This is an optimization exercise on Yosys and OpenROAD, whose aim is a short achievable clock period and few clock cycles, not a production implementation. Where RTL was checked, it was by simulation tests only, not by an equivalence proof against the original. Some runs may be left out. An edit can pass the tests and still lose a function that they never use. Function not checked in runs 3 and 4: the RTL went through the layout flow alone.

==> design/flow/design.v <==
`timescale 1ns / 1ps
module RegFile (
    input         clk,
    input         rst,
    input  [4:0]  ra_a,
    input  [4:0]  ra_b,
    output [31:0] rd_a,
    output [31:0] rd_b,
    input         we_x,
    input  [4:0]  wa_x,
    input  [31:0] wd_x,
    input         we_w,
    input  [4:0]  wa_w,
    input  [31:0] wd_w
);
reg [31:0] r [0:31];
integer i;
always @(posedge clk) begin
    if (rst) begin
        for (i = 0; i < 32; i = i + 1) r[i] <= 32'b0;
    end else begin
        if (we_w) r[wa_w] <= wd_w;
        if (we_x) r[wa_x] <= wd_x;
    end
end
assign rd_a = r[ra_a];
assign rd_b = r[ra_b];
endmodule
`timescale 1ns / 1ps
module MultDiv #(
    parameter S  = 8,    
    parameter LS = 3     
) (
    input             clk,
    input             rst,
    input             start,     
    input      [31:0] a,         
    input      [31:0] b,         
    output            busy,
    output            done,      
    output     [31:0] hi,
    output     [31:0] lo
);
function [5:0] lzc;
    input [31:0] x;
    integer j;
    begin
        lzc = 6'd32;
        for (j = 0; j < 32; j = j + 1)
            if (x[j]) lzc = 6'd31 - j[5:0];
    end
endfunction
wire        sa = a[31];
wire        sb = b[31];
wire [31:0] ua = sa ? (32'd0 - a) : a;
wire [31:0] ub = sb ? (32'd0 - b) : b;
wire [5:0]  lza = lzc(ua);
wire [5:0]  lzb = lzc(ub);
wire        qzero = (lza > lzb);
wire [4:0]  k = lzb[4:0] - lza[4:0];             
wire [5-LS-1:0] ncm1 = k[4:LS];                  
wire [5:0]  steps = ({1'b0, ncm1} + 6'd1) << LS;  
wire [31:0] rem0 = (steps == 6'd32) ? 32'd0 : (ua >> steps);
wire [31:0] qd0  = ua << (6'd32 - steps);
reg         r_busy;
reg  [31:0] r_rem, r_qd, r_b;
reg  [5-LS-1:0] r_cnt;                           
reg         r_sq, r_sr;                          
reg  [31:0] rem [0:S];
reg  [31:0] qd  [0:S];
reg  [32:0] t;
reg  [33:0] d;
integer s;
always @(*) begin
    rem[0] = r_rem;
    qd[0]  = r_qd;
    for (s = 0; s < S; s = s + 1) begin
        t = {rem[s], qd[s][31]};
        d = {1'b0, t} - {2'b0, r_b};
        if (!d[33]) begin
            rem[s+1] = d[31:0];
            qd[s+1]  = {qd[s][30:0], 1'b1};
        end else begin
            rem[s+1] = t[31:0];
            qd[s+1]  = {qd[s][30:0], 1'b0};
        end
    end
end
wire last = r_busy && (r_cnt == 0);
assign busy = r_busy;
assign done = (start && qzero) || last;
assign hi   = r_busy ? (r_sr ? (32'd0 - rem[S]) : rem[S]) : a;
assign lo   = r_busy ? (r_sq ? (32'd0 - qd[S])  : qd[S])  : 32'd0;
always @(posedge clk) begin
    if (rst) begin
        r_busy <= 1'b0;
    end else if (r_busy) begin
        r_rem <= rem[S];
        r_qd  <= qd[S];
        r_cnt <= r_cnt - 1'b1;
        if (last) r_busy <= 1'b0;
    end else if (start && !qzero) begin
        r_busy <= 1'b1;
        r_rem  <= rem0;
        r_qd   <= qd0;
        r_b    <= ub;
        r_cnt  <= ncm1;
        r_sq   <= sa ^ sb;
        r_sr   <= sa;
    end
end
endmodule
`timescale 1ns / 1ps
module CPU (
    input         clk,
    input         reset,
    output [31:0] imem_addr,
    input  [31:0] imem_data,
    output [31:0] dmem_addr,
    output [31:0] dmem_wdata,
    output        dmem_we,
    input  [31:0] dmem_rdata
);
reg rst;
always @(posedge clk) rst <= reset;
reg  [31:0] pc_f;
reg  [31:0] ir, ir_pc;
reg         ir_v;
assign imem_addr = pc_f;
wire [5:0]  op   = ir[31:26];
wire [5:0]  fn   = ir[5:0];
wire [4:0]  ra   = ir[25:21];
wire [4:0]  rb   = ir[20:16];
wire [4:0]  rc   = ir[15:11];
wire [4:0]  sh   = ir[10:6];
wire [15:0] imm  = ir[15:0];
wire [31:0] sext = {{16{imm[15]}}, imm};
wire [31:0] zext = {16'b0, imm};
wire is_r    = (op == 6'h00);
wire f_add   = is_r && (fn == 6'h20);
wire f_sub   = is_r && (fn == 6'h22);
wire f_and   = is_r && (fn == 6'h24);
wire f_or    = is_r && (fn == 6'h25);
wire f_xor   = is_r && (fn == 6'h26);
wire f_slt   = is_r && (fn == 6'h2a);
wire f_sll   = is_r && (fn == 6'h00);
wire f_srl   = is_r && (fn == 6'h02);
wire f_sra   = is_r && (fn == 6'h03);
wire f_sllv  = is_r && (fn == 6'h04);
wire f_srlv  = is_r && (fn == 6'h06);
wire f_srav  = is_r && (fn == 6'h07);
wire f_jr    = is_r && (fn == 6'h08);
wire f_mult  = is_r && (fn == 6'h18);
wire f_div   = is_r && (fn == 6'h1a);
wire f_mfhi  = is_r && (fn == 6'h10);
wire f_mflo  = is_r && (fn == 6'h12);
wire o_j     = (op == 6'h02);
wire o_jal   = (op == 6'h03);
wire o_beq   = (op == 6'h04);
wire o_bne   = (op == 6'h05);
wire o_addi  = (op == 6'h08);
wire o_slti  = (op == 6'h0a);
wire o_andi  = (op == 6'h0c);
wire o_ori   = (op == 6'h0d);
wire o_xori  = (op == 6'h0e);
wire o_lui   = (op == 6'h0f);
wire o_lw    = (op == 6'h23);
wire o_sw    = (op == 6'h2b);
wire r_known = f_add | f_sub | f_and | f_or | f_xor | f_slt | f_sll | f_srl | f_sra |
               f_sllv | f_srlv | f_srav | f_jr | f_mult | f_div | f_mfhi | f_mflo;
wire i_alu   = o_addi | o_slti | o_andi | o_ori | o_xori | o_lui;
wire uses_a  = ~(o_j | o_jal | o_lui | f_sll | f_srl | f_sra | f_mfhi | f_mflo);
wire uses_b  = is_r | o_beq | o_bne | o_sw;
wire [31:0] rf_a, rf_b;
reg         ld_we;
reg  [4:0]  ld_rd;
reg  [31:0] ld_data;
wire [31:0] va = (ld_we && ld_rd == ra) ? ld_data : rf_a;
wire [31:0] vb = (ld_we && ld_rd == rb) ? ld_data : rf_b;
reg         m_we, m_ld;
reg  [4:0]  m_rd;
reg  [31:0] m_addr, m_wdata;
wire lu_stall = ir_v && m_ld && ((uses_a && m_rd == ra) || (uses_b && m_rd == rb));
wire dv_start, dv_busy, dv_done;
wire [31:0] dv_hi, dv_lo;
wire dv_stall = ir_v && f_div && !lu_stall && !dv_done;
wire x_fire   = ir_v && !lu_stall && !dv_stall;
assign dv_start = ir_v && f_div && !lu_stall && !dv_busy;
wire [31:0] opb   = is_r ? vb : ((o_xori | o_andi | o_ori) ? zext : sext);
wire [31:0] sum   = va + opb;
wire [31:0] diff  = va - opb;
wire        lt    = (va[31] != opb[31]) ? va[31] : diff[31];
wire        varsh = f_sllv | f_srlv | f_srav;
wire [4:0]  amt   = varsh ? va[4:0] : sh;
wire        big   = varsh && (|va[31:5]);
wire [31:0] shl   = big ? 32'd0 : (vb << amt);
wire [31:0] shr   = big ? 32'd0 : (vb >> amt);
wire [31:0] sar0  = $signed(vb) >>> amt;
wire [31:0] sar   = big ? {32{vb[31]}} : sar0;
reg  [31:0] hi, lo;
wire [31:0] pc4 = ir_pc + 32'd4;
reg  [31:0] res;
always @(*) begin
    res = 32'd0;
    case (1'b1)
        f_add | o_addi | o_xori: res = sum;
        f_sub:                   res = diff;
        f_and | o_andi:          res = va & opb;
        f_or  | o_ori:           res = va | opb;
        f_xor:                   res = va ^ vb;
        f_slt | o_slti:          res = {31'd0, lt};
        f_sll | f_sllv:          res = shl;
        f_srl | f_srlv:          res = shr;
        f_sra | f_srav:          res = sar;
        f_mfhi:                  res = hi;
        f_mflo:                  res = lo;
        o_lui:                   res = {imm, 16'd0};
        o_jal:                   res = pc4;
        default:                 res = 32'd0;
    endcase
end
wire       x_wen = r_known | i_alu | o_jal;
wire [4:0] x_wa  = o_jal ? 5'd31 : (is_r ? rc : rb);
wire        eq      = (va == vb);
wire        taken   = (o_beq && eq) || (o_bne && !eq);
wire [31:0] btarget = pc4 + {sext[29:0], 2'b00};
wire [31:0] jtarget = {pc4[31:28], ir[25:0], 2'b00};
wire [31:0] npc     = f_jr ? va : ((o_j | o_jal) ? jtarget : (taken ? btarget : pc4));
wire        redirect = x_fire && (npc != pc_f);
RegFile u_rf (
    .clk(clk), .rst(rst),
    .ra_a(ra), .ra_b(rb), .rd_a(rf_a), .rd_b(rf_b),
    .we_x(x_fire && x_wen), .wa_x(x_wa), .wd_x(res),
    .we_w(ld_we), .wa_w(ld_rd), .wd_w(ld_data)
);
MultDiv u_div (
    .clk(clk), .rst(rst), .start(dv_start), .a(va), .b(vb),
    .busy(dv_busy), .done(dv_done), .hi(dv_hi), .lo(dv_lo)
);
wire [63:0] prod = $signed(va) * $signed(vb);
always @(posedge clk) begin
    if (rst) begin
        hi <= 32'd0;
        lo <= 32'd0;
    end else if (x_fire && f_mult) begin
        hi <= prod[63:32];
        lo <= prod[31:0];
    end else if (x_fire && f_div) begin
        hi <= dv_hi;
        lo <= dv_lo;
    end
end
always @(posedge clk) begin
    if (rst) begin
        pc_f <= 32'd0;
        ir_v <= 1'b0;
    end else if (redirect) begin
        pc_f <= npc;
        ir_v <= 1'b0;
    end else if (!(ir_v && !x_fire)) begin
        pc_f  <= pc_f + 32'd4;
        ir    <= imem_data;
        ir_pc <= pc_f;
        ir_v  <= 1'b1;
    end
end
always @(posedge clk) begin
    m_we    <= !reset && !rst && x_fire && o_sw;
    m_ld    <= !rst && x_fire && o_lw;
    m_rd    <= rb;
    m_addr  <= sum;
    m_wdata <= vb;
end
assign dmem_addr  = m_addr;
assign dmem_wdata = m_wdata;
assign dmem_we    = m_we;
always @(posedge clk) begin
    ld_we   <= !rst && m_ld && !(x_fire && x_wen && x_wa == m_rd);
    ld_rd   <= m_rd;
    ld_data <= dmem_rdata;
end
endmodule
==> design/flow/run.sh <==
#!/bin/bash
# synth_recipe.tcl (not shown) runs the flow's synth.tcl, then flattens the netlist and writes it again
# the make line also repeats each setting of config.mk as NAME=value (left out here)
make -C /OpenROAD-flow-scripts/flow DESIGN_CONFIG=/design/flow/config.mk WORK_HOME=/design/flow/orfs CLKGATE_MAP_FILE= SYNTH_SCRIPT=/design/flow/synth_recipe.tcl finish
==> design/flow/config.mk <==
export PLATFORM = sky130hd
export DESIGN_NAME = CPU
export DESIGN_NICKNAME = CPU
export VERILOG_FILES = /design/flow/design.v
export SDC_FILE = /design/flow/constraint.sdc
export NUM_CORES = 4
export LEC_CHECK = 0
export CAP_MARGIN = 20
export CORE_MARGIN = 2
export CORE_UTILIZATION = 40
export SLEW_MARGIN = 20
==> design/flow/constraint.sdc <==
create_clock -name core_clock -period 100.0 [get_ports {clk}]
set_input_delay 20.0000 -clock core_clock [delete_from_list [all_inputs] [get_ports {clk}]]
set_output_delay 20.0000 -clock core_clock [all_outputs]
set_load 0.01 [all_outputs]
Figure 1. Floorplan with the power grid (run 1).
Pins as bars on the die edge.
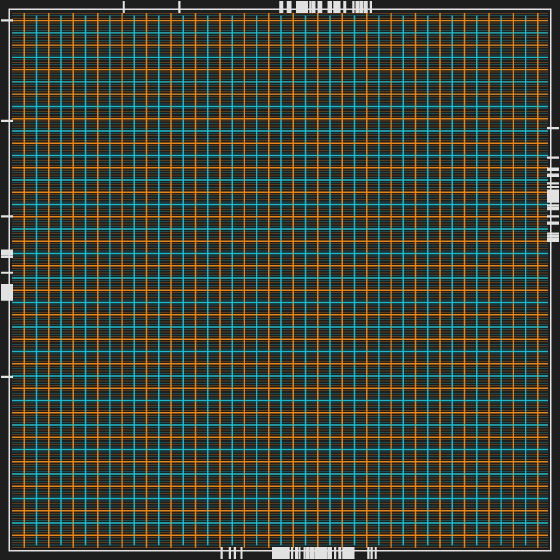
net	color
VSS	orange
VDD	cyan
met5 straps	43
signal pins	163
met1 rails	219

Figure 2. Cell classes on the final placement (run 1).
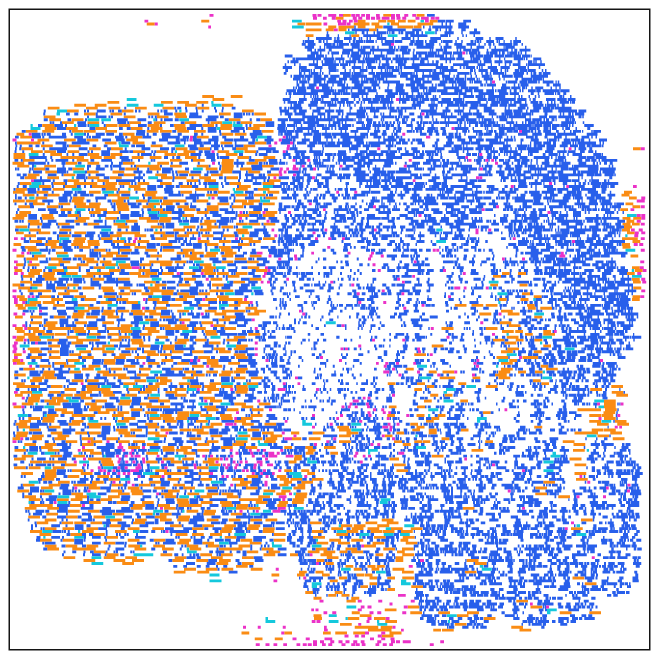
class	color	cells	share of their area
flip-flops	orange	1406	27%
clock drivers and dummy loads	cyan	319	3.8%
all other logic	blue	12236	66%
other buffers and delay cells	magenta	607	3.4%

==> impl_metrics.py, run 1 <==
metrics = {
    "sta": {
        "final.setup_skew_ps": 72.71,
        "number_of_pins_with_negative_max_slew_slack_in_the_final_report": 0,
        "finalSetupTns_ps": 0,
        "finalSetupViolCount": 0,
        "finalHoldViolCount": 0,
        "fmax_mhz": 29.04,
        "timing.max_slew.rel_slack_pct": 13.06,
        "period_needed_ps": 34430,
        "timing.final.crit_share_pct": 34.43,
        "slew_at_the_pin_closest_to_its_max_slew_limit_ps": 1294,
        "grt_setup_unrepaired": "false",
    },
    "cells_and_area": {
        "most-common-layout-cells": "sky130_fd_sc_hd__o21ai_0, sky130_fd_sc_hd__inv_1, sky130_fd_sc_hd__nand2_1",
        "layout-drive-gt1-share_pct": 12.95,
        "fin_area_um2": 155600,
        "most_flop_heavy_register": "u_rf.r",
        "mostFrequentLayoutCell": "sky130_fd_sc_hd__o21ai_0",
        "fin_nets": 16200,
        "areaGrowthSynthToFinish_pct": 9.762,
        "largest_register_ff_count": 1024,
    },
    "cts": {
        "clock_transition_at_the_registers_of_the_reported_paths_ps": 70,
        "clock_buffers_created_by_tritoncts": 175,
        "cts_setup_buffers": 0,
        "clk_path_buf_depth": 4,
        "clock_latency_ps": 930,
        "cts.sinks": 1406,
        "post_cts.resized_instances": 0,
        "cts_tree": "yes",
        "root_buffer": "sky130_fd_sc_hd__clkbuf_16",
        "h_tree_levels": 4,
        "postCtsHoldBufs": 0,
    },
    "grt": {
        "grt_pass1_vias": 120100,
        "grt_max_degree": 112,
        "grt_use_met2_pct": 54.31,
        "number_of_antenna_violations_at_the_first_check_in_global_routing": 59,
        "grt_overflow": 0,
        "gr-usage-all-layers_pct": 35.18,
        "global_route_wire_length_before_repair_um": 900800,
        "globalRouteMet1Util_pct": 42.98,
        "gr-usage-met3_pct": 9.080,
        "grt-busiest-layer": "met2",
    },
    "detailed_routing": {
        "dr.pass1.iters": 8,
        "avgViaCountPerCell": 6.415,
        "drt_iter0_drc": 17100,
        "wl_um": 640500,
        "wl_per_cell_um": 33.06,
        "detail_route.drc_violations": 0,
        "post_detailed_route_count_of_antenna_violating_nets": 0,
        "vias": 124300,
    },
    "placed_design": {
        "count_of_input_and_output_buffers": 162,
        "gp_congestion": 1.071,
        "hpwl_dp_um": 445200,
        "postPlaceCellArea_um2": 149600,
    },
    "die": {
        "io_pins": 163,
        "die_height_um": 599.3,
        "core_area_um2": 352700,
        "die_width_um": 599.3,
        "initial_standard_cell_utilization_of_the_core_pct": 40.20,
        "row_count": 218,
        "die_area_um2": 359200,
    },
    "synthesis": {
        "synth_cell_type_count": 112,
        "mappedNetlistArea_um2": 141800,
        "ys_ff_latch": 1406,
        "post_synth_inst_count": 14870,
        "synth_async_sr_flop_share_pct": 0,
        "syn_nets": 16640,
        "synth_edf_count": 1188,
        "ys_top_cells_by_area": "sky130_fd_sc_hd__edfxtp_1, sky130_fd_sc_hd__fa_1, sky130_fd_sc_hd__mux4_2",
        "synth_seq_area_share_pct": 28.24,
        "yosysWarnings": 5,
        "syn-mean-instance-area_um2": 9.534,
        "netlist.area_leader.share_pct": 25.17,
        "yosys.area.top_type": "sky130_fd_sc_hd__edfxtp_1",
        "postSynth.topFlopCell": "sky130_fd_sc_hd__edfxtp_1",
    },
    "worst_setup_path": {
        "critPathMaxStageDelay_ps": 820,
        "arrival_ps": 35200,
        "worst_path_max_delay_cell": "sky130_fd_sc_hd__o41ai_1",
        "worst_ep_required_time_ps": 100770,
        "cp_max_fo": 75,
        "timing_worst_setup_path_type": "register to register",
        "crit_path_frequent_cell": "sky130_fd_sc_hd__o21ai_0",
        "timing.critical_path.to_type": "register",
        "cp-start-kind": "register",
    },
    "min_path": {
        "hp-class": "register to register",
    },
    "job": {
        "max_cap_violations": 0,
    },
    "outcome": {
        "run_status": "no timing/DRC/antenna violations",
    },
}
Testbench counts for the RTL of run 1, summed over its fixed seeds: cycles 83,279.
Figure 3. Routed clock nets over the placement (run 1).
Bar = 200 um.
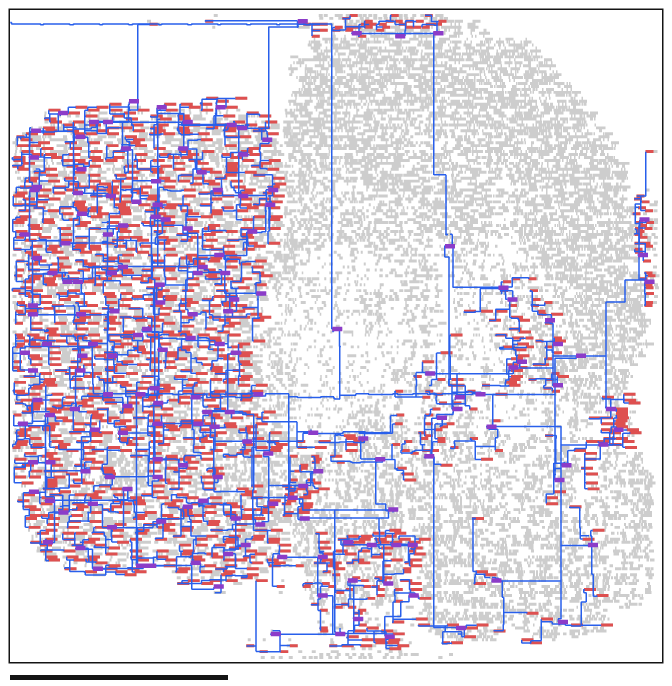
[cells driving clock nets] purple | count: 175
[flip-flops] red | count: 1406
[clock wires] blue | length: 23.3 mm
routed clock nets	176
flops lie	spread over the die

Figure 4. Metal layers overlaid (run 1).
Two of the layers only.
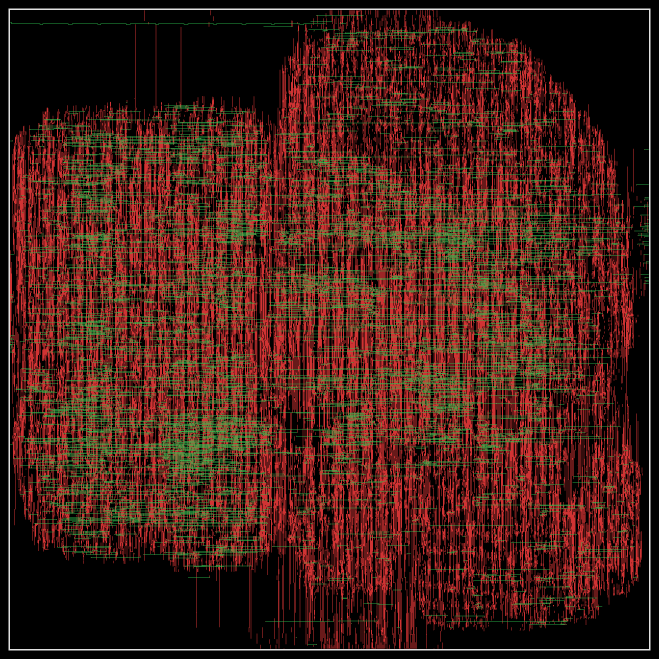
layer	color	wire length
met2	red	285 mm
met3	green	70.4 mm

## run 1: logic make-up (layout without fill, tap and decap cells)
kind of cell	count (synthesis)	in the layout	share of synthesized area [%]
AO/OA/AOI/OAI	3220	3220	13.64
adder cells (fa/ha/maj)	1708	1708	20.87
AND/OR/NAND/NOR	4319	4319	13.89
buffers and inverters	2701	2400	7.269
other	0	79	0
XOR/XNOR	510	510	3.151
multiplexers	1005	1005	12.94
flip-flops	1406	1406	28.24
## run 1: critical path: cells and delay by family (launching register included)
family                   cells  cell delay, ps
adder cells (fa/ha/maj)      9            2460
XOR/XNOR                     1             160
AND/OR/NAND/NOR             23            5160
buffers and inverters       12            3060
multiplexers                 4            1050
AO/OA/AOI/OAI               73           21690
flip-flops                   1             560
## run 1: layout make-up
type	instances	area (um2)
timing repair buffer	607	5066
fill	33670	197100
sequential	1406	40080
multi-input combinational	10760	93070
inverter	1474	5533
clock inverter	86	939.7
tap	4730	5918
antenna	79	197.7
clock buffer	233	4802
## run 1: through the flow
stage	utilization [%]	setup slack [ps]	cells	hold WS (ps)
final	44.12	65570	19380	441.3
after floorplan	-	72390	14870	395.7
after detailed placement	42.41	66560	18980	431.4
after global placement	42.40	66920	18980	429.9
after CTS	44.04	66390	19300	441.7
after global routing	44.09	63240	19340	457.0
## run 1: final timing paths
path	from	to	slack (ps)	depth (start not counted)
worst min register to register	m_rd[1]	ld_rd[1]	440	0
worst max-delay path	u_div.r_b[1]	hi[14]	65570	122
worst max register to register	u_div.r_b[1]	hi[14]	65570	122
worst min-delay path	m_rd[1]	ld_rd[1]	440	0
## run 1: cell usage after synthesis (all sizes together) (45+ instances only)
library cell  instances
dfxtp               218
mux4                641
inv                1457
buf                 231
nand3              1166
clkbuf              996
nor2b                75
nor3                186
nand2              1463
a21o                145
a21oi               591
o21bai               75
a31oi                77
mux2i               167
or3                  63
o211ai               61
o21ai              1555
and3                 76
ha                  614
a221oi               75
a211oi               75
nor2                878
nand2b               78
nor4                 52
a22oi                54
o22ai                45
edfxtp             1188
fa                 1094
mux2                197
xnor2               358
o21a                 80
and2                119
o31ai                62
xor2                152
## run 1: layer usage
| metal | vias up | part of all wire [%] |
|---|---|---|
| li1 | 51760 | - |
| met1 | 61910 | 36 |
| met2 | 8405 | 44 |
| met3 | 2198 | 11 |
| met4 | 32 | 8.4 |
| met5 | - | 0.040 |
Figure 5. Placement view (run 1).
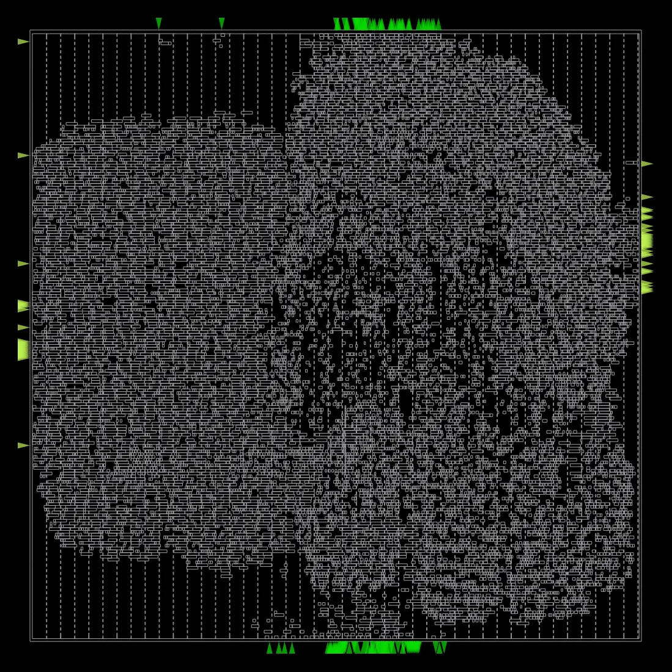

==> run 2: changes to the inputs <==
--- a/design/flow/design.v
+++ b/design/flow/design.v
@@ -29,6 +29,6 @@
 `timescale 1ns / 1ps
 module MultDiv #(
-    parameter S  = 8,    
-    parameter LS = 3     
+    parameter S  = 4,    
+    parameter LS = 2     
 ) (
     input             clk,
@@ -39,6 +39,8 @@
     output            busy,
     output            done,      
-    output     [31:0] hi,
-    output     [31:0] lo
+    output     [31:0] hi,        
+    output     [31:0] lo,
+    output            hi_neg,
+    output            lo_neg
 );
 function [5:0] lzc;
@@ -90,6 +92,8 @@
 assign busy = r_busy;
 assign done = (start && qzero) || last;
-assign hi   = r_busy ? (r_sr ? (32'd0 - rem[S]) : rem[S]) : a;
-assign lo   = r_busy ? (r_sq ? (32'd0 - qd[S])  : qd[S])  : 32'd0;
+assign hi     = r_busy ? rem[S] : a;
+assign lo     = r_busy ? qd[S]  : 32'd0;
+assign hi_neg = r_busy & r_sr;
+assign lo_neg = r_busy & r_sq;
 always @(posedge clk) begin
     if (rst) begin
@@ -184,4 +188,5 @@
 wire dv_start, dv_busy, dv_done;
 wire [31:0] dv_hi, dv_lo;
+wire        dv_hi_neg, dv_lo_neg;
 wire dv_stall = ir_v && f_div && !lu_stall && !dv_done;
 wire x_fire   = ir_v && !lu_stall && !dv_stall;
@@ -199,4 +204,7 @@
 wire [31:0] sar   = big ? {32{vb[31]}} : sar0;
 reg  [31:0] hi, lo;
+reg         hi_n, lo_n;
+wire [31:0] hi_v = hi_n ? (32'd0 - hi) : hi;
+wire [31:0] lo_v = lo_n ? (32'd0 - lo) : lo;
 wire [31:0] pc4 = ir_pc + 32'd4;
 reg  [31:0] res;
@@ -213,6 +221,6 @@
         f_srl | f_srlv:          res = shr;
         f_sra | f_srav:          res = sar;
-        f_mfhi:                  res = hi;
-        f_mflo:                  res = lo;
+        f_mfhi:                  res = hi_v;
+        f_mflo:                  res = lo_v;
         o_lui:                   res = {imm, 16'd0};
         o_jal:                   res = pc4;
@@ -236,19 +244,63 @@
 MultDiv u_div (
     .clk(clk), .rst(rst), .start(dv_start), .a(va), .b(vb),
-    .busy(dv_busy), .done(dv_done), .hi(dv_hi), .lo(dv_lo)
+    .busy(dv_busy), .done(dv_done), .hi(dv_hi), .lo(dv_lo),
+    .hi_neg(dv_hi_neg), .lo_neg(dv_lo_neg)
 );
 wire [63:0] prod = $signed(va) * $signed(vb);
 always @(posedge clk) begin
     if (rst) begin
-        hi <= 32'd0;
-        lo <= 32'd0;
+        hi   <= 32'd0;
+        lo   <= 32'd0;
+        hi_n <= 1'b0;
+        lo_n <= 1'b0;
     end else if (x_fire && f_mult) begin
-        hi <= prod[63:32];
-        lo <= prod[31:0];
+        hi   <= prod[63:32];
+        lo   <= prod[31:0];
+        hi_n <= 1'b0;
+        lo_n <= 1'b0;
     end else if (x_fire && f_div) begin
-        hi <= dv_hi;
-        lo <= dv_lo;
+        hi   <= dv_hi;
+        lo   <= dv_lo;
+        hi_n <= dv_hi_neg;
+        lo_n <= dv_lo_neg;
     end
 end
+localparam BB    = 4;    
+localparam PD_J  = 1;    
+localparam PD_JR = 1;    
+localparam PD_BB = 1;    
+reg  [31:0] ras;
+wire [31:0] pcf4 = pc_f + 32'd4;
+wire [31:0] seq_next;
+generate if (BB > 0) begin : g_btb
+    reg  [31:0] bt_tgt [0:(1<<BB)-1];
+    reg  [31-BB-2:0] bt_tag [0:(1<<BB)-1];
+    reg  [(1<<BB)-1:0] bt_v;
+    wire [BB-1:0] fi = pc_f[BB+1:2];
+    wire [BB-1:0] xi = ir_pc[BB+1:2];
+    wire hit = bt_v[fi] && (bt_tag[fi] == pc_f[31:BB+2]);
+    assign seq_next = hit ? bt_tgt[fi] : pcf4;
+    always @(posedge clk) begin
+        if (rst) bt_v <= 0;
+        else if (redirect) begin
+            bt_v[xi]   <= 1'b1;
+            bt_tag[xi] <= ir_pc[31:BB+2];
+            bt_tgt[xi] <= npc;
+        end
+    end
+end else begin : g_nobtb
+    assign seq_next = pcf4;
+end endgenerate
+wire [5:0]  d_op  = imem_data[31:26];
+wire        d_jmp = PD_J && (d_op[5:1] == 5'b00001);
+wire        d_jr  = PD_JR && (d_op == 6'd0) && (imem_data[5:0] == 6'h08);
+wire        d_bb  = PD_BB && (d_op[5:1] == 5'b00010) && imem_data[15];
+wire [31:0] d_jt  = {pcf4[31:28], imem_data[25:0], 2'b00};
+wire [31:0] d_bt  = pcf4 + {{14{imem_data[15]}}, imem_data[15:0], 2'b00};
+wire [31:0] f_next = d_jmp ? d_jt : (d_jr ? ras : (d_bb ? d_bt : seq_next));
+always @(posedge clk) begin
+    if (rst) ras <= 32'd0;
+    else if (x_fire && o_jal) ras <= pc4;
+end
 always @(posedge clk) begin
     if (rst) begin
@@ -259,5 +311,5 @@
         ir_v <= 1'b0;
     end else if (!(ir_v && !x_fire)) begin
-        pc_f  <= pc_f + 32'd4;
+        pc_f  <= f_next;
         ir    <= imem_data;
         ir_pc <= pc_f;
Figure 6. Placement view (run 2).
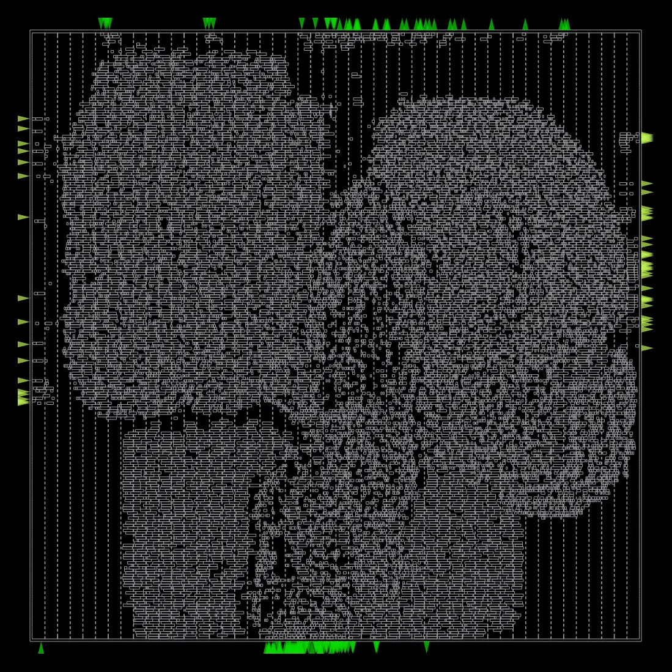
core region area: 437800 um2
Well Taps: 5757

Figure 7. Cell classes on the final placement (run 2).
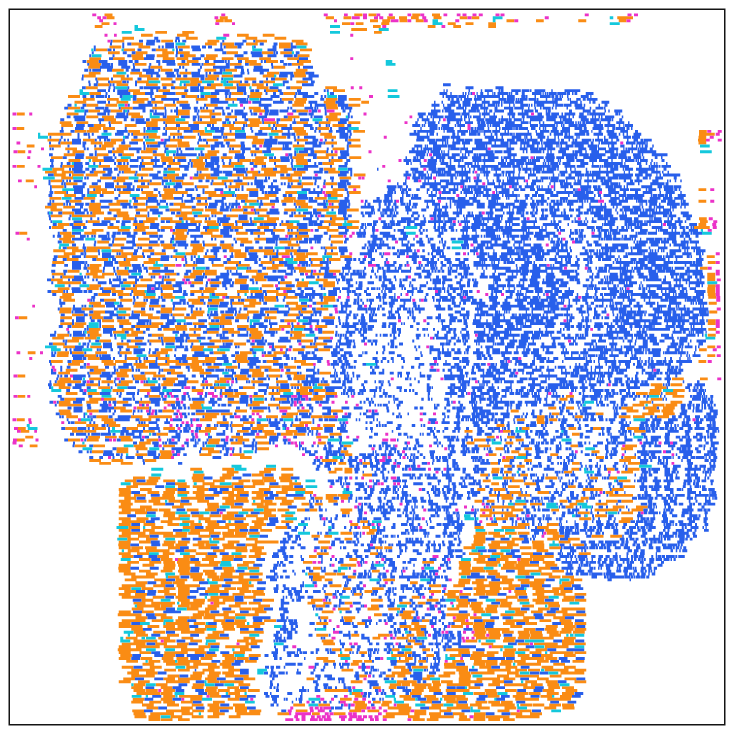
class	color	cells	share of their area
other buffers and delay cells	magenta	689	3.0%
flip-flops	orange	2389	37%
all other logic	blue	12331	55%
clock drivers and dummy loads	cyan	491	4.8%

==> impl_metrics.py, run 2 <==
metrics = {
    "detailed_routing": {
        "detail_route.drc_violations": 0,
        "vias": 138600,
        "avgViaCountPerCell": 6.386,
        "dr.pass1.iters": 10,
        "wl_um": 717300,
        "drt_iter0_drc": 19780,
        "wl_per_cell_um": 33.06,
        "post_detailed_route_count_of_antenna_violating_nets": 0,
    },
    "synthesis": {
        "postSynth.topFlopCell": "sky130_fd_sc_hd__edfxtp_1",
        "ys_ff_latch": 2389,
        "synth_top_cells_by_count": "sky130_fd_sc_hd__edfxtp_1, sky130_fd_sc_hd__o21ai_0, sky130_fd_sc_hd__inv_1",
        "post_synth_inst_count": 16090,
        "yosys.area.top_type": "sky130_fd_sc_hd__edfxtp_1",
        "synth_cell_type_count": 115,
        "ys_top_cells_by_area": "sky130_fd_sc_hd__edfxtp_1, sky130_fd_sc_hd__fa_1, sky130_fd_sc_hd__mux4_2",
        "syn_nets": 17770,
        "synth_edf_count": 2117,
        "mappedNetlistArea_um2": 175800,
        "yosys.cell_count.top_type": "sky130_fd_sc_hd__edfxtp_1",
        "yosysWarnings": 5,
        "synth_seq_area_share_pct": 39.26,
        "syn-mean-instance-area_um2": 10.93,
        "synth_async_sr_flop_share_pct": 0,
        "netlist.area_leader.share_pct": 36.17,
    },
    "grt": {
        "gr-usage-met3_pct": 8.735,
        "global_route_wire_length_before_repair_um": 1006000,
        "globalRouteMet1Util_pct": 40.63,
        "grt_overflow": 0,
        "grt-busiest-layer": "met2",
        "grt_pass1_vias": 133600,
        "number_of_antenna_violations_at_the_first_check_in_global_routing": 61,
        "gr-usage-all-layers_pct": 31.60,
        "grt_use_met2_pct": 47.68,
        "grt_max_degree": 104,
    },
    "cts": {
        "cts_setup_buffers": 0,
        "root_buffer": "sky130_fd_sc_hd__clkbuf_16",
        "cts.sinks": 2389,
        "cts_tree": "yes",
        "postCtsHoldBufs": 0,
        "post_cts.resized_instances": 0,
        "h_tree_levels": 5,
        "clk_path_buf_depth": 4,
        "clock_latency_ps": 980,
        "clock_transition_at_the_registers_of_the_reported_paths_ps": 60,
        "clock_buffers_created_by_tritoncts": 276,
    },
    "cells_and_area": {
        "biggestRegsByFlops": "u_rf.r x1024, g_btb.bt_tgt x512, g_btb.bt_tag x416",
        "most-common-layout-cells": "sky130_fd_sc_hd__edfxtp_1, sky130_fd_sc_hd__o21ai_0, sky130_fd_sc_hd__inv_1",
        "most_flop_heavy_register": "u_rf.r",
        "fillCellCount": 40500,
        "largest_register_ff_count": 1024,
        "register_area_um2": 69060,
        "fin_nets": 17370,
        "mostFrequentLayoutCell": "sky130_fd_sc_hd__edfxtp_1",
        "layout-drive-gt1-share_pct": 13.81,
        "multi_input_comb_area_um2": 97180,
        "post_layout_nonfiller_instances": 21700,
        "areaGrowthSynthToFinish_pct": 10.10,
    },
    "min_path": {
        "hp-class": "register to register",
    },
    "die": {
        "die_area_um2": 444800,
        "die_width_um": 666.9,
        "die_height_um": 666.9,
        "io_pins": 163,
        "initial_standard_cell_utilization_of_the_core_pct": 40.15,
        "row_count": 243,
    },
    "job": {
        "max_cap_violations": 0,
    },
    "sta": {
        "fmax_mhz": 42.11,
        "finalSetupTns_ps": 0,
        "hold-worst-slack_ps": 447.9,
        "timing.final.crit_share_pct": 23.75,
        "period_needed_ps": 23750,
        "finalWorstSetupSlack_ps": 76250,
        "final.setup_skew_ps": 90.64,
        "number_of_pins_with_negative_max_slew_slack_in_the_final_report": 0,
        "finalHoldViolCount": 0,
        "grt_setup_unrepaired": "false",
        "timing.max_slew.rel_slack_pct": 10.00,
        "slew_at_the_pin_closest_to_its_max_slew_limit_ps": 1341,
        "finalSetupViolCount": 0,
    },
    "worst_setup_path": {
        "arrival_ps": 24620,
        "worst_path_max_delay_cell": "sky130_fd_sc_hd__a2111oi_0",
        "cp-start-kind": "primary input",
        "critPathMaxStageDelay_ps": 770,
        "worst_ep_required_time_ps": 100870,
        "timing.critical_path.cells": "clkdlybuf4s50_1 -> ha_1 -> or3_1 -> or3_1 -> a211oi_1 -> nor3_1 -> o31a_1 -> o31a_1 -> a31oi_1 -> a211o_1 -> o21ai_0 -> xor2_1 -> nor2_1 -> a2111oi_0 -> a221oi_1 -> nor3_1 -> a311o_1",
        "worst-path-buf-inv": 1,
        "timing_worst_setup_path_type": "primary input to register",
        "cp_top_family": "compound AO/OA/AOI/OAI gates",
        "cp_max_fo": 6,
        "timing.critical_path.to_type": "register",
    },
    "placed_design": {
        "numPlacedInstances": 21160,
        "count_of_input_and_output_buffers": 162,
        "dp_slack_ps": 75520,
        "gp_congestion": 1.026,
        "hpwl_dp_um": 485800,
    },
    "outcome": {
        "run_status": "no timing/DRC/antenna violations",
    },
}
Testbench counts for the RTL of run 2, summed over its fixed seeds: cycles 75,526.
## run 2: cell types whose count changed after synthesis, moves of 66 or more
cell and delta:
sky130_fd_sc_hd__mux2i_1 +102, sky130_fd_sc_hd__ha_1 -93, sky130_fd_sc_hd__edfxtp_1 +929, sky130_fd_sc_hd__mux4_2 +151
sky130_fd_sc_hd__nand2_1 -88, sky130_fd_sc_hd__a211oi_1 +74, sky130_fd_sc_hd__o21ai_0 -83, sky130_fd_sc_hd__o22ai_1 +76
sky130_fd_sc_hd__mux2_2 -66
## run 2: routing by layer
| layer | routed length, um | share of wire [%] |
|---|---|---|
| met1 | 264300 | 37 |
| met2 | 312800 | 44 |
| met3 | 88270 | 12 |
| met4 | 51720 | 7.2 |
| met5 | 184 | 0.026 |
## run 2: layout make-up
type                            instances  share of cell area (%)
Antenna cell                           42                 0.05431
Clock buffer                          345                   3.800
Clock inverter                        146                  0.8282
Inverter                             1431                   2.778
Multi-Input combinational cell      10900                   50.21
Sequential cell                      2389                   35.69
Tap cell                             5757                   3.722
Timing Repair Buffer                  689                   2.920
## run 2: worst register-to-register path: cells and delay by family (launching register included)
| kind | cells | cell delay, ps |
|---|---|---|
| buffers and inverters | 8 | 2330 |
| adders and majority gates | 4 | 1280 |
| muxes | 3 | 1410 |
| DFF | 1 | 520 |
| AOI/OAI and AO/OA | 28 | 8260 |
| and+or+nand+nor | 13 | 2920 |
## run 2: metrics by stage
stage	util [%]	cell area (um2)
finish	44.20	193500
global route	44.19	193500
CTS	44.15	193300
detailed placement	42.10	184300
global placement	42.10	184300
floorplan	-	175800
## run 2: cell families after synthesis
logic type                 after synthesis  share of synthesized area (%)
buffers and inverters                 2799                          6.376
muxes                                 1237                          13.19
adders and majority gates             1612                          16.13
AOI/OAI and AO/OA                     3331                          11.51
DFF                                   2389                          39.26
and+or+nand+nor                       4215                          11.00
xor gates and xnor gates               505                          2.521
## run 2: worst paths after layout
path	start	to	slack (ps)	cells after the start
hold / removal	m_rd[4]	ld_rd[4]	450	0
setup reg to reg	u_div.r_b[1]	hi[31]	83240	56
setup / recovery	imem_data[10]	pc_f[29]	76250	17
hold reg to reg	m_rd[4]	ld_rd[4]	450	0
Figure 8. Routed clock nets over the placement (run 2).
Bar = 200 um.
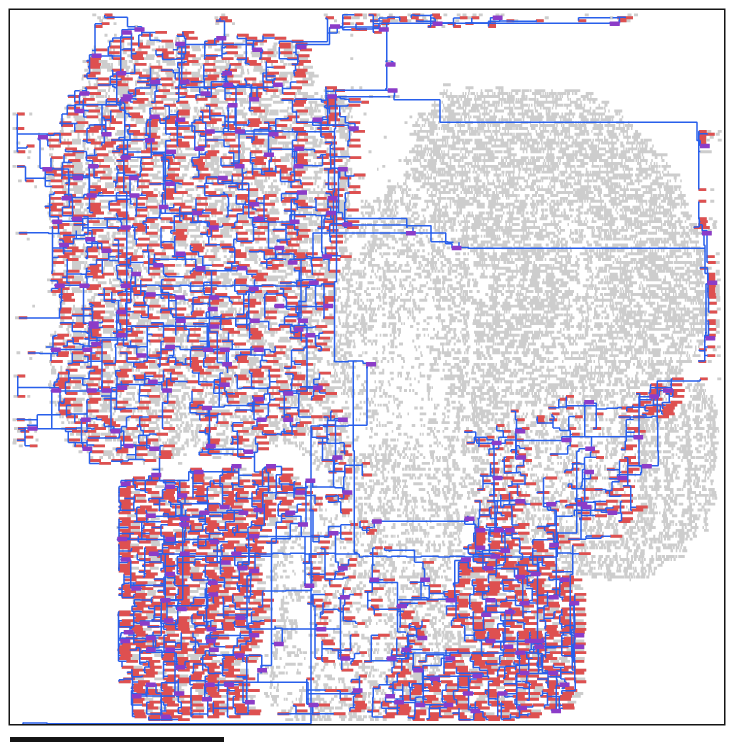

==> run 3: changes to the inputs <==
--- a/design/flow/design.v
+++ b/design/flow/design.v
@@ -29,6 +29,6 @@
 `timescale 1ns / 1ps
 module MultDiv #(
-    parameter S  = 4,    
-    parameter LS = 2     
+    parameter S  = 8,    
+    parameter LS = 3     
 ) (
     input             clk,
@@ -67,23 +67,33 @@
 reg         r_busy;
 reg  [31:0] r_rem, r_qd, r_b;
+reg  [32:0] r_b2;
+reg  [33:0] r_b3;
 reg  [5-LS-1:0] r_cnt;                           
 reg         r_sq, r_sr;                          
-reg  [31:0] rem [0:S];
-reg  [31:0] qd  [0:S];
-reg  [32:0] t;
-reg  [33:0] d;
+reg  [31:0] rem [0:S/2];
+reg  [31:0] qd  [0:S/2];
+reg  [33:0] t;
+reg  [34:0] d1, d2, d3;
 integer s;
 always @(*) begin
     rem[0] = r_rem;
     qd[0]  = r_qd;
-    for (s = 0; s < S; s = s + 1) begin
-        t = {rem[s], qd[s][31]};
-        d = {1'b0, t} - {2'b0, r_b};
-        if (!d[33]) begin
-            rem[s+1] = d[31:0];
-            qd[s+1]  = {qd[s][30:0], 1'b1};
+    for (s = 0; s < S/2; s = s + 1) begin
+        t  = {rem[s], qd[s][31:30]};
+        d1 = {1'b0, t} - {3'b0, r_b};
+        d2 = {1'b0, t} - {2'b0, r_b2};
+        d3 = {1'b0, t} - {1'b0, r_b3};
+        if (!d3[34]) begin
+            rem[s+1] = d3[31:0];
+            qd[s+1]  = {qd[s][29:0], 2'd3};
+        end else if (!d2[34]) begin
+            rem[s+1] = d2[31:0];
+            qd[s+1]  = {qd[s][29:0], 2'd2};
+        end else if (!d1[34]) begin
+            rem[s+1] = d1[31:0];
+            qd[s+1]  = {qd[s][29:0], 2'd1};
         end else begin
             rem[s+1] = t[31:0];
-            qd[s+1]  = {qd[s][30:0], 1'b0};
+            qd[s+1]  = {qd[s][29:0], 2'd0};
         end
     end
@@ -92,6 +102,6 @@
 assign busy = r_busy;
 assign done = (start && qzero) || last;
-assign hi     = r_busy ? rem[S] : a;
-assign lo     = r_busy ? qd[S]  : 32'd0;
+assign hi     = r_busy ? rem[S/2] : a;
+assign lo     = r_busy ? qd[S/2]  : 32'd0;
 assign hi_neg = r_busy & r_sr;
 assign lo_neg = r_busy & r_sq;
@@ -100,6 +110,6 @@
         r_busy <= 1'b0;
     end else if (r_busy) begin
-        r_rem <= rem[S];
-        r_qd  <= qd[S];
+        r_rem <= rem[S/2];
+        r_qd  <= qd[S/2];
         r_cnt <= r_cnt - 1'b1;
         if (last) r_busy <= 1'b0;
@@ -109,4 +119,6 @@
         r_qd   <= qd0;
         r_b    <= ub;
+        r_b2   <= {ub, 1'b0};
+        r_b3   <= {1'b0, ub, 1'b0} + {2'b0, ub};
         r_cnt  <= ncm1;
         r_sq   <= sa ^ sb;
@@ -269,5 +281,5 @@
 localparam PD_J  = 1;    
 localparam PD_JR = 1;    
-localparam PD_BB = 1;    
+localparam PD_BB = 0;    
 reg  [31:0] ras;
 wire [31:0] pcf4 = pc_f + 32'd4;
==> design/flow/flow/run.sh (new file) <==
#!/bin/bash
# Standard ORFS layout, with ORFS's own repair_timing (after CTS and after
# global routing) asked to keep a setup-slack margin, so that the cells on
# the paths to and from the ports get sized for speed. The SDC is unchanged.
set -euo pipefail
MARGIN=$(cat flow/margin.txt)
bash standard.sh SETUP_SLACK_MARGIN=$MARGIN finish > flow_standard.log 2>&1
==> design/flow/flow/margin.txt (new file) <==
79.5
==> design/flow/standard.sh (new file) <==
#!/bin/bash
# synth_recipe.tcl (not shown) runs the flow's synth.tcl, then flattens the netlist and writes it again
# the make line also repeats each setting of config.mk as NAME=value (left out here)
make -C /OpenROAD-flow-scripts/flow DESIGN_CONFIG=/design/flow/config.mk WORK_HOME=/design/flow/orfs CLKGATE_MAP_FILE= SYNTH_SCRIPT=/design/flow/synth_recipe.tcl "${@:-finish}"
--- a/design/flow/config.mk
+++ b/design/flow/config.mk
@@ -6,4 +6,5 @@
 export NUM_CORES = 4
 export LEC_CHECK = 0
+export ABC_CLOCK_PERIOD_IN_PS = 15000
 export CAP_MARGIN = 20
 export CORE_MARGIN = 2
removed: design/flow/run.sh
Figure 9. Routed clock nets over the placement (run 3).
Bar = 200 um.
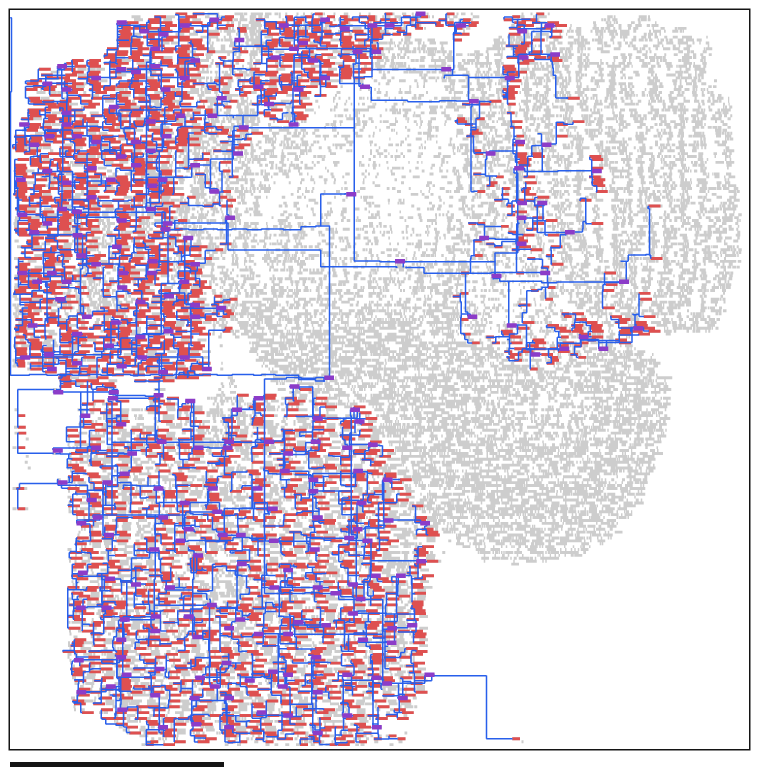
[flip-flops] red | count: 2421
[cells driving clock nets] purple | count: 268
[clock wires] blue | length: 33.1 mm
routed clock nets	269

==> impl_metrics.py, run 3 <==
metrics = {
    "synthesis": {
        "mappedNetlistArea_um2": 188500,
        "yosys.area.top_type": "sky130_fd_sc_hd__edfxtp_1",
        "yosysWarnings": 5,
        "post_synth_inst_count": 17790,
        "synth_edf_count": 2149,
        "ys_ff_latch": 2421,
        "postSynth.topFlopCell": "sky130_fd_sc_hd__edfxtp_1",
        "synth_cell_type_count": 102,
    },
    "sta": {
        "hold-worst-slack_ps": 422.1,
        "fmax_mhz": 46.23,
        "slew_at_the_pin_closest_to_its_max_slew_limit_ps": 1260,
        "period_needed_ps": 21630,
        "finalHoldViolCount": 0,
        "timing.final.crit_share_pct": 21.63,
        "grt_setup_unrepaired": "true",
        "finalSetupViolCount": 0,
    },
    "outcome": {
        "run_status": "no timing/DRC/antenna violations",
    },
    "cells_and_area": {
        "fin_nets": 19500,
        "fillCellCount": 43520,
        "most_flop_heavy_register": "u_rf.r",
        "largest_register_ff_count": 1024,
        "biggestRegsByFlops": "u_rf.r x1024, g_btb.bt_tgt x512, g_btb.bt_tag x416",
        "post_layout_nonfiller_instances": 24040,
    },
    "job": {
        "max_cap_violations": 0,
    },
    "placed_design": {
        "hpwl_dp_um": 556300,
        "count_of_input_and_output_buffers": 162,
    },
    "worst_setup_path": {
        "cp-start-kind": "register",
        "timing_worst_setup_path_type": "register to primary output",
        "critPathCapture": "imem_addr[29]",
        "ff2ff_path_depth": 66,
        "r2r_end": "u_div.r_rem[23]",
        "timing.critical_path.to_type": "primary output",
        "worst_r2r_start": "u_div.r_b3[0]",
        "worst_path_max_delay_cell": "sky130_fd_sc_hd__dfxtp_4",
    },
    "cts": {
        "clock_transition_at_the_registers_of_the_reported_paths_ps": 60,
        "clk_path_buf_depth": 4,
        "postCtsHoldBufs": 0,
        "clock_latency_ps": 1020,
    },
    "die": {
        "core_area_um2": 470100,
        "initial_standard_cell_utilization_of_the_core_pct": 40.09,
    },
    "detailed_routing": {
        "dr.pass1.iters": 9,
        "avgViaCountPerCell": 6.446,
        "vias": 155000,
        "wl_per_cell_um": 33.68,
    },
    "grt": {
        "grt_max_degree": 103,
        "grt_overflow": 0,
    },
}
Figure 10. Cell classes on the final placement (run 3).
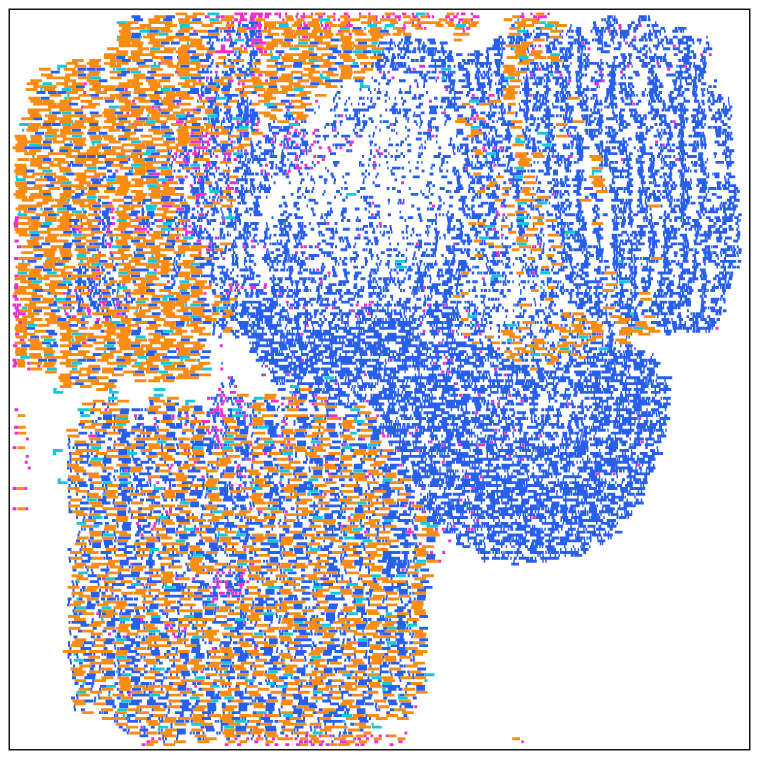
class	color	cells	share of their area
clock drivers and dummy loads	cyan	490	4.3%
other buffers and delay cells	magenta	831	3.5%
all other logic	blue	14024	57%
flip-flops	orange	2421	35%

-- run 3: logic make-up (layout without fill, tap and decap cells) --
group                    after synthesis  count (layout)  synth area share (%)
AO/OA/AOI/OAI                       3900            3900                 12.64
XOR/XNOR                             687             687                 3.193
adder cells (fa/ha/maj)             1886            1886                 16.90
buffers and inverters               2873            2854                 5.825
flip-flops                          2421            2421                 37.13
multiplexers                        1211            1211                 12.71
other                                  0              53                     0
AND/OR/NAND/NOR                     4807            4807                 11.60
-- run 3: per-layer routing --
| metal | part of all wire, % | GRT usage, % | vias up |
|---|---|---|---|
| met3 | 11 | 8.137 | 2540 |
| met1 | 36 | 41.08 | 78120 |
| met2 | 44 | 50.87 | 10230 |
| met5 | 0.023 | 0 | - |
| li1 | - | - | 64050 |
| met4 | 8.5 | 23.10 | 24 |
-- run 3: layout make-up --
| cell class | instances | area (um2) | share of cell area (%) |
|---|---|---|---|
| inverters | 1533 | 5754 | 2.756 |
| well taps | 6223 | 7786 | 3.730 |
| flip-flops and latches | 2421 | 70130 | 33.60 |
| clock buffers | 336 | 7147 | 3.423 |
| multi-input cells | 12490 | 109500 | 52.43 |
| clock inverters | 154 | 1405 | 0.6731 |
| repair buffers | 831 | 6940 | 3.325 |
| diodes | 53 | 132.6 | 0.06353 |
-- run 3: worst min path at each step --
stage | slack (ps) | depth (start not counted) | endpoint | startpoint
after detailed placement | 420 | 0 | ld_rd[0] | m_rd[0]
after global routing | 440 | 0 | ld_rd[0] | m_rd[0]
after global placement | 430 | 0 | ld_rd[4] | m_rd[4]
after floorplan | 350 | 0 | m_rd[4] | ir[20]
final | 420 | 0 | ld_rd[0] | m_rd[0]
after CTS | 410 | 0 | ld_rd[0] | m_rd[0]
-- run 3: worst register-to-register path, delay by kind of cell, from the launching register on --
kind,cells,cell delay (ps)
compound gates,43,12590
flops,1,570
buf+inv,8,2220
fa+ha+maj,5,1940
simple gates,8,1260
mux,2,820
-- run 3: stage by stage --
step	util [%]	setup WS (ps)	cell area, um2
floorplan	-	78500	188500
global placement	42.26	77400	198700
detailed placement	42.27	77450	198700
CTS	44.26	78350	208100
global route	44.38	78370	208700
finish	44.41	78370	208800
-- run 3: what timing repair did --
| item | CTS | global route |
|---|---|---|
| setup endpoints to repair | 133 | 148 |
| endpoints found under the hold margin | 0 | 0 |
| pin swaps | 59 | 29 |
| resized for setup | 653 | 89 |
| setup buffers | 48 | 16 |
| gates cloned | 7 | 0 |
## Run 4: files that changed since run 3, shown whole
==> design/flow/design.v <==
`timescale 1ns / 1ps
module ALU (
    input  [31:0] ir,
    input  [31:0] va,        
    input  [31:0] vb,        
    output reg [31:0] res,
    output        simple,    
    output [4:0]  wa,        
    output        uses_a,    
    output        uses_b,    
    output [31:0] sum
);
wire [5:0]  op   = ir[31:26];
wire [5:0]  fn   = ir[5:0];
wire [4:0]  sh   = ir[10:6];
wire [15:0] imm  = ir[15:0];
wire [31:0] sext = {{16{imm[15]}}, imm};
wire [31:0] zext = {16'b0, imm};
wire is_r    = (op == 6'h00);
wire f_add   = is_r && (fn == 6'h20);
wire f_sub   = is_r && (fn == 6'h22);
wire f_and   = is_r && (fn == 6'h24);
wire f_or    = is_r && (fn == 6'h25);
wire f_xor   = is_r && (fn == 6'h26);
wire f_slt   = is_r && (fn == 6'h2a);
wire f_sll   = is_r && (fn == 6'h00);
wire f_srl   = is_r && (fn == 6'h02);
wire f_sra   = is_r && (fn == 6'h03);
wire f_sllv  = is_r && (fn == 6'h04);
wire f_srlv  = is_r && (fn == 6'h06);
wire f_srav  = is_r && (fn == 6'h07);
wire f_mfhi  = is_r && (fn == 6'h10);
wire f_mflo  = is_r && (fn == 6'h12);
wire o_j     = (op == 6'h02);
wire o_jal   = (op == 6'h03);
wire o_beq   = (op == 6'h04);
wire o_bne   = (op == 6'h05);
wire o_addi  = (op == 6'h08);
wire o_slti  = (op == 6'h0a);
wire o_andi  = (op == 6'h0c);
wire o_ori   = (op == 6'h0d);
wire o_xori  = (op == 6'h0e);
wire o_lui   = (op == 6'h0f);
wire o_sw    = (op == 6'h2b);
assign simple = f_add | f_sub | f_and | f_or | f_xor | f_slt | f_sll | f_srl | f_sra |
                f_sllv | f_srlv | f_srav | o_addi | o_slti | o_andi | o_ori | o_xori | o_lui;
assign wa     = is_r ? ir[15:11] : ir[20:16];
assign uses_a = ~(o_j | o_jal | o_lui | f_sll | f_srl | f_sra | f_mfhi | f_mflo);
assign uses_b = is_r | o_beq | o_bne | o_sw;
wire [31:0] opb   = is_r ? vb : ((o_xori | o_andi | o_ori) ? zext : sext);
assign      sum   = va + opb;
wire [31:0] diff  = va - opb;
wire        lt    = (va[31] != opb[31]) ? va[31] : diff[31];
wire        varsh = f_sllv | f_srlv | f_srav;
wire [4:0]  amt   = varsh ? va[4:0] : sh;
wire        big   = varsh && (|va[31:5]);
wire [31:0] shl   = big ? 32'd0 : (vb << amt);
wire [31:0] shr   = big ? 32'd0 : (vb >> amt);
wire [31:0] sar0  = $signed(vb) >>> amt;
wire [31:0] sar   = big ? {32{vb[31]}} : sar0;
always @(*) begin
    res = 32'd0;
    case (1'b1)
        f_add | o_addi | o_xori: res = sum;
        f_sub:                   res = diff;
        f_and | o_andi:          res = va & opb;
        f_or  | o_ori:           res = va | opb;
        f_xor:                   res = va ^ vb;
        f_slt | o_slti:          res = {31'd0, lt};
        f_sll | f_sllv:          res = shl;
        f_srl | f_srlv:          res = shr;
        f_sra | f_srav:          res = sar;
        o_lui:                   res = {imm, 16'd0};
        default:                 res = 32'd0;
    endcase
end
endmodule
`timescale 1ns / 1ps
module RegFile (
    input         clk,
    input         rst,
    input  [4:0]  ra0,
    input  [4:0]  rb0,
    input  [4:0]  ra1,
    input  [4:0]  rb1,
    output [31:0] da0,
    output [31:0] db0,
    output [31:0] da1,
    output [31:0] db1,
    input         we_x0,
    input  [4:0]  wa_x0,
    input  [31:0] wd_x0,
    input         we_x1,
    input  [4:0]  wa_x1,
    input  [31:0] wd_x1,
    input         we_w,
    input  [4:0]  wa_w,
    input  [31:0] wd_w
);
reg [31:0] r [0:31];
integer i;
always @(posedge clk) begin
    if (rst) begin
        for (i = 0; i < 32; i = i + 1) r[i] <= 32'b0;
    end else begin
        if (we_w)  r[wa_w]  <= wd_w;
        if (we_x0) r[wa_x0] <= wd_x0;
        if (we_x1) r[wa_x1] <= wd_x1;
    end
end
assign da0 = r[ra0];
assign db0 = r[rb0];
assign da1 = r[ra1];
assign db1 = r[rb1];
endmodule
`timescale 1ns / 1ps
module MultDiv #(
    parameter S  = 8,    
    parameter LS = 3     
) (
    input             clk,
    input             rst,
    input             start,     
    input      [31:0] a,         
    input      [31:0] b,         
    output            busy,
    output            done,      
    output     [31:0] hi,        
    output     [31:0] lo,
    output            hi_neg,
    output            lo_neg
);
function [5:0] lzc;
    input [31:0] x;
    integer j;
    begin
        lzc = 6'd32;
        for (j = 0; j < 32; j = j + 1)
            if (x[j]) lzc = 6'd31 - j[5:0];
    end
endfunction
wire        sa = a[31];
wire        sb = b[31];
wire [31:0] ua = sa ? (32'd0 - a) : a;
wire [31:0] ub = sb ? (32'd0 - b) : b;
wire [5:0]  lza = lzc(ua);
wire [5:0]  lzb = lzc(ub);
wire        qzero = (lza > lzb);
wire [4:0]  k = lzb[4:0] - lza[4:0];             
wire [5-LS-1:0] ncm1 = k[4:LS];                  
wire [5:0]  steps = ({1'b0, ncm1} + 6'd1) << LS;  
wire [31:0] rem0 = (steps == 6'd32) ? 32'd0 : (ua >> steps);
wire [31:0] qd0  = ua << (6'd32 - steps);
reg         r_busy;
reg  [31:0] r_rem, r_qd, r_b;
reg  [32:0] r_b2;
reg  [33:0] r_b3;
reg  [5-LS-1:0] r_cnt;                           
reg         r_sq, r_sr;                          
reg  [31:0] rem [0:S/2];
reg  [31:0] qd  [0:S/2];
reg  [33:0] t;
reg  [34:0] d1, d2, d3;
integer s;
always @(*) begin
    rem[0] = r_rem;
    qd[0]  = r_qd;
    for (s = 0; s < S/2; s = s + 1) begin
        t  = {rem[s], qd[s][31:30]};
        d1 = {1'b0, t} - {3'b0, r_b};
        d2 = {1'b0, t} - {2'b0, r_b2};
        d3 = {1'b0, t} - {1'b0, r_b3};
        if (!d3[34]) begin
            rem[s+1] = d3[31:0];
            qd[s+1]  = {qd[s][29:0], 2'd3};
        end else if (!d2[34]) begin
            rem[s+1] = d2[31:0];
            qd[s+1]  = {qd[s][29:0], 2'd2};
        end else if (!d1[34]) begin
            rem[s+1] = d1[31:0];
            qd[s+1]  = {qd[s][29:0], 2'd1};
        end else begin
            rem[s+1] = t[31:0];
            qd[s+1]  = {qd[s][29:0], 2'd0};
        end
    end
end
wire last = r_busy && (r_cnt == 0);
assign busy = r_busy;
assign done = (start && qzero) || last;
assign hi     = r_busy ? rem[S/2] : a;
assign lo     = r_busy ? qd[S/2]  : 32'd0;
assign hi_neg = r_busy & r_sr;
assign lo_neg = r_busy & r_sq;
always @(posedge clk) begin
    if (rst) begin
        r_busy <= 1'b0;
    end else if (r_busy) begin
        r_rem <= rem[S/2];
        r_qd  <= qd[S/2];
        r_cnt <= r_cnt - 1'b1;
        if (last) r_busy <= 1'b0;
    end else if (start && !qzero) begin
        r_busy <= 1'b1;
        r_rem  <= rem0;
        r_qd   <= qd0;
        r_b    <= ub;
        r_b2   <= {ub, 1'b0};
        r_b3   <= {1'b0, ub, 1'b0} + {2'b0, ub};
        r_cnt  <= ncm1;
        r_sq   <= sa ^ sb;
        r_sr   <= sa;
    end
end
endmodule
`timescale 1ns / 1ps
module CPU (
    input         clk,
    input         reset,
    output [31:0] imem_addr,
    input  [31:0] imem_data,
    output [31:0] dmem_addr,
    output [31:0] dmem_wdata,
    output        dmem_we,
    input  [31:0] dmem_rdata
);
reg rst;
always @(posedge clk) rst <= reset;
reg  [31:0] pc_f;
reg  [31:0] ir0, ir0_pc, ir1, ir1_pc;
reg         ir0_v, ir1_v;
assign imem_addr = pc_f;
wire [5:0]  op   = ir0[31:26];
wire [5:0]  fn   = ir0[5:0];
wire [4:0]  ra   = ir0[25:21];
wire [4:0]  rb   = ir0[20:16];
wire [15:0] imm  = ir0[15:0];
wire [31:0] sext = {{16{imm[15]}}, imm};
wire is_r    = (op == 6'h00);
wire f_jr    = is_r && (fn == 6'h08);
wire f_mult  = is_r && (fn == 6'h18);
wire f_div   = is_r && (fn == 6'h1a);
wire f_mfhi  = is_r && (fn == 6'h10);
wire f_mflo  = is_r && (fn == 6'h12);
wire o_j     = (op == 6'h02);
wire o_jal   = (op == 6'h03);
wire o_beq   = (op == 6'h04);
wire o_bne   = (op == 6'h05);
wire o_lw    = (op == 6'h23);
wire o_sw    = (op == 6'h2b);
wire [31:0] rf_a0, rf_b0, rf_a1, rf_b1;
reg         ld_we;
reg  [4:0]  ld_rd;
reg  [31:0] ld_data;
wire [4:0]  ra1 = ir1[25:21];
wire [4:0]  rb1 = ir1[20:16];
wire [31:0] va  = (ld_we && ld_rd == ra)  ? ld_data : rf_a0;
wire [31:0] vb  = (ld_we && ld_rd == rb)  ? ld_data : rf_b0;
wire [31:0] va1r = (ld_we && ld_rd == ra1) ? ld_data : rf_a1;
wire [31:0] vb1r = (ld_we && ld_rd == rb1) ? ld_data : rf_b1;
wire        fw_a1, fw_b1;
wire [31:0] res0;
wire [31:0] va1 = fw_a1 ? res0 : va1r;
wire [31:0] vb1 = fw_b1 ? res0 : vb1r;
reg         m_we, m_ld;
reg  [4:0]  m_rd;
reg  [31:0] m_addr, m_wdata;
wire [31:0] res0_alu, sum;
wire        simple0, uses_a, uses_b;
wire [4:0]  wa0_alu;
ALU u_alu0 (
    .ir(ir0), .va(va), .vb(vb), .res(res0_alu), .simple(simple0), .wa(wa0_alu),
    .uses_a(uses_a), .uses_b(uses_b), .sum(sum)
);
wire lu_stall = ir0_v && m_ld && ((uses_a && m_rd == ra) || (uses_b && m_rd == rb));
wire dv_start, dv_busy, dv_done;
wire [31:0] dv_hi, dv_lo;
wire        dv_hi_neg, dv_lo_neg;
wire dv_stall = ir0_v && f_div && !lu_stall && !dv_done;
wire x_fire   = ir0_v && !lu_stall && !dv_stall;
assign dv_start = ir0_v && f_div && !lu_stall && !dv_busy;
reg  [31:0] hi, lo;
reg         hi_n, lo_n;
wire [31:0] hi_v = hi_n ? (32'd0 - hi) : hi;
wire [31:0] lo_v = lo_n ? (32'd0 - lo) : lo;
wire [31:0] pc4 = ir0_pc + 32'd4;
wire [63:0] prod = $signed(va) * $signed(vb);
assign res0 = f_mfhi ? hi_v : (f_mflo ? lo_v : (o_jal ? pc4 :
                   ((f_jr | f_mult | f_div) ? 32'd0 : res0_alu)));
wire        x_wen = simple0 | f_jr | f_mult | f_div | f_mfhi | f_mflo | o_jal;
wire [4:0]  x_wa  = o_jal ? 5'd31 : wa0_alu;
wire        eq      = (va == vb);
wire        taken   = (o_beq && eq) || (o_bne && !eq);
wire [31:0] btarget = pc4 + {sext[29:0], 2'b00};
wire [31:0] jtarget = {pc4[31:28], ir0[25:0], 2'b00};
wire [31:0] npc0    = f_jr ? va : ((o_j | o_jal) ? jtarget : (taken ? btarget : pc4));
wire [31:0] pred0   = ir1_v ? ir1_pc : pc_f;
wire        redir0  = x_fire && (npc0 != pred0);
wire [31:0] res1, sum1;
wire        simple1, uses_a1, uses_b1;
wire [4:0]  wa1;
ALU u_alu1 (
    .ir(ir1), .va(va1), .vb(vb1), .res(res1), .simple(simple1), .wa(wa1),
    .uses_a(uses_a1), .uses_b(uses_b1), .sum(sum1)
);
wire [5:0]  op1    = ir1[31:26];
wire [5:0]  fn1    = ir1[5:0];
wire        is_r1  = (op1 == 6'h00);
wire        f_jr1  = is_r1 && (fn1 == 6'h08);
wire        f_mfhi1 = is_r1 && (fn1 == 6'h10);
wire        f_mflo1 = is_r1 && (fn1 == 6'h12);
wire        o_j1   = (op1 == 6'h02);
wire        o_jal1 = (op1 == 6'h03);
wire        o_beq1 = (op1 == 6'h04);
wire        o_bne1 = (op1 == 6'h05);
wire        o_lw1  = (op1 == 6'h23);
wire        o_sw1  = (op1 == 6'h2b);
wire        mem0   = o_lw || o_sw;
wire        mem1   = o_lw1 || o_sw1;
wire        kind1  = simple1 | f_jr1 | f_mfhi1 | f_mflo1 | o_j1 | o_jal1 | o_beq1 | o_bne1 |
                     (mem1 && !mem0);
wire        x1_wen = simple1 | f_jr1 | f_mfhi1 | f_mflo1 | o_jal1;
wire [4:0]  x1_wa  = o_jal1 ? 5'd31 : wa1;
wire [31:0] pc1_4  = ir1_pc + 32'd4;
wire [31:0] hi1_v  = f_mult ? prod[63:32] : hi_v;
wire [31:0] lo1_v  = f_mult ? prod[31:0]  : lo_v;
wire [31:0] x1_res = f_mfhi1 ? hi1_v : (f_mflo1 ? lo1_v : (o_jal1 ? pc1_4 : (f_jr1 ? 32'd0 : res1)));
assign      fw_a1 = x_wen && (ra1 == x_wa);
assign      fw_b1 = x_wen && (rb1 == x_wa);
wire        dep1  = (o_lw && ((uses_a1 && ra1 == rb) || (uses_b1 && rb1 == rb) ||
                              ((x1_wen || o_lw1) && x1_wa == rb))) ||
                    ((f_mfhi1 || f_mflo1) && f_div);
wire        lu1   = m_ld && ((uses_a1 && m_rd == ra1) || (uses_b1 && m_rd == rb1));
wire        s1_go = ir1_v && kind1 && !dep1 && !lu1 && x_fire;
wire        s1_ok = s1_go && !redir0;           
wire        s1_we = s1_ok && x1_wen;
wire [31:0] sext1   = {{16{ir1[15]}}, ir1[15:0]};
wire        eq1     = (va1 == vb1);
wire        taken1  = (o_beq1 && eq1) || (o_bne1 && !eq1);
wire [31:0] btarget1 = pc1_4 + {sext1[29:0], 2'b00};
wire [31:0] jtarget1 = {pc1_4[31:28], ir1[25:0], 2'b00};
wire [31:0] npc1    = f_jr1 ? va1 : ((o_j1 | o_jal1) ? jtarget1 : (taken1 ? btarget1 : pc1_4));
wire        redir1  = s1_ok && (npc1 != pc_f);
wire        redirect = redir0 || redir1;
wire [31:0] npc     = redir0 ? npc0 : npc1;
wire        shift   = x_fire && !redir0 && ir1_v && !s1_go;
RegFile u_rf (
    .clk(clk), .rst(rst),
    .ra0(ra), .rb0(rb), .ra1(ra1), .rb1(rb1),
    .da0(rf_a0), .db0(rf_b0), .da1(rf_a1), .db1(rf_b1),
    .we_x0(x_fire && x_wen), .wa_x0(x_wa), .wd_x0(res0),
    .we_x1(s1_we), .wa_x1(x1_wa), .wd_x1(x1_res),
    .we_w(ld_we), .wa_w(ld_rd), .wd_w(ld_data)
);
MultDiv u_div (
    .clk(clk), .rst(rst), .start(dv_start), .a(va), .b(vb),
    .busy(dv_busy), .done(dv_done), .hi(dv_hi), .lo(dv_lo),
    .hi_neg(dv_hi_neg), .lo_neg(dv_lo_neg)
);
always @(posedge clk) begin
    if (rst) begin
        hi   <= 32'd0;
        lo   <= 32'd0;
        hi_n <= 1'b0;
        lo_n <= 1'b0;
    end else if (x_fire && f_mult) begin
        hi   <= prod[63:32];
        lo   <= prod[31:0];
        hi_n <= 1'b0;
        lo_n <= 1'b0;
    end else if (x_fire && f_div) begin
        hi   <= dv_hi;
        lo   <= dv_lo;
        hi_n <= dv_hi_neg;
        lo_n <= dv_lo_neg;
    end
end
localparam BB = 4;    
localparam CB = 8;    
reg  [31:0] ras;
wire [31:0] pcf4 = pc_f + 32'd4;
wire [31:0] pcf8 = pc_f + 32'd8;
reg  [17:0] bt_tgt [0:(1<<BB)-1];
reg  [5:0]  bt_tag [0:(1<<BB)-1];
reg  [(1<<BB)-1:0] bt_v;
wire [BB-1:0] bi0 = pc_f[BB+1:2];
wire [BB-1:0] bi1 = pcf4[BB+1:2];
wire        bhit0 = bt_v[bi0] && (bt_tag[bi0] == pc_f[BB+7:BB+2]);
wire        bhit1 = bt_v[bi1] && (bt_tag[bi1] == pcf4[BB+7:BB+2]);
wire [31:0] btgt0 = {pc_f[31:18], bt_tgt[bi0]};
wire [31:0] btgt1 = {pcf4[31:18], bt_tgt[bi1]};
wire [31:0] upd_pc = redir0 ? ir0_pc : ir1_pc;
wire [BB-1:0] bu = upd_pc[BB+1:2];
always @(posedge clk) begin
    if (rst) bt_v <= 0;
    else if (redirect) begin
        bt_v[bu]   <= 1'b1;
        bt_tag[bu] <= upd_pc[BB+7:BB+2];
        bt_tgt[bu] <= npc[17:0];
    end
end
localparam LB = 2;    
reg  [31:0] is_w   [0:(1<<CB)-1];
reg  [31-CB-2:0] is_tag [0:(1<<(CB-LB))-1];
reg  [(1<<CB)-1:0] is_v;
wire [CB-1:0] ci  = pcf4[CB+1:2];
wire [CB-LB-1:0] cl = pcf4[CB+1:LB+2];
wire        c_hit = is_v[ci] && (is_tag[cl] == pcf4[31:CB+2]);
wire [31:0] c_w   = is_w[ci];
wire [CB-1:0] cu  = ir0_pc[CB+1:2];
wire [CB-LB-1:0] cul = ir0_pc[CB+1:LB+2];
wire        c_same = (is_tag[cul] == ir0_pc[31:CB+2]);
integer q;
always @(posedge clk) begin
    if (rst) is_v <= 0;
    else if (ir0_v) begin
        if (c_same) begin
            is_v[cu] <= 1'b1;
        end else begin
            for (q = 0; q < (1<<LB); q = q + 1) is_v[{cul, q[LB-1:0]}] <= 1'b0;
            is_tag[cul] <= ir0_pc[31:CB+2];
            is_v[cu] <= 1'b1;
        end
        is_w[cu] <= ir0;
    end
end
wire [5:0]  c_op  = c_w[31:26];
wire        c_jmp = (c_op[5:1] == 5'b00001);
wire        c_jr  = (c_op == 6'd0) && (c_w[5:0] == 6'h08);
wire        c_bb  = (c_op[5:1] == 5'b00010) && c_w[15];
wire [31:0] c_jt  = {pcf8[31:28], c_w[25:0], 2'b00};
wire [31:0] c_bt  = pcf8 + {{14{c_w[15]}}, c_w[15:0], 2'b00};
wire [31:0] c_next = c_jmp ? c_jt : (c_jr ? ras : (c_bb ? c_bt : (bhit1 ? btgt1 : pcf8)));
wire [5:0]  d_op  = imem_data[31:26];
wire [7:0]  d_lo  = {1'b0, pcf4[8:2]} + {1'b0, imem_data[6:0]};
wire        d_jmp = (d_op[5:1] == 5'b00001);
wire        d_jr  = (d_op == 6'd0) && (imem_data[5:0] == 6'h08);
wire        d_bb  = (d_op[5:1] == 5'b00010) && (&imem_data[15:7]) && d_lo[7];
wire [31:0] d_jt  = {pcf4[31:28], imem_data[25:0], 2'b00};
wire [31:0] d_bt  = {pcf4[31:9], d_lo[6:0], pcf4[1:0]};
wire        d_tk  = d_jmp | d_jr | d_bb | bhit0;
wire [31:0] d_tgt = d_jmp ? d_jt : (d_jr ? ras : (d_bb ? d_bt : btgt0));
always @(posedge clk) begin
    if (rst) ras <= 32'd0;
    else if (s1_ok && o_jal1) ras <= pc1_4;
    else if (x_fire && o_jal) ras <= pc4;
end
always @(posedge clk) begin
    if (rst) begin
        pc_f  <= 32'd0;
        ir0_v <= 1'b0;
        ir1_v <= 1'b0;
    end else if (redirect) begin
        pc_f  <= npc;
        ir0_v <= 1'b0;
        ir1_v <= 1'b0;
    end else if (ir0_v && !x_fire) begin
    end else if (shift) begin
        ir0    <= ir1;
        ir0_pc <= ir1_pc;
        ir0_v  <= 1'b1;
        ir1    <= imem_data;
        ir1_pc <= pc_f;
        ir1_v  <= 1'b1;
        pc_f   <= d_tk ? d_tgt : pcf4;
    end else begin
        ir0    <= imem_data;
        ir0_pc <= pc_f;
        ir0_v  <= 1'b1;
        ir1    <= c_w;
        ir1_pc <= pcf4;
        ir1_v  <= c_hit && !d_tk;
        pc_f   <= d_tk ? d_tgt : (c_hit ? c_next : pcf4);
    end
end
always @(posedge clk) begin
    m_we    <= !reset && !rst && ((x_fire && o_sw) || (s1_ok && o_sw1));
    m_ld    <= !rst && ((x_fire && o_lw) || (s1_ok && o_lw1));
    m_rd    <= mem0 ? rb  : rb1;
    m_addr  <= mem0 ? sum : sum1;
    m_wdata <= mem0 ? vb  : vb1;
end
assign dmem_addr  = m_addr;
assign dmem_wdata = m_wdata;
assign dmem_we    = m_we;
always @(posedge clk) begin
    ld_we   <= !rst && m_ld && !(x_fire && x_wen && x_wa == m_rd) && !(s1_we && x1_wa == m_rd);
    ld_rd   <= m_rd;
    ld_data <= dmem_rdata;
end
endmodule
==> impl_metrics.py, run 4 <==
metrics = {
    "outcome": {
        "error": "ERROR: TCL interpreter returned an error: Source files actually used in the design:",
        "failing_step": "synthesis",
        "run_status": "aborted with a tool error",
    },
    "synthesis": {
        "yosysWarnings": 6,
    },
}
==> run 5: changes to the inputs <==
--- a/design/flow/design.v
+++ b/design/flow/design.v
@@ -432,13 +432,19 @@
 wire [31:0] c_bt  = pcf8 + {{14{c_w[15]}}, c_w[15:0], 2'b00};
 wire [31:0] c_next = c_jmp ? c_jt : (c_jr ? ras : (c_bb ? c_bt : (bhit1 ? btgt1 : pcf8)));
+wire [CB-1:0] ti  = btgt0[CB+1:2];
+wire [CB-LB-1:0] tl = btgt0[CB+1:LB+2];
+wire        t_hit = is_v[ti] && (is_tag[tl] == btgt0[31:CB+2]);
+wire [31:0] t_w   = is_w[ti];
+wire [31:0] t_4   = btgt0 + 32'd4;
+wire [31:0] e_w    = bhit0 ? t_w   : c_w;
+wire [31:0] e_pc   = bhit0 ? btgt0 : pcf4;
+wire        e_hit  = bhit0 ? t_hit : c_hit;
+wire [31:0] e_next = bhit0 ? (t_hit ? t_4 : btgt0) : (c_hit ? c_next : pcf4);
 wire [5:0]  d_op  = imem_data[31:26];
-wire [7:0]  d_lo  = {1'b0, pcf4[8:2]} + {1'b0, imem_data[6:0]};
 wire        d_jmp = (d_op[5:1] == 5'b00001);
 wire        d_jr  = (d_op == 6'd0) && (imem_data[5:0] == 6'h08);
-wire        d_bb  = (d_op[5:1] == 5'b00010) && (&imem_data[15:7]) && d_lo[7];
 wire [31:0] d_jt  = {pcf4[31:28], imem_data[25:0], 2'b00};
-wire [31:0] d_bt  = {pcf4[31:9], d_lo[6:0], pcf4[1:0]};
-wire        d_tk  = d_jmp | d_jr | d_bb | bhit0;
-wire [31:0] d_tgt = d_jmp ? d_jt : (d_jr ? ras : (d_bb ? d_bt : btgt0));
+wire        d_tk  = d_jmp | d_jr | bhit0;
+wire [31:0] d_tgt = d_jmp ? d_jt : (d_jr ? ras : btgt0);
 always @(posedge clk) begin
     if (rst) ras <= 32'd0;
@@ -468,8 +474,8 @@
         ir0_pc <= pc_f;
         ir0_v  <= 1'b1;
-        ir1    <= c_w;
-        ir1_pc <= pcf4;
-        ir1_v  <= c_hit && !d_tk;
-        pc_f   <= d_tk ? d_tgt : (c_hit ? c_next : pcf4);
+        ir1    <= e_w;
+        ir1_pc <= e_pc;
+        ir1_v  <= e_hit && !d_jmp && !d_jr;
+        pc_f   <= (d_jmp | d_jr) ? d_tgt : e_next;
     end
 end
--- a/design/flow/config.mk
+++ b/design/flow/config.mk
@@ -7,6 +7,8 @@
 export LEC_CHECK = 0
 export ABC_CLOCK_PERIOD_IN_PS = 15000
-export CAP_MARGIN = 20
+export CAP_MARGIN = 40
 export CORE_MARGIN = 2
-export CORE_UTILIZATION = 40
-export SLEW_MARGIN = 20
+export CORE_UTILIZATION = 30
+export PLACE_DENSITY = 0.35
+export SLEW_MARGIN = 40
+export SYNTH_MEMORY_MAX_BITS = 65536
Figure 11. Floorplan with the power grid (run 5).
Pins as bars on the die edge.
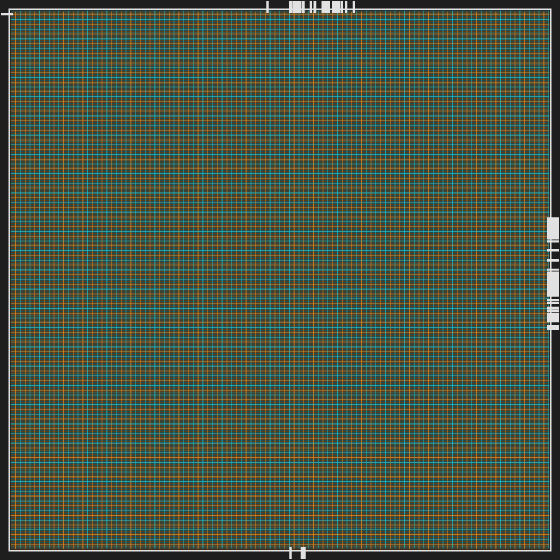
net	color
VDD	cyan
VSS	orange
rows	559
signal pins	163

==> impl_metrics.py, run 5 <==
metrics = {
    "outcome": {
        "run_status": "no timing/DRC/antenna violations",
    },
    "placed_design": {
        "hpwl_dp_um": 2741000,
        "count_of_input_and_output_buffers": 162,
    },
    "sta": {
        "slew_at_the_pin_closest_to_its_max_slew_limit_ps": 1104,
        "timing.final.crit_share_pct": 22.28,
        "finalSetupViolCount": 0,
        "final.setup_skew_ps": 166.6,
        "finalHoldViolCount": 0,
        "finalWorstSetupSlack_ps": 77720,
        "fmax_mhz": 44.88,
        "finalSetupTns_ps": 0,
        "grt_setup_unrepaired": "true",
        "number_of_pins_with_negative_max_slew_slack_in_the_final_report": 0,
    },
    "grt": {
        "grt_use_met2_pct": 51.77,
        "gr-usage-met3_pct": 8.609,
        "gr-usage-all-layers_pct": 33.82,
        "global_route_wire_length_before_repair_um": 5255000,
        "grt_max_degree": 125,
        "grt-busiest-layer": "met2",
        "number_of_antenna_violations_at_the_first_check_in_global_routing": 554,
    },
    "cts": {
        "clock_transition_at_the_registers_of_the_reported_paths_ps": 60,
        "cts_tree": "yes",
        "root_buffer": "sky130_fd_sc_hd__clkbuf_16",
        "cts.sinks": 11810,
        "clock_latency_ps": 1670,
        "clk_path_buf_depth": 6,
    },
    "worst_setup_path": {
        "worst_ep_required_time_ps": 80000,
        "r2r_end": "u_rf.r[25][31]",
        "cp_max_fo": 2,
        "timing.critical_path.to_type": "primary output",
        "worst-path-buf-inv": 1,
        "timing.critical_path.cells": "buf_6",
        "timing_worst_setup_path_type": "register to primary output",
        "reg2reg_setup_slack_ps": 80280,
        "worst-path-stages": 1,
        "arrival_ps": 2280,
        "ff2ff_path_depth": 65,
        "critPathCapture": "imem_addr[30]",
    },
    "job": {
        "max_cap_violations": 0,
    },
    "synthesis": {
        "synth_edf_count": 11270,
        "syn-mean-instance-area_um2": 13.90,
        "yosysWarnings": 6,
        "syn_nets": 52120,
        "yosys.area.top_type": "sky130_fd_sc_hd__edfxtp_1",
        "synth_async_sr_flop_share_pct": 0,
        "synth_cell_type_count": 124,
        "post_synth_inst_count": 50000,
        "ys_top_cells_by_area": "sky130_fd_sc_hd__edfxtp_1, sky130_fd_sc_hd__mux4_2, sky130_fd_sc_hd__fa_1",
        "mappedNetlistArea_um2": 694900,
        "yosys.cell_count.top_type": "sky130_fd_sc_hd__edfxtp_1",
        "netlist.area_leader.share_pct": 48.70,
        "synth_seq_area_share_pct": 50.27,
    },
    "die": {
        "die_area_um2": 2328000,
        "io_pins": 163,
        "die_height_um": 1526,
    },
    "detailed_routing": {
        "dr.pass1.iters": 13,
        "wl_per_cell_um": 48.73,
        "post_detailed_route_count_of_antenna_violating_nets": 0,
        "drt_iter0_drc": 77000,
    },
    "cells_and_area": {
        "mostFrequentLayoutCell": "sky130_fd_sc_hd__edfxtp_1",
        "most-common-layout-cells": "sky130_fd_sc_hd__edfxtp_1, sky130_fd_sc_hd__mux4_2, sky130_fd_sc_hd__nand2_1",
        "biggestRegsByFlops": "is_w x8192, is_tag x1408, u_rf.r x1024",
        "layout-drive-gt1-share_pct": 28.06,
        "most_flop_heavy_register": "is_w",
        "fin_nets": 52670,
        "largest_register_ff_count": 8192,
        "fin_area_um2": 809600,
    },
    "min_path": {
        "hp-class": "register to register",
    },
}
Testbench counts for the RTL of run 5, summed over its fixed seeds: cycles 56,400.
Figure 12. Placement view (run 5).
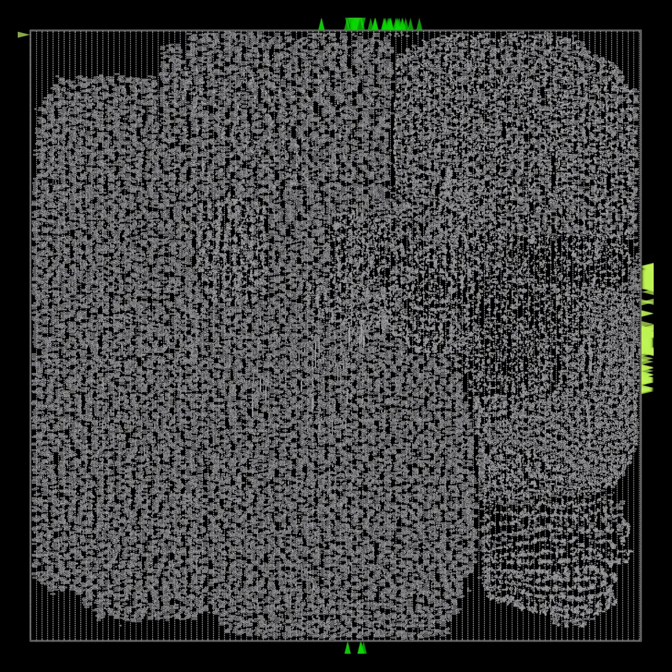
core region area: 2313000 um2
Row Count: 559
core occupancy in the finished layout: 35.00%

==> run 5: repair_timing <==
action,4_1_cts,5_1_grt
resized for setup,946,211
buffers inserted,124,30
endpoints found under the setup margin,202,202
hold buffers,0,0
pin swaps,116,107
cloned,16,3
==> run 5: how the worst min path moves through the flow <==
stage	start	slack, ps	to	depth (start not counted)
detailed placement	lo[8]	480	lo[8]	2
global route	is_v[100]	500	is_v[100]	2
CTS	lo[8]	480	lo[8]	2
finish	lo[8]	490	lo[8]	2
global placement	bt_v[13]	460	bt_v[13]	2
floorplan	m_rd[0]	330	ld_rd[0]	0
==> run 5: per-layer routing <==
metal  wire length, um  vias to the layer above
met1           1596000                   285600
met5              1478                        -
met2           1807000                    32170
li1                  -                   199600
met4            283000                      172
met3            374800                     7355
==> run 5: cell type report <==
class                           instances  area [um2]
Fill cell                          222400     1503000
Sequential cell                     11810      349600
Multi-Input combinational cell      32200      334500
Clock buffer                         1816       39060
Tap cell                            30860       38610
Timing Repair Buffer                 3302       30340
Clock inverter                        874        9071
Inverter                             1736        6535
Antenna cell                          771        1929
==> run 5: cell families after synthesis <==
group	count (synthesis)	synth area share, %
flip-flops	11810	50.27
AND/OR/NAND/NOR	12130	7.570
buffers and inverters	5988	3.349
AO/OA/AOI/OAI	8518	7.673
multiplexers	8453	24.93
XOR/XNOR	1043	1.315
adder cells (fa/ha/maj)	2056	4.895
==> run 5: metrics by stage <==
step	utilization [%]	std cells
4_1_cts	34.82	82530
5_1_grt	34.97	83080
3_5_place_dp	32.62	79700
3_3_place_gp	32.34	79570
2_1_floorplan	-	50000
6_report	35.00	83370
Figure 13. Routed clock nets over the placement (run 5).
Bar = 500 um.
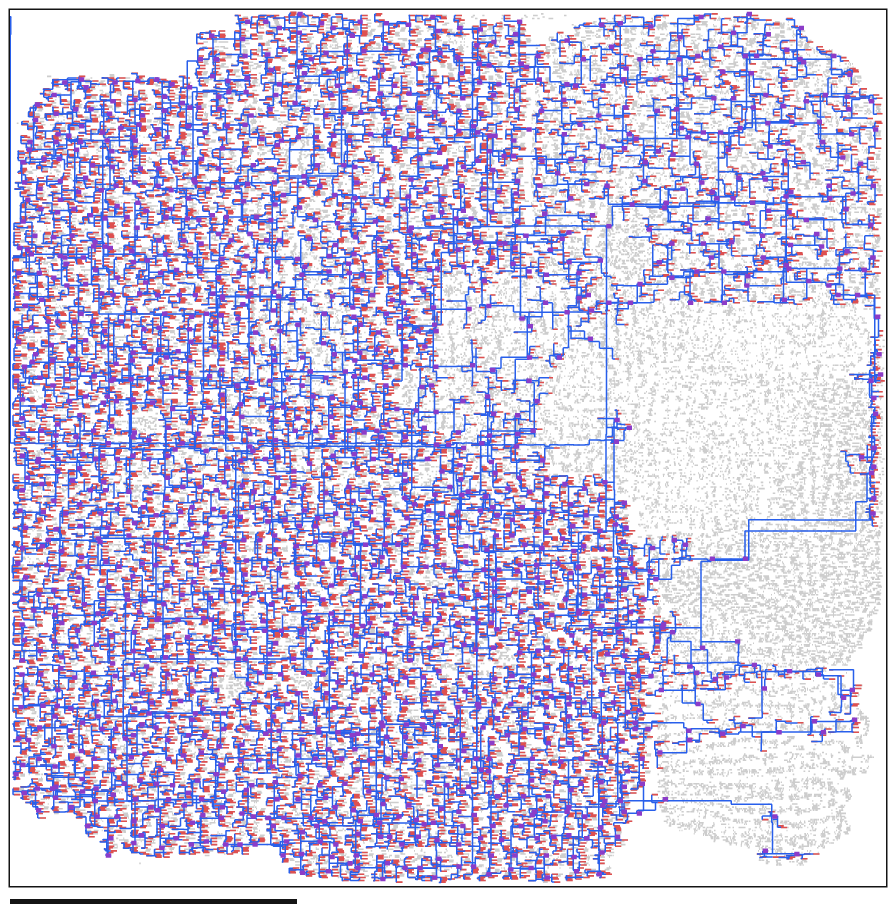

==> run 6: changes to the inputs <==
==> design/flow/run.sh (new file) <==
#!/bin/bash
# synth_recipe.tcl (not shown) runs the flow's synth.tcl, then flattens the netlist and writes it again
# the make line also repeats each setting of config.mk as NAME=value (left out here)
make -C /OpenROAD-flow-scripts/flow DESIGN_CONFIG=/design/flow/config.mk WORK_HOME=/design/flow/orfs CLKGATE_MAP_FILE= SYNTH_SCRIPT=/design/flow/synth_recipe.tcl finish
--- a/design/flow/config.mk
+++ b/design/flow/config.mk
@@ -7,8 +7,8 @@
 export LEC_CHECK = 0
 export ABC_CLOCK_PERIOD_IN_PS = 15000
-export CAP_MARGIN = 40
+export CAP_MARGIN = 50
 export CORE_MARGIN = 2
 export CORE_UTILIZATION = 30
 export PLACE_DENSITY = 0.35
-export SLEW_MARGIN = 40
+export SLEW_MARGIN = 50
 export SYNTH_MEMORY_MAX_BITS = 65536
removed: design/flow/flow/run.sh
removed: design/flow/flow/margin.txt
removed: design/flow/standard.sh
Figure 14. Routed clock nets over the placement (run 6).
Bar = 500 um.
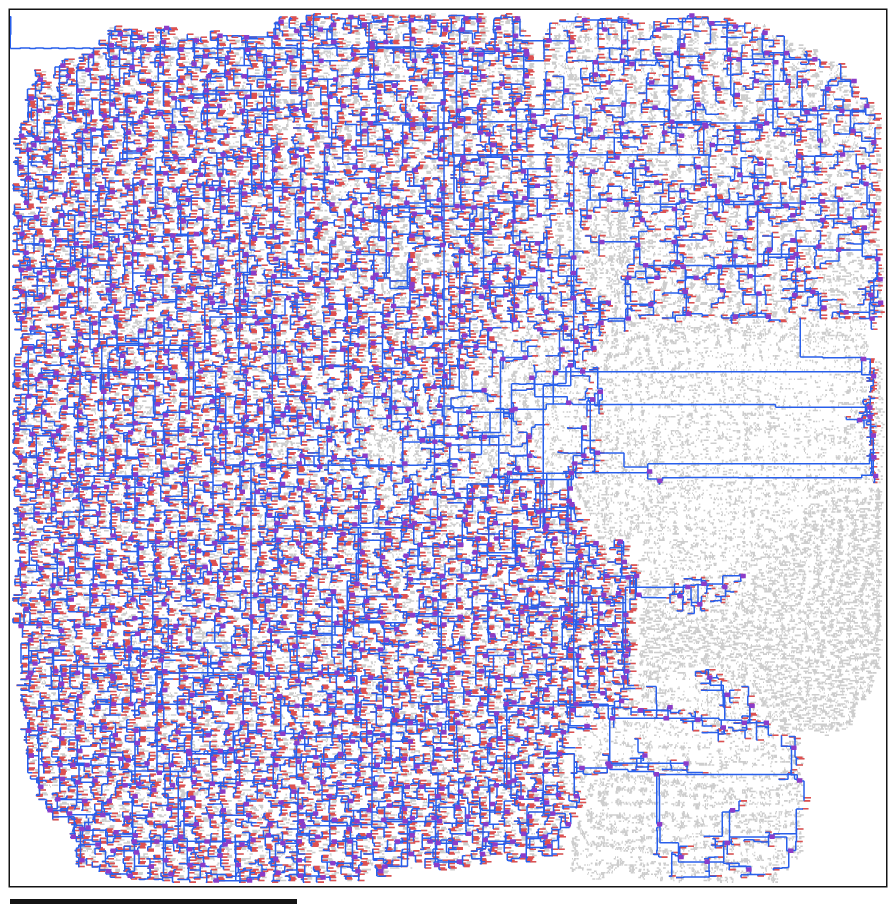
[clock wires] blue | length: 192 mm
[flip-flops] red | count: 11814
[cells driving clock nets] purple | count: 1498
flops lie	spread over the die
routed clock nets	1499

==> impl_metrics.py, run 6 <==
metrics = {
    "sta": {
        "hold-worst-slack_ps": 491.7,
        "finalSetupTns_ps": 0,
        "finalSetupViolCount": 0,
        "finalWorstSetupSlack_ps": 73970,
        "slew_at_the_pin_closest_to_its_max_slew_limit_ps": 904.3,
    },
    "grt": {
        "grt_pass1_vias": 510700,
        "global_route_wire_length_before_repair_um": 5271000,
        "grt_max_degree": 115,
        "number_of_antenna_violations_at_the_first_check_in_global_routing": 542,
    },
    "worst_setup_path": {
        "timing_worst_setup_path_type": "register to register",
        "crit_path_frequent_cell": "sky130_fd_sc_hd__o21ai_0",
        "cp-start-kind": "register",
        "worst-path-buf-inv": 8,
        "worst_path_max_delay_cell": "sky130_fd_sc_hd__or4b_2",
        "critPathMaxStageDelay_ps": 880,
        "cp_top_family": "compound AO/OA/AOI/OAI gates",
        "worst_ep_required_time_ps": 101410,
        "timing.critical_path.to_type": "register",
    },
    "cts": {
        "postCtsHoldBufs": 0,
        "cts.sinks": 11810,
        "h_tree_levels": 7,
        "clk_path_buf_depth": 6,
        "post_cts.resized_instances": 0,
        "cts_setup_buffers": 0,
        "cts_tree": "yes",
    },
    "synthesis": {
        "synth_cell_type_count": 124,
        "netlist.area_leader.share_pct": 48.70,
        "yosys.cell_count.top_type": "sky130_fd_sc_hd__edfxtp_1",
        "syn_nets": 52120,
        "synth_async_sr_flop_share_pct": 0,
        "post_synth_inst_count": 50000,
        "synth_seq_area_share_pct": 50.27,
        "synth_edf_count": 11270,
        "synth_top_cells_by_count": "sky130_fd_sc_hd__edfxtp_1, sky130_fd_sc_hd__mux4_2, sky130_fd_sc_hd__nand2_1",
    },
    "cells_and_area": {
        "areaGrowthSynthToFinish_pct": 16.90,
        "layout-drive-gt1-share_pct": 27.81,
        "fin_area_um2": 812300,
        "most_flop_heavy_register": "is_w",
    },
    "min_path": {
        "hp-class": "register to register",
    },
    "die": {
        "row_count": 559,
        "die_width_um": 1526,
        "io_pins": 163,
        "core_area_um2": 2313000,
        "initial_standard_cell_utilization_of_the_core_pct": 30.04,
    },
    "detailed_routing": {
        "avgViaCountPerCell": 6.293,
        "wl_um": 4069000,
        "detail_route.drc_violations": 0,
        "wl_per_cell_um": 48.80,
        "vias": 524700,
        "drt_iter0_drc": 76790,
        "post_detailed_route_count_of_antenna_violating_nets": 0,
    },
    "job": {
        "max_cap_violations": 0,
    },
    "placed_design": {
        "dp_slack_ps": 73810,
        "hpwl_dp_um": 2772000,
        "postPlaceCellArea_um2": 760900,
    },
    "outcome": {
        "run_status": "no timing/DRC/antenna violations",
    },
}
Figure 15. Metal layers overlaid (run 6).
Two of the layers only.
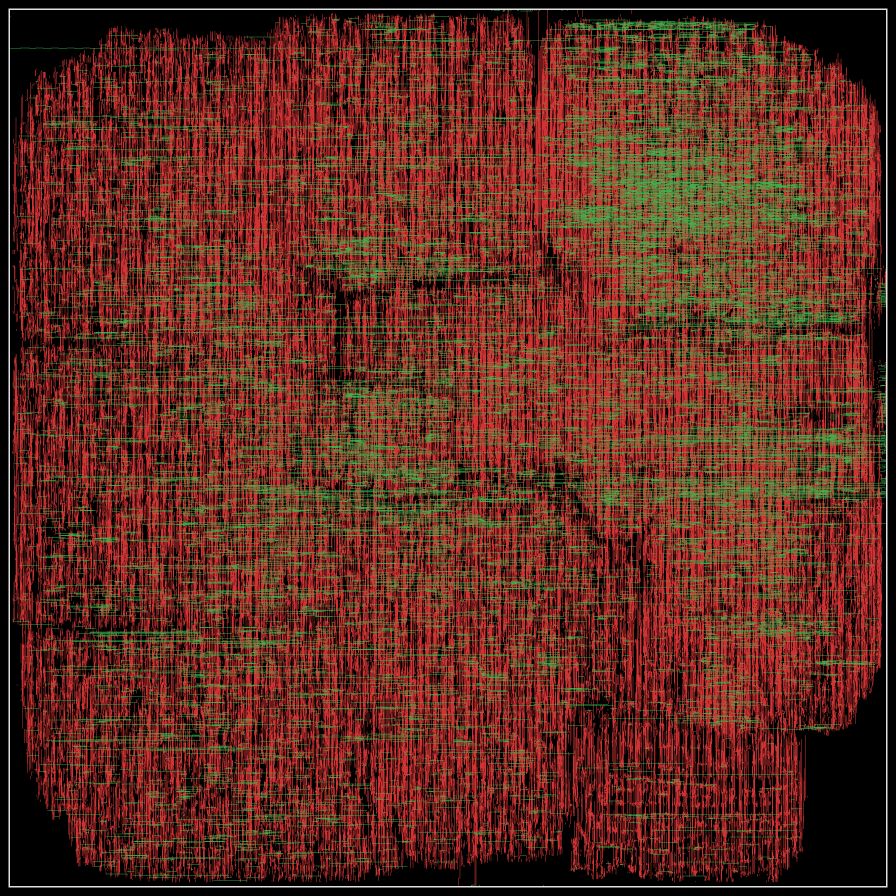
layer	color	wire length
met2	red	1800 mm
met3	green	366 mm

-- run 6: cell counts after synthesis --
Identical to the previous run, type by type.
-- run 6: final cells by class --
cell class / count / area [um2]
clock buffers: 1868 / 39510
multi-input cells: 32200 / 335100
clock inverters: 852 / 8107
well taps: 30860 / 38610
diodes: 775 / 1939
repair buffers: 3279 / 33000
flip-flops and latches: 11810 / 349500
inverters: 1736 / 6539
fillers: 222000 / 1501000
-- run 6: metrics by stage --
step           cells  utilization [%]
3_3_place_gp   79470            32.32
5_1_grt        83120            35.09
4_1_cts        82540            34.96
6_report       83380            35.12
2_1_floorplan  50000                -
3_5_place_dp   79820            32.90
-- run 6: cells by family after synthesis --
| group | count (synthesis) | synth area share (%) |
|---|---|---|
| DFF | 11810 | 50.27 |
| AOI/OAI and AO/OA | 8518 | 7.673 |
| and+or+nand+nor | 12130 | 7.570 |
| adders and majority gates | 2056 | 4.895 |
| xor gates and xnor gates | 1043 | 1.315 |
| buffers and inverters | 5988 | 3.349 |
| muxes | 8453 | 24.93 |
-- run 6: worst reg2reg max path, delay by kind of cell, from the launching register on --
kind	cells	cell delay [ps]
AO/OA/AOI/OAI	61	16940
adder cells (fa/ha/maj)	4	1480
buffers and inverters	8	2240
flip-flops	1	770
multiplexers	2	1090
AND/OR/NAND/NOR	15	3270
-- run 6: final timing paths --
path	start	endpoint	slack, ps	cells after the start
worst min register to register	lo[8]	lo[8]	490	2
worst max-delay path	u_div.r_b[1]	hi[30]	73970	90
worst min-delay path	lo[8]	lo[8]	490	2
worst max register to register	u_div.r_b[1]	hi[30]	73970	90
-- run 6: routing by layer --
metal | up-vias | global-route usage (%) | part of all wire (%)
li1 | 199600 | - | -
met1 | 286300 | 44.53 | 40
met2 | 31830 | 51.66 | 44
met3 | 6883 | 7.963 | 9.0
met4 | 161 | 19.06 | 6.7
met5 | - | 0.03030 | 0.041

-- re-timing with driven ports --
In the flow no input, the clock included, has a driving cell. The finished layouts below were timed again as built, in two steps.
Step 1 (the two cells are an assumption about what drives the block):
set clk [get_ports {clk}]
set_driving_cell -lib_cell sky130_fd_sc_hd__clkbuf_16 $clk
set_driving_cell -lib_cell sky130_fd_sc_hd__buf_2 [delete_from_list [all_inputs] $clk]
Step 2 adds t to the input delays and takes it off the output delays; t is the mean of the earliest and latest rising clock arrival at the registers after step 1. Input paths then give back, and output paths get back, about the clock's delay inside the block.
Slacks: ideal ports / drivers / drivers and shift; pairs: ideal ports / drivers.
| run | shift t [ns] | slack for setup (ns) | latest minus earliest clock arrival (ns) |
|---|---|---|---|
| run 1 | 1.000 | 65.568 / 65.568 / 65.568 | 0.073 / 0.073 |
| run 2 | 1.058 | 76.254 / 76.347 / 75.289 | 0.091 / 0.091 |
| run 3 | 1.064 | 78.370 / 78.258 / 77.950 | 0.132 / 0.132 |
| run 5 | 1.764 | 77.718 / 77.512 / 76.885 | 0.213 / 0.213 |
| run 6 | 1.772 | 73.972 / 73.972 / 73.972 | 0.177 / 0.178 |
After both steps every run listed still meets setup and hold. The setup slack of run 2, which loses most, moves by +0.093 ns with the drivers and by -0.965 ns with both steps.
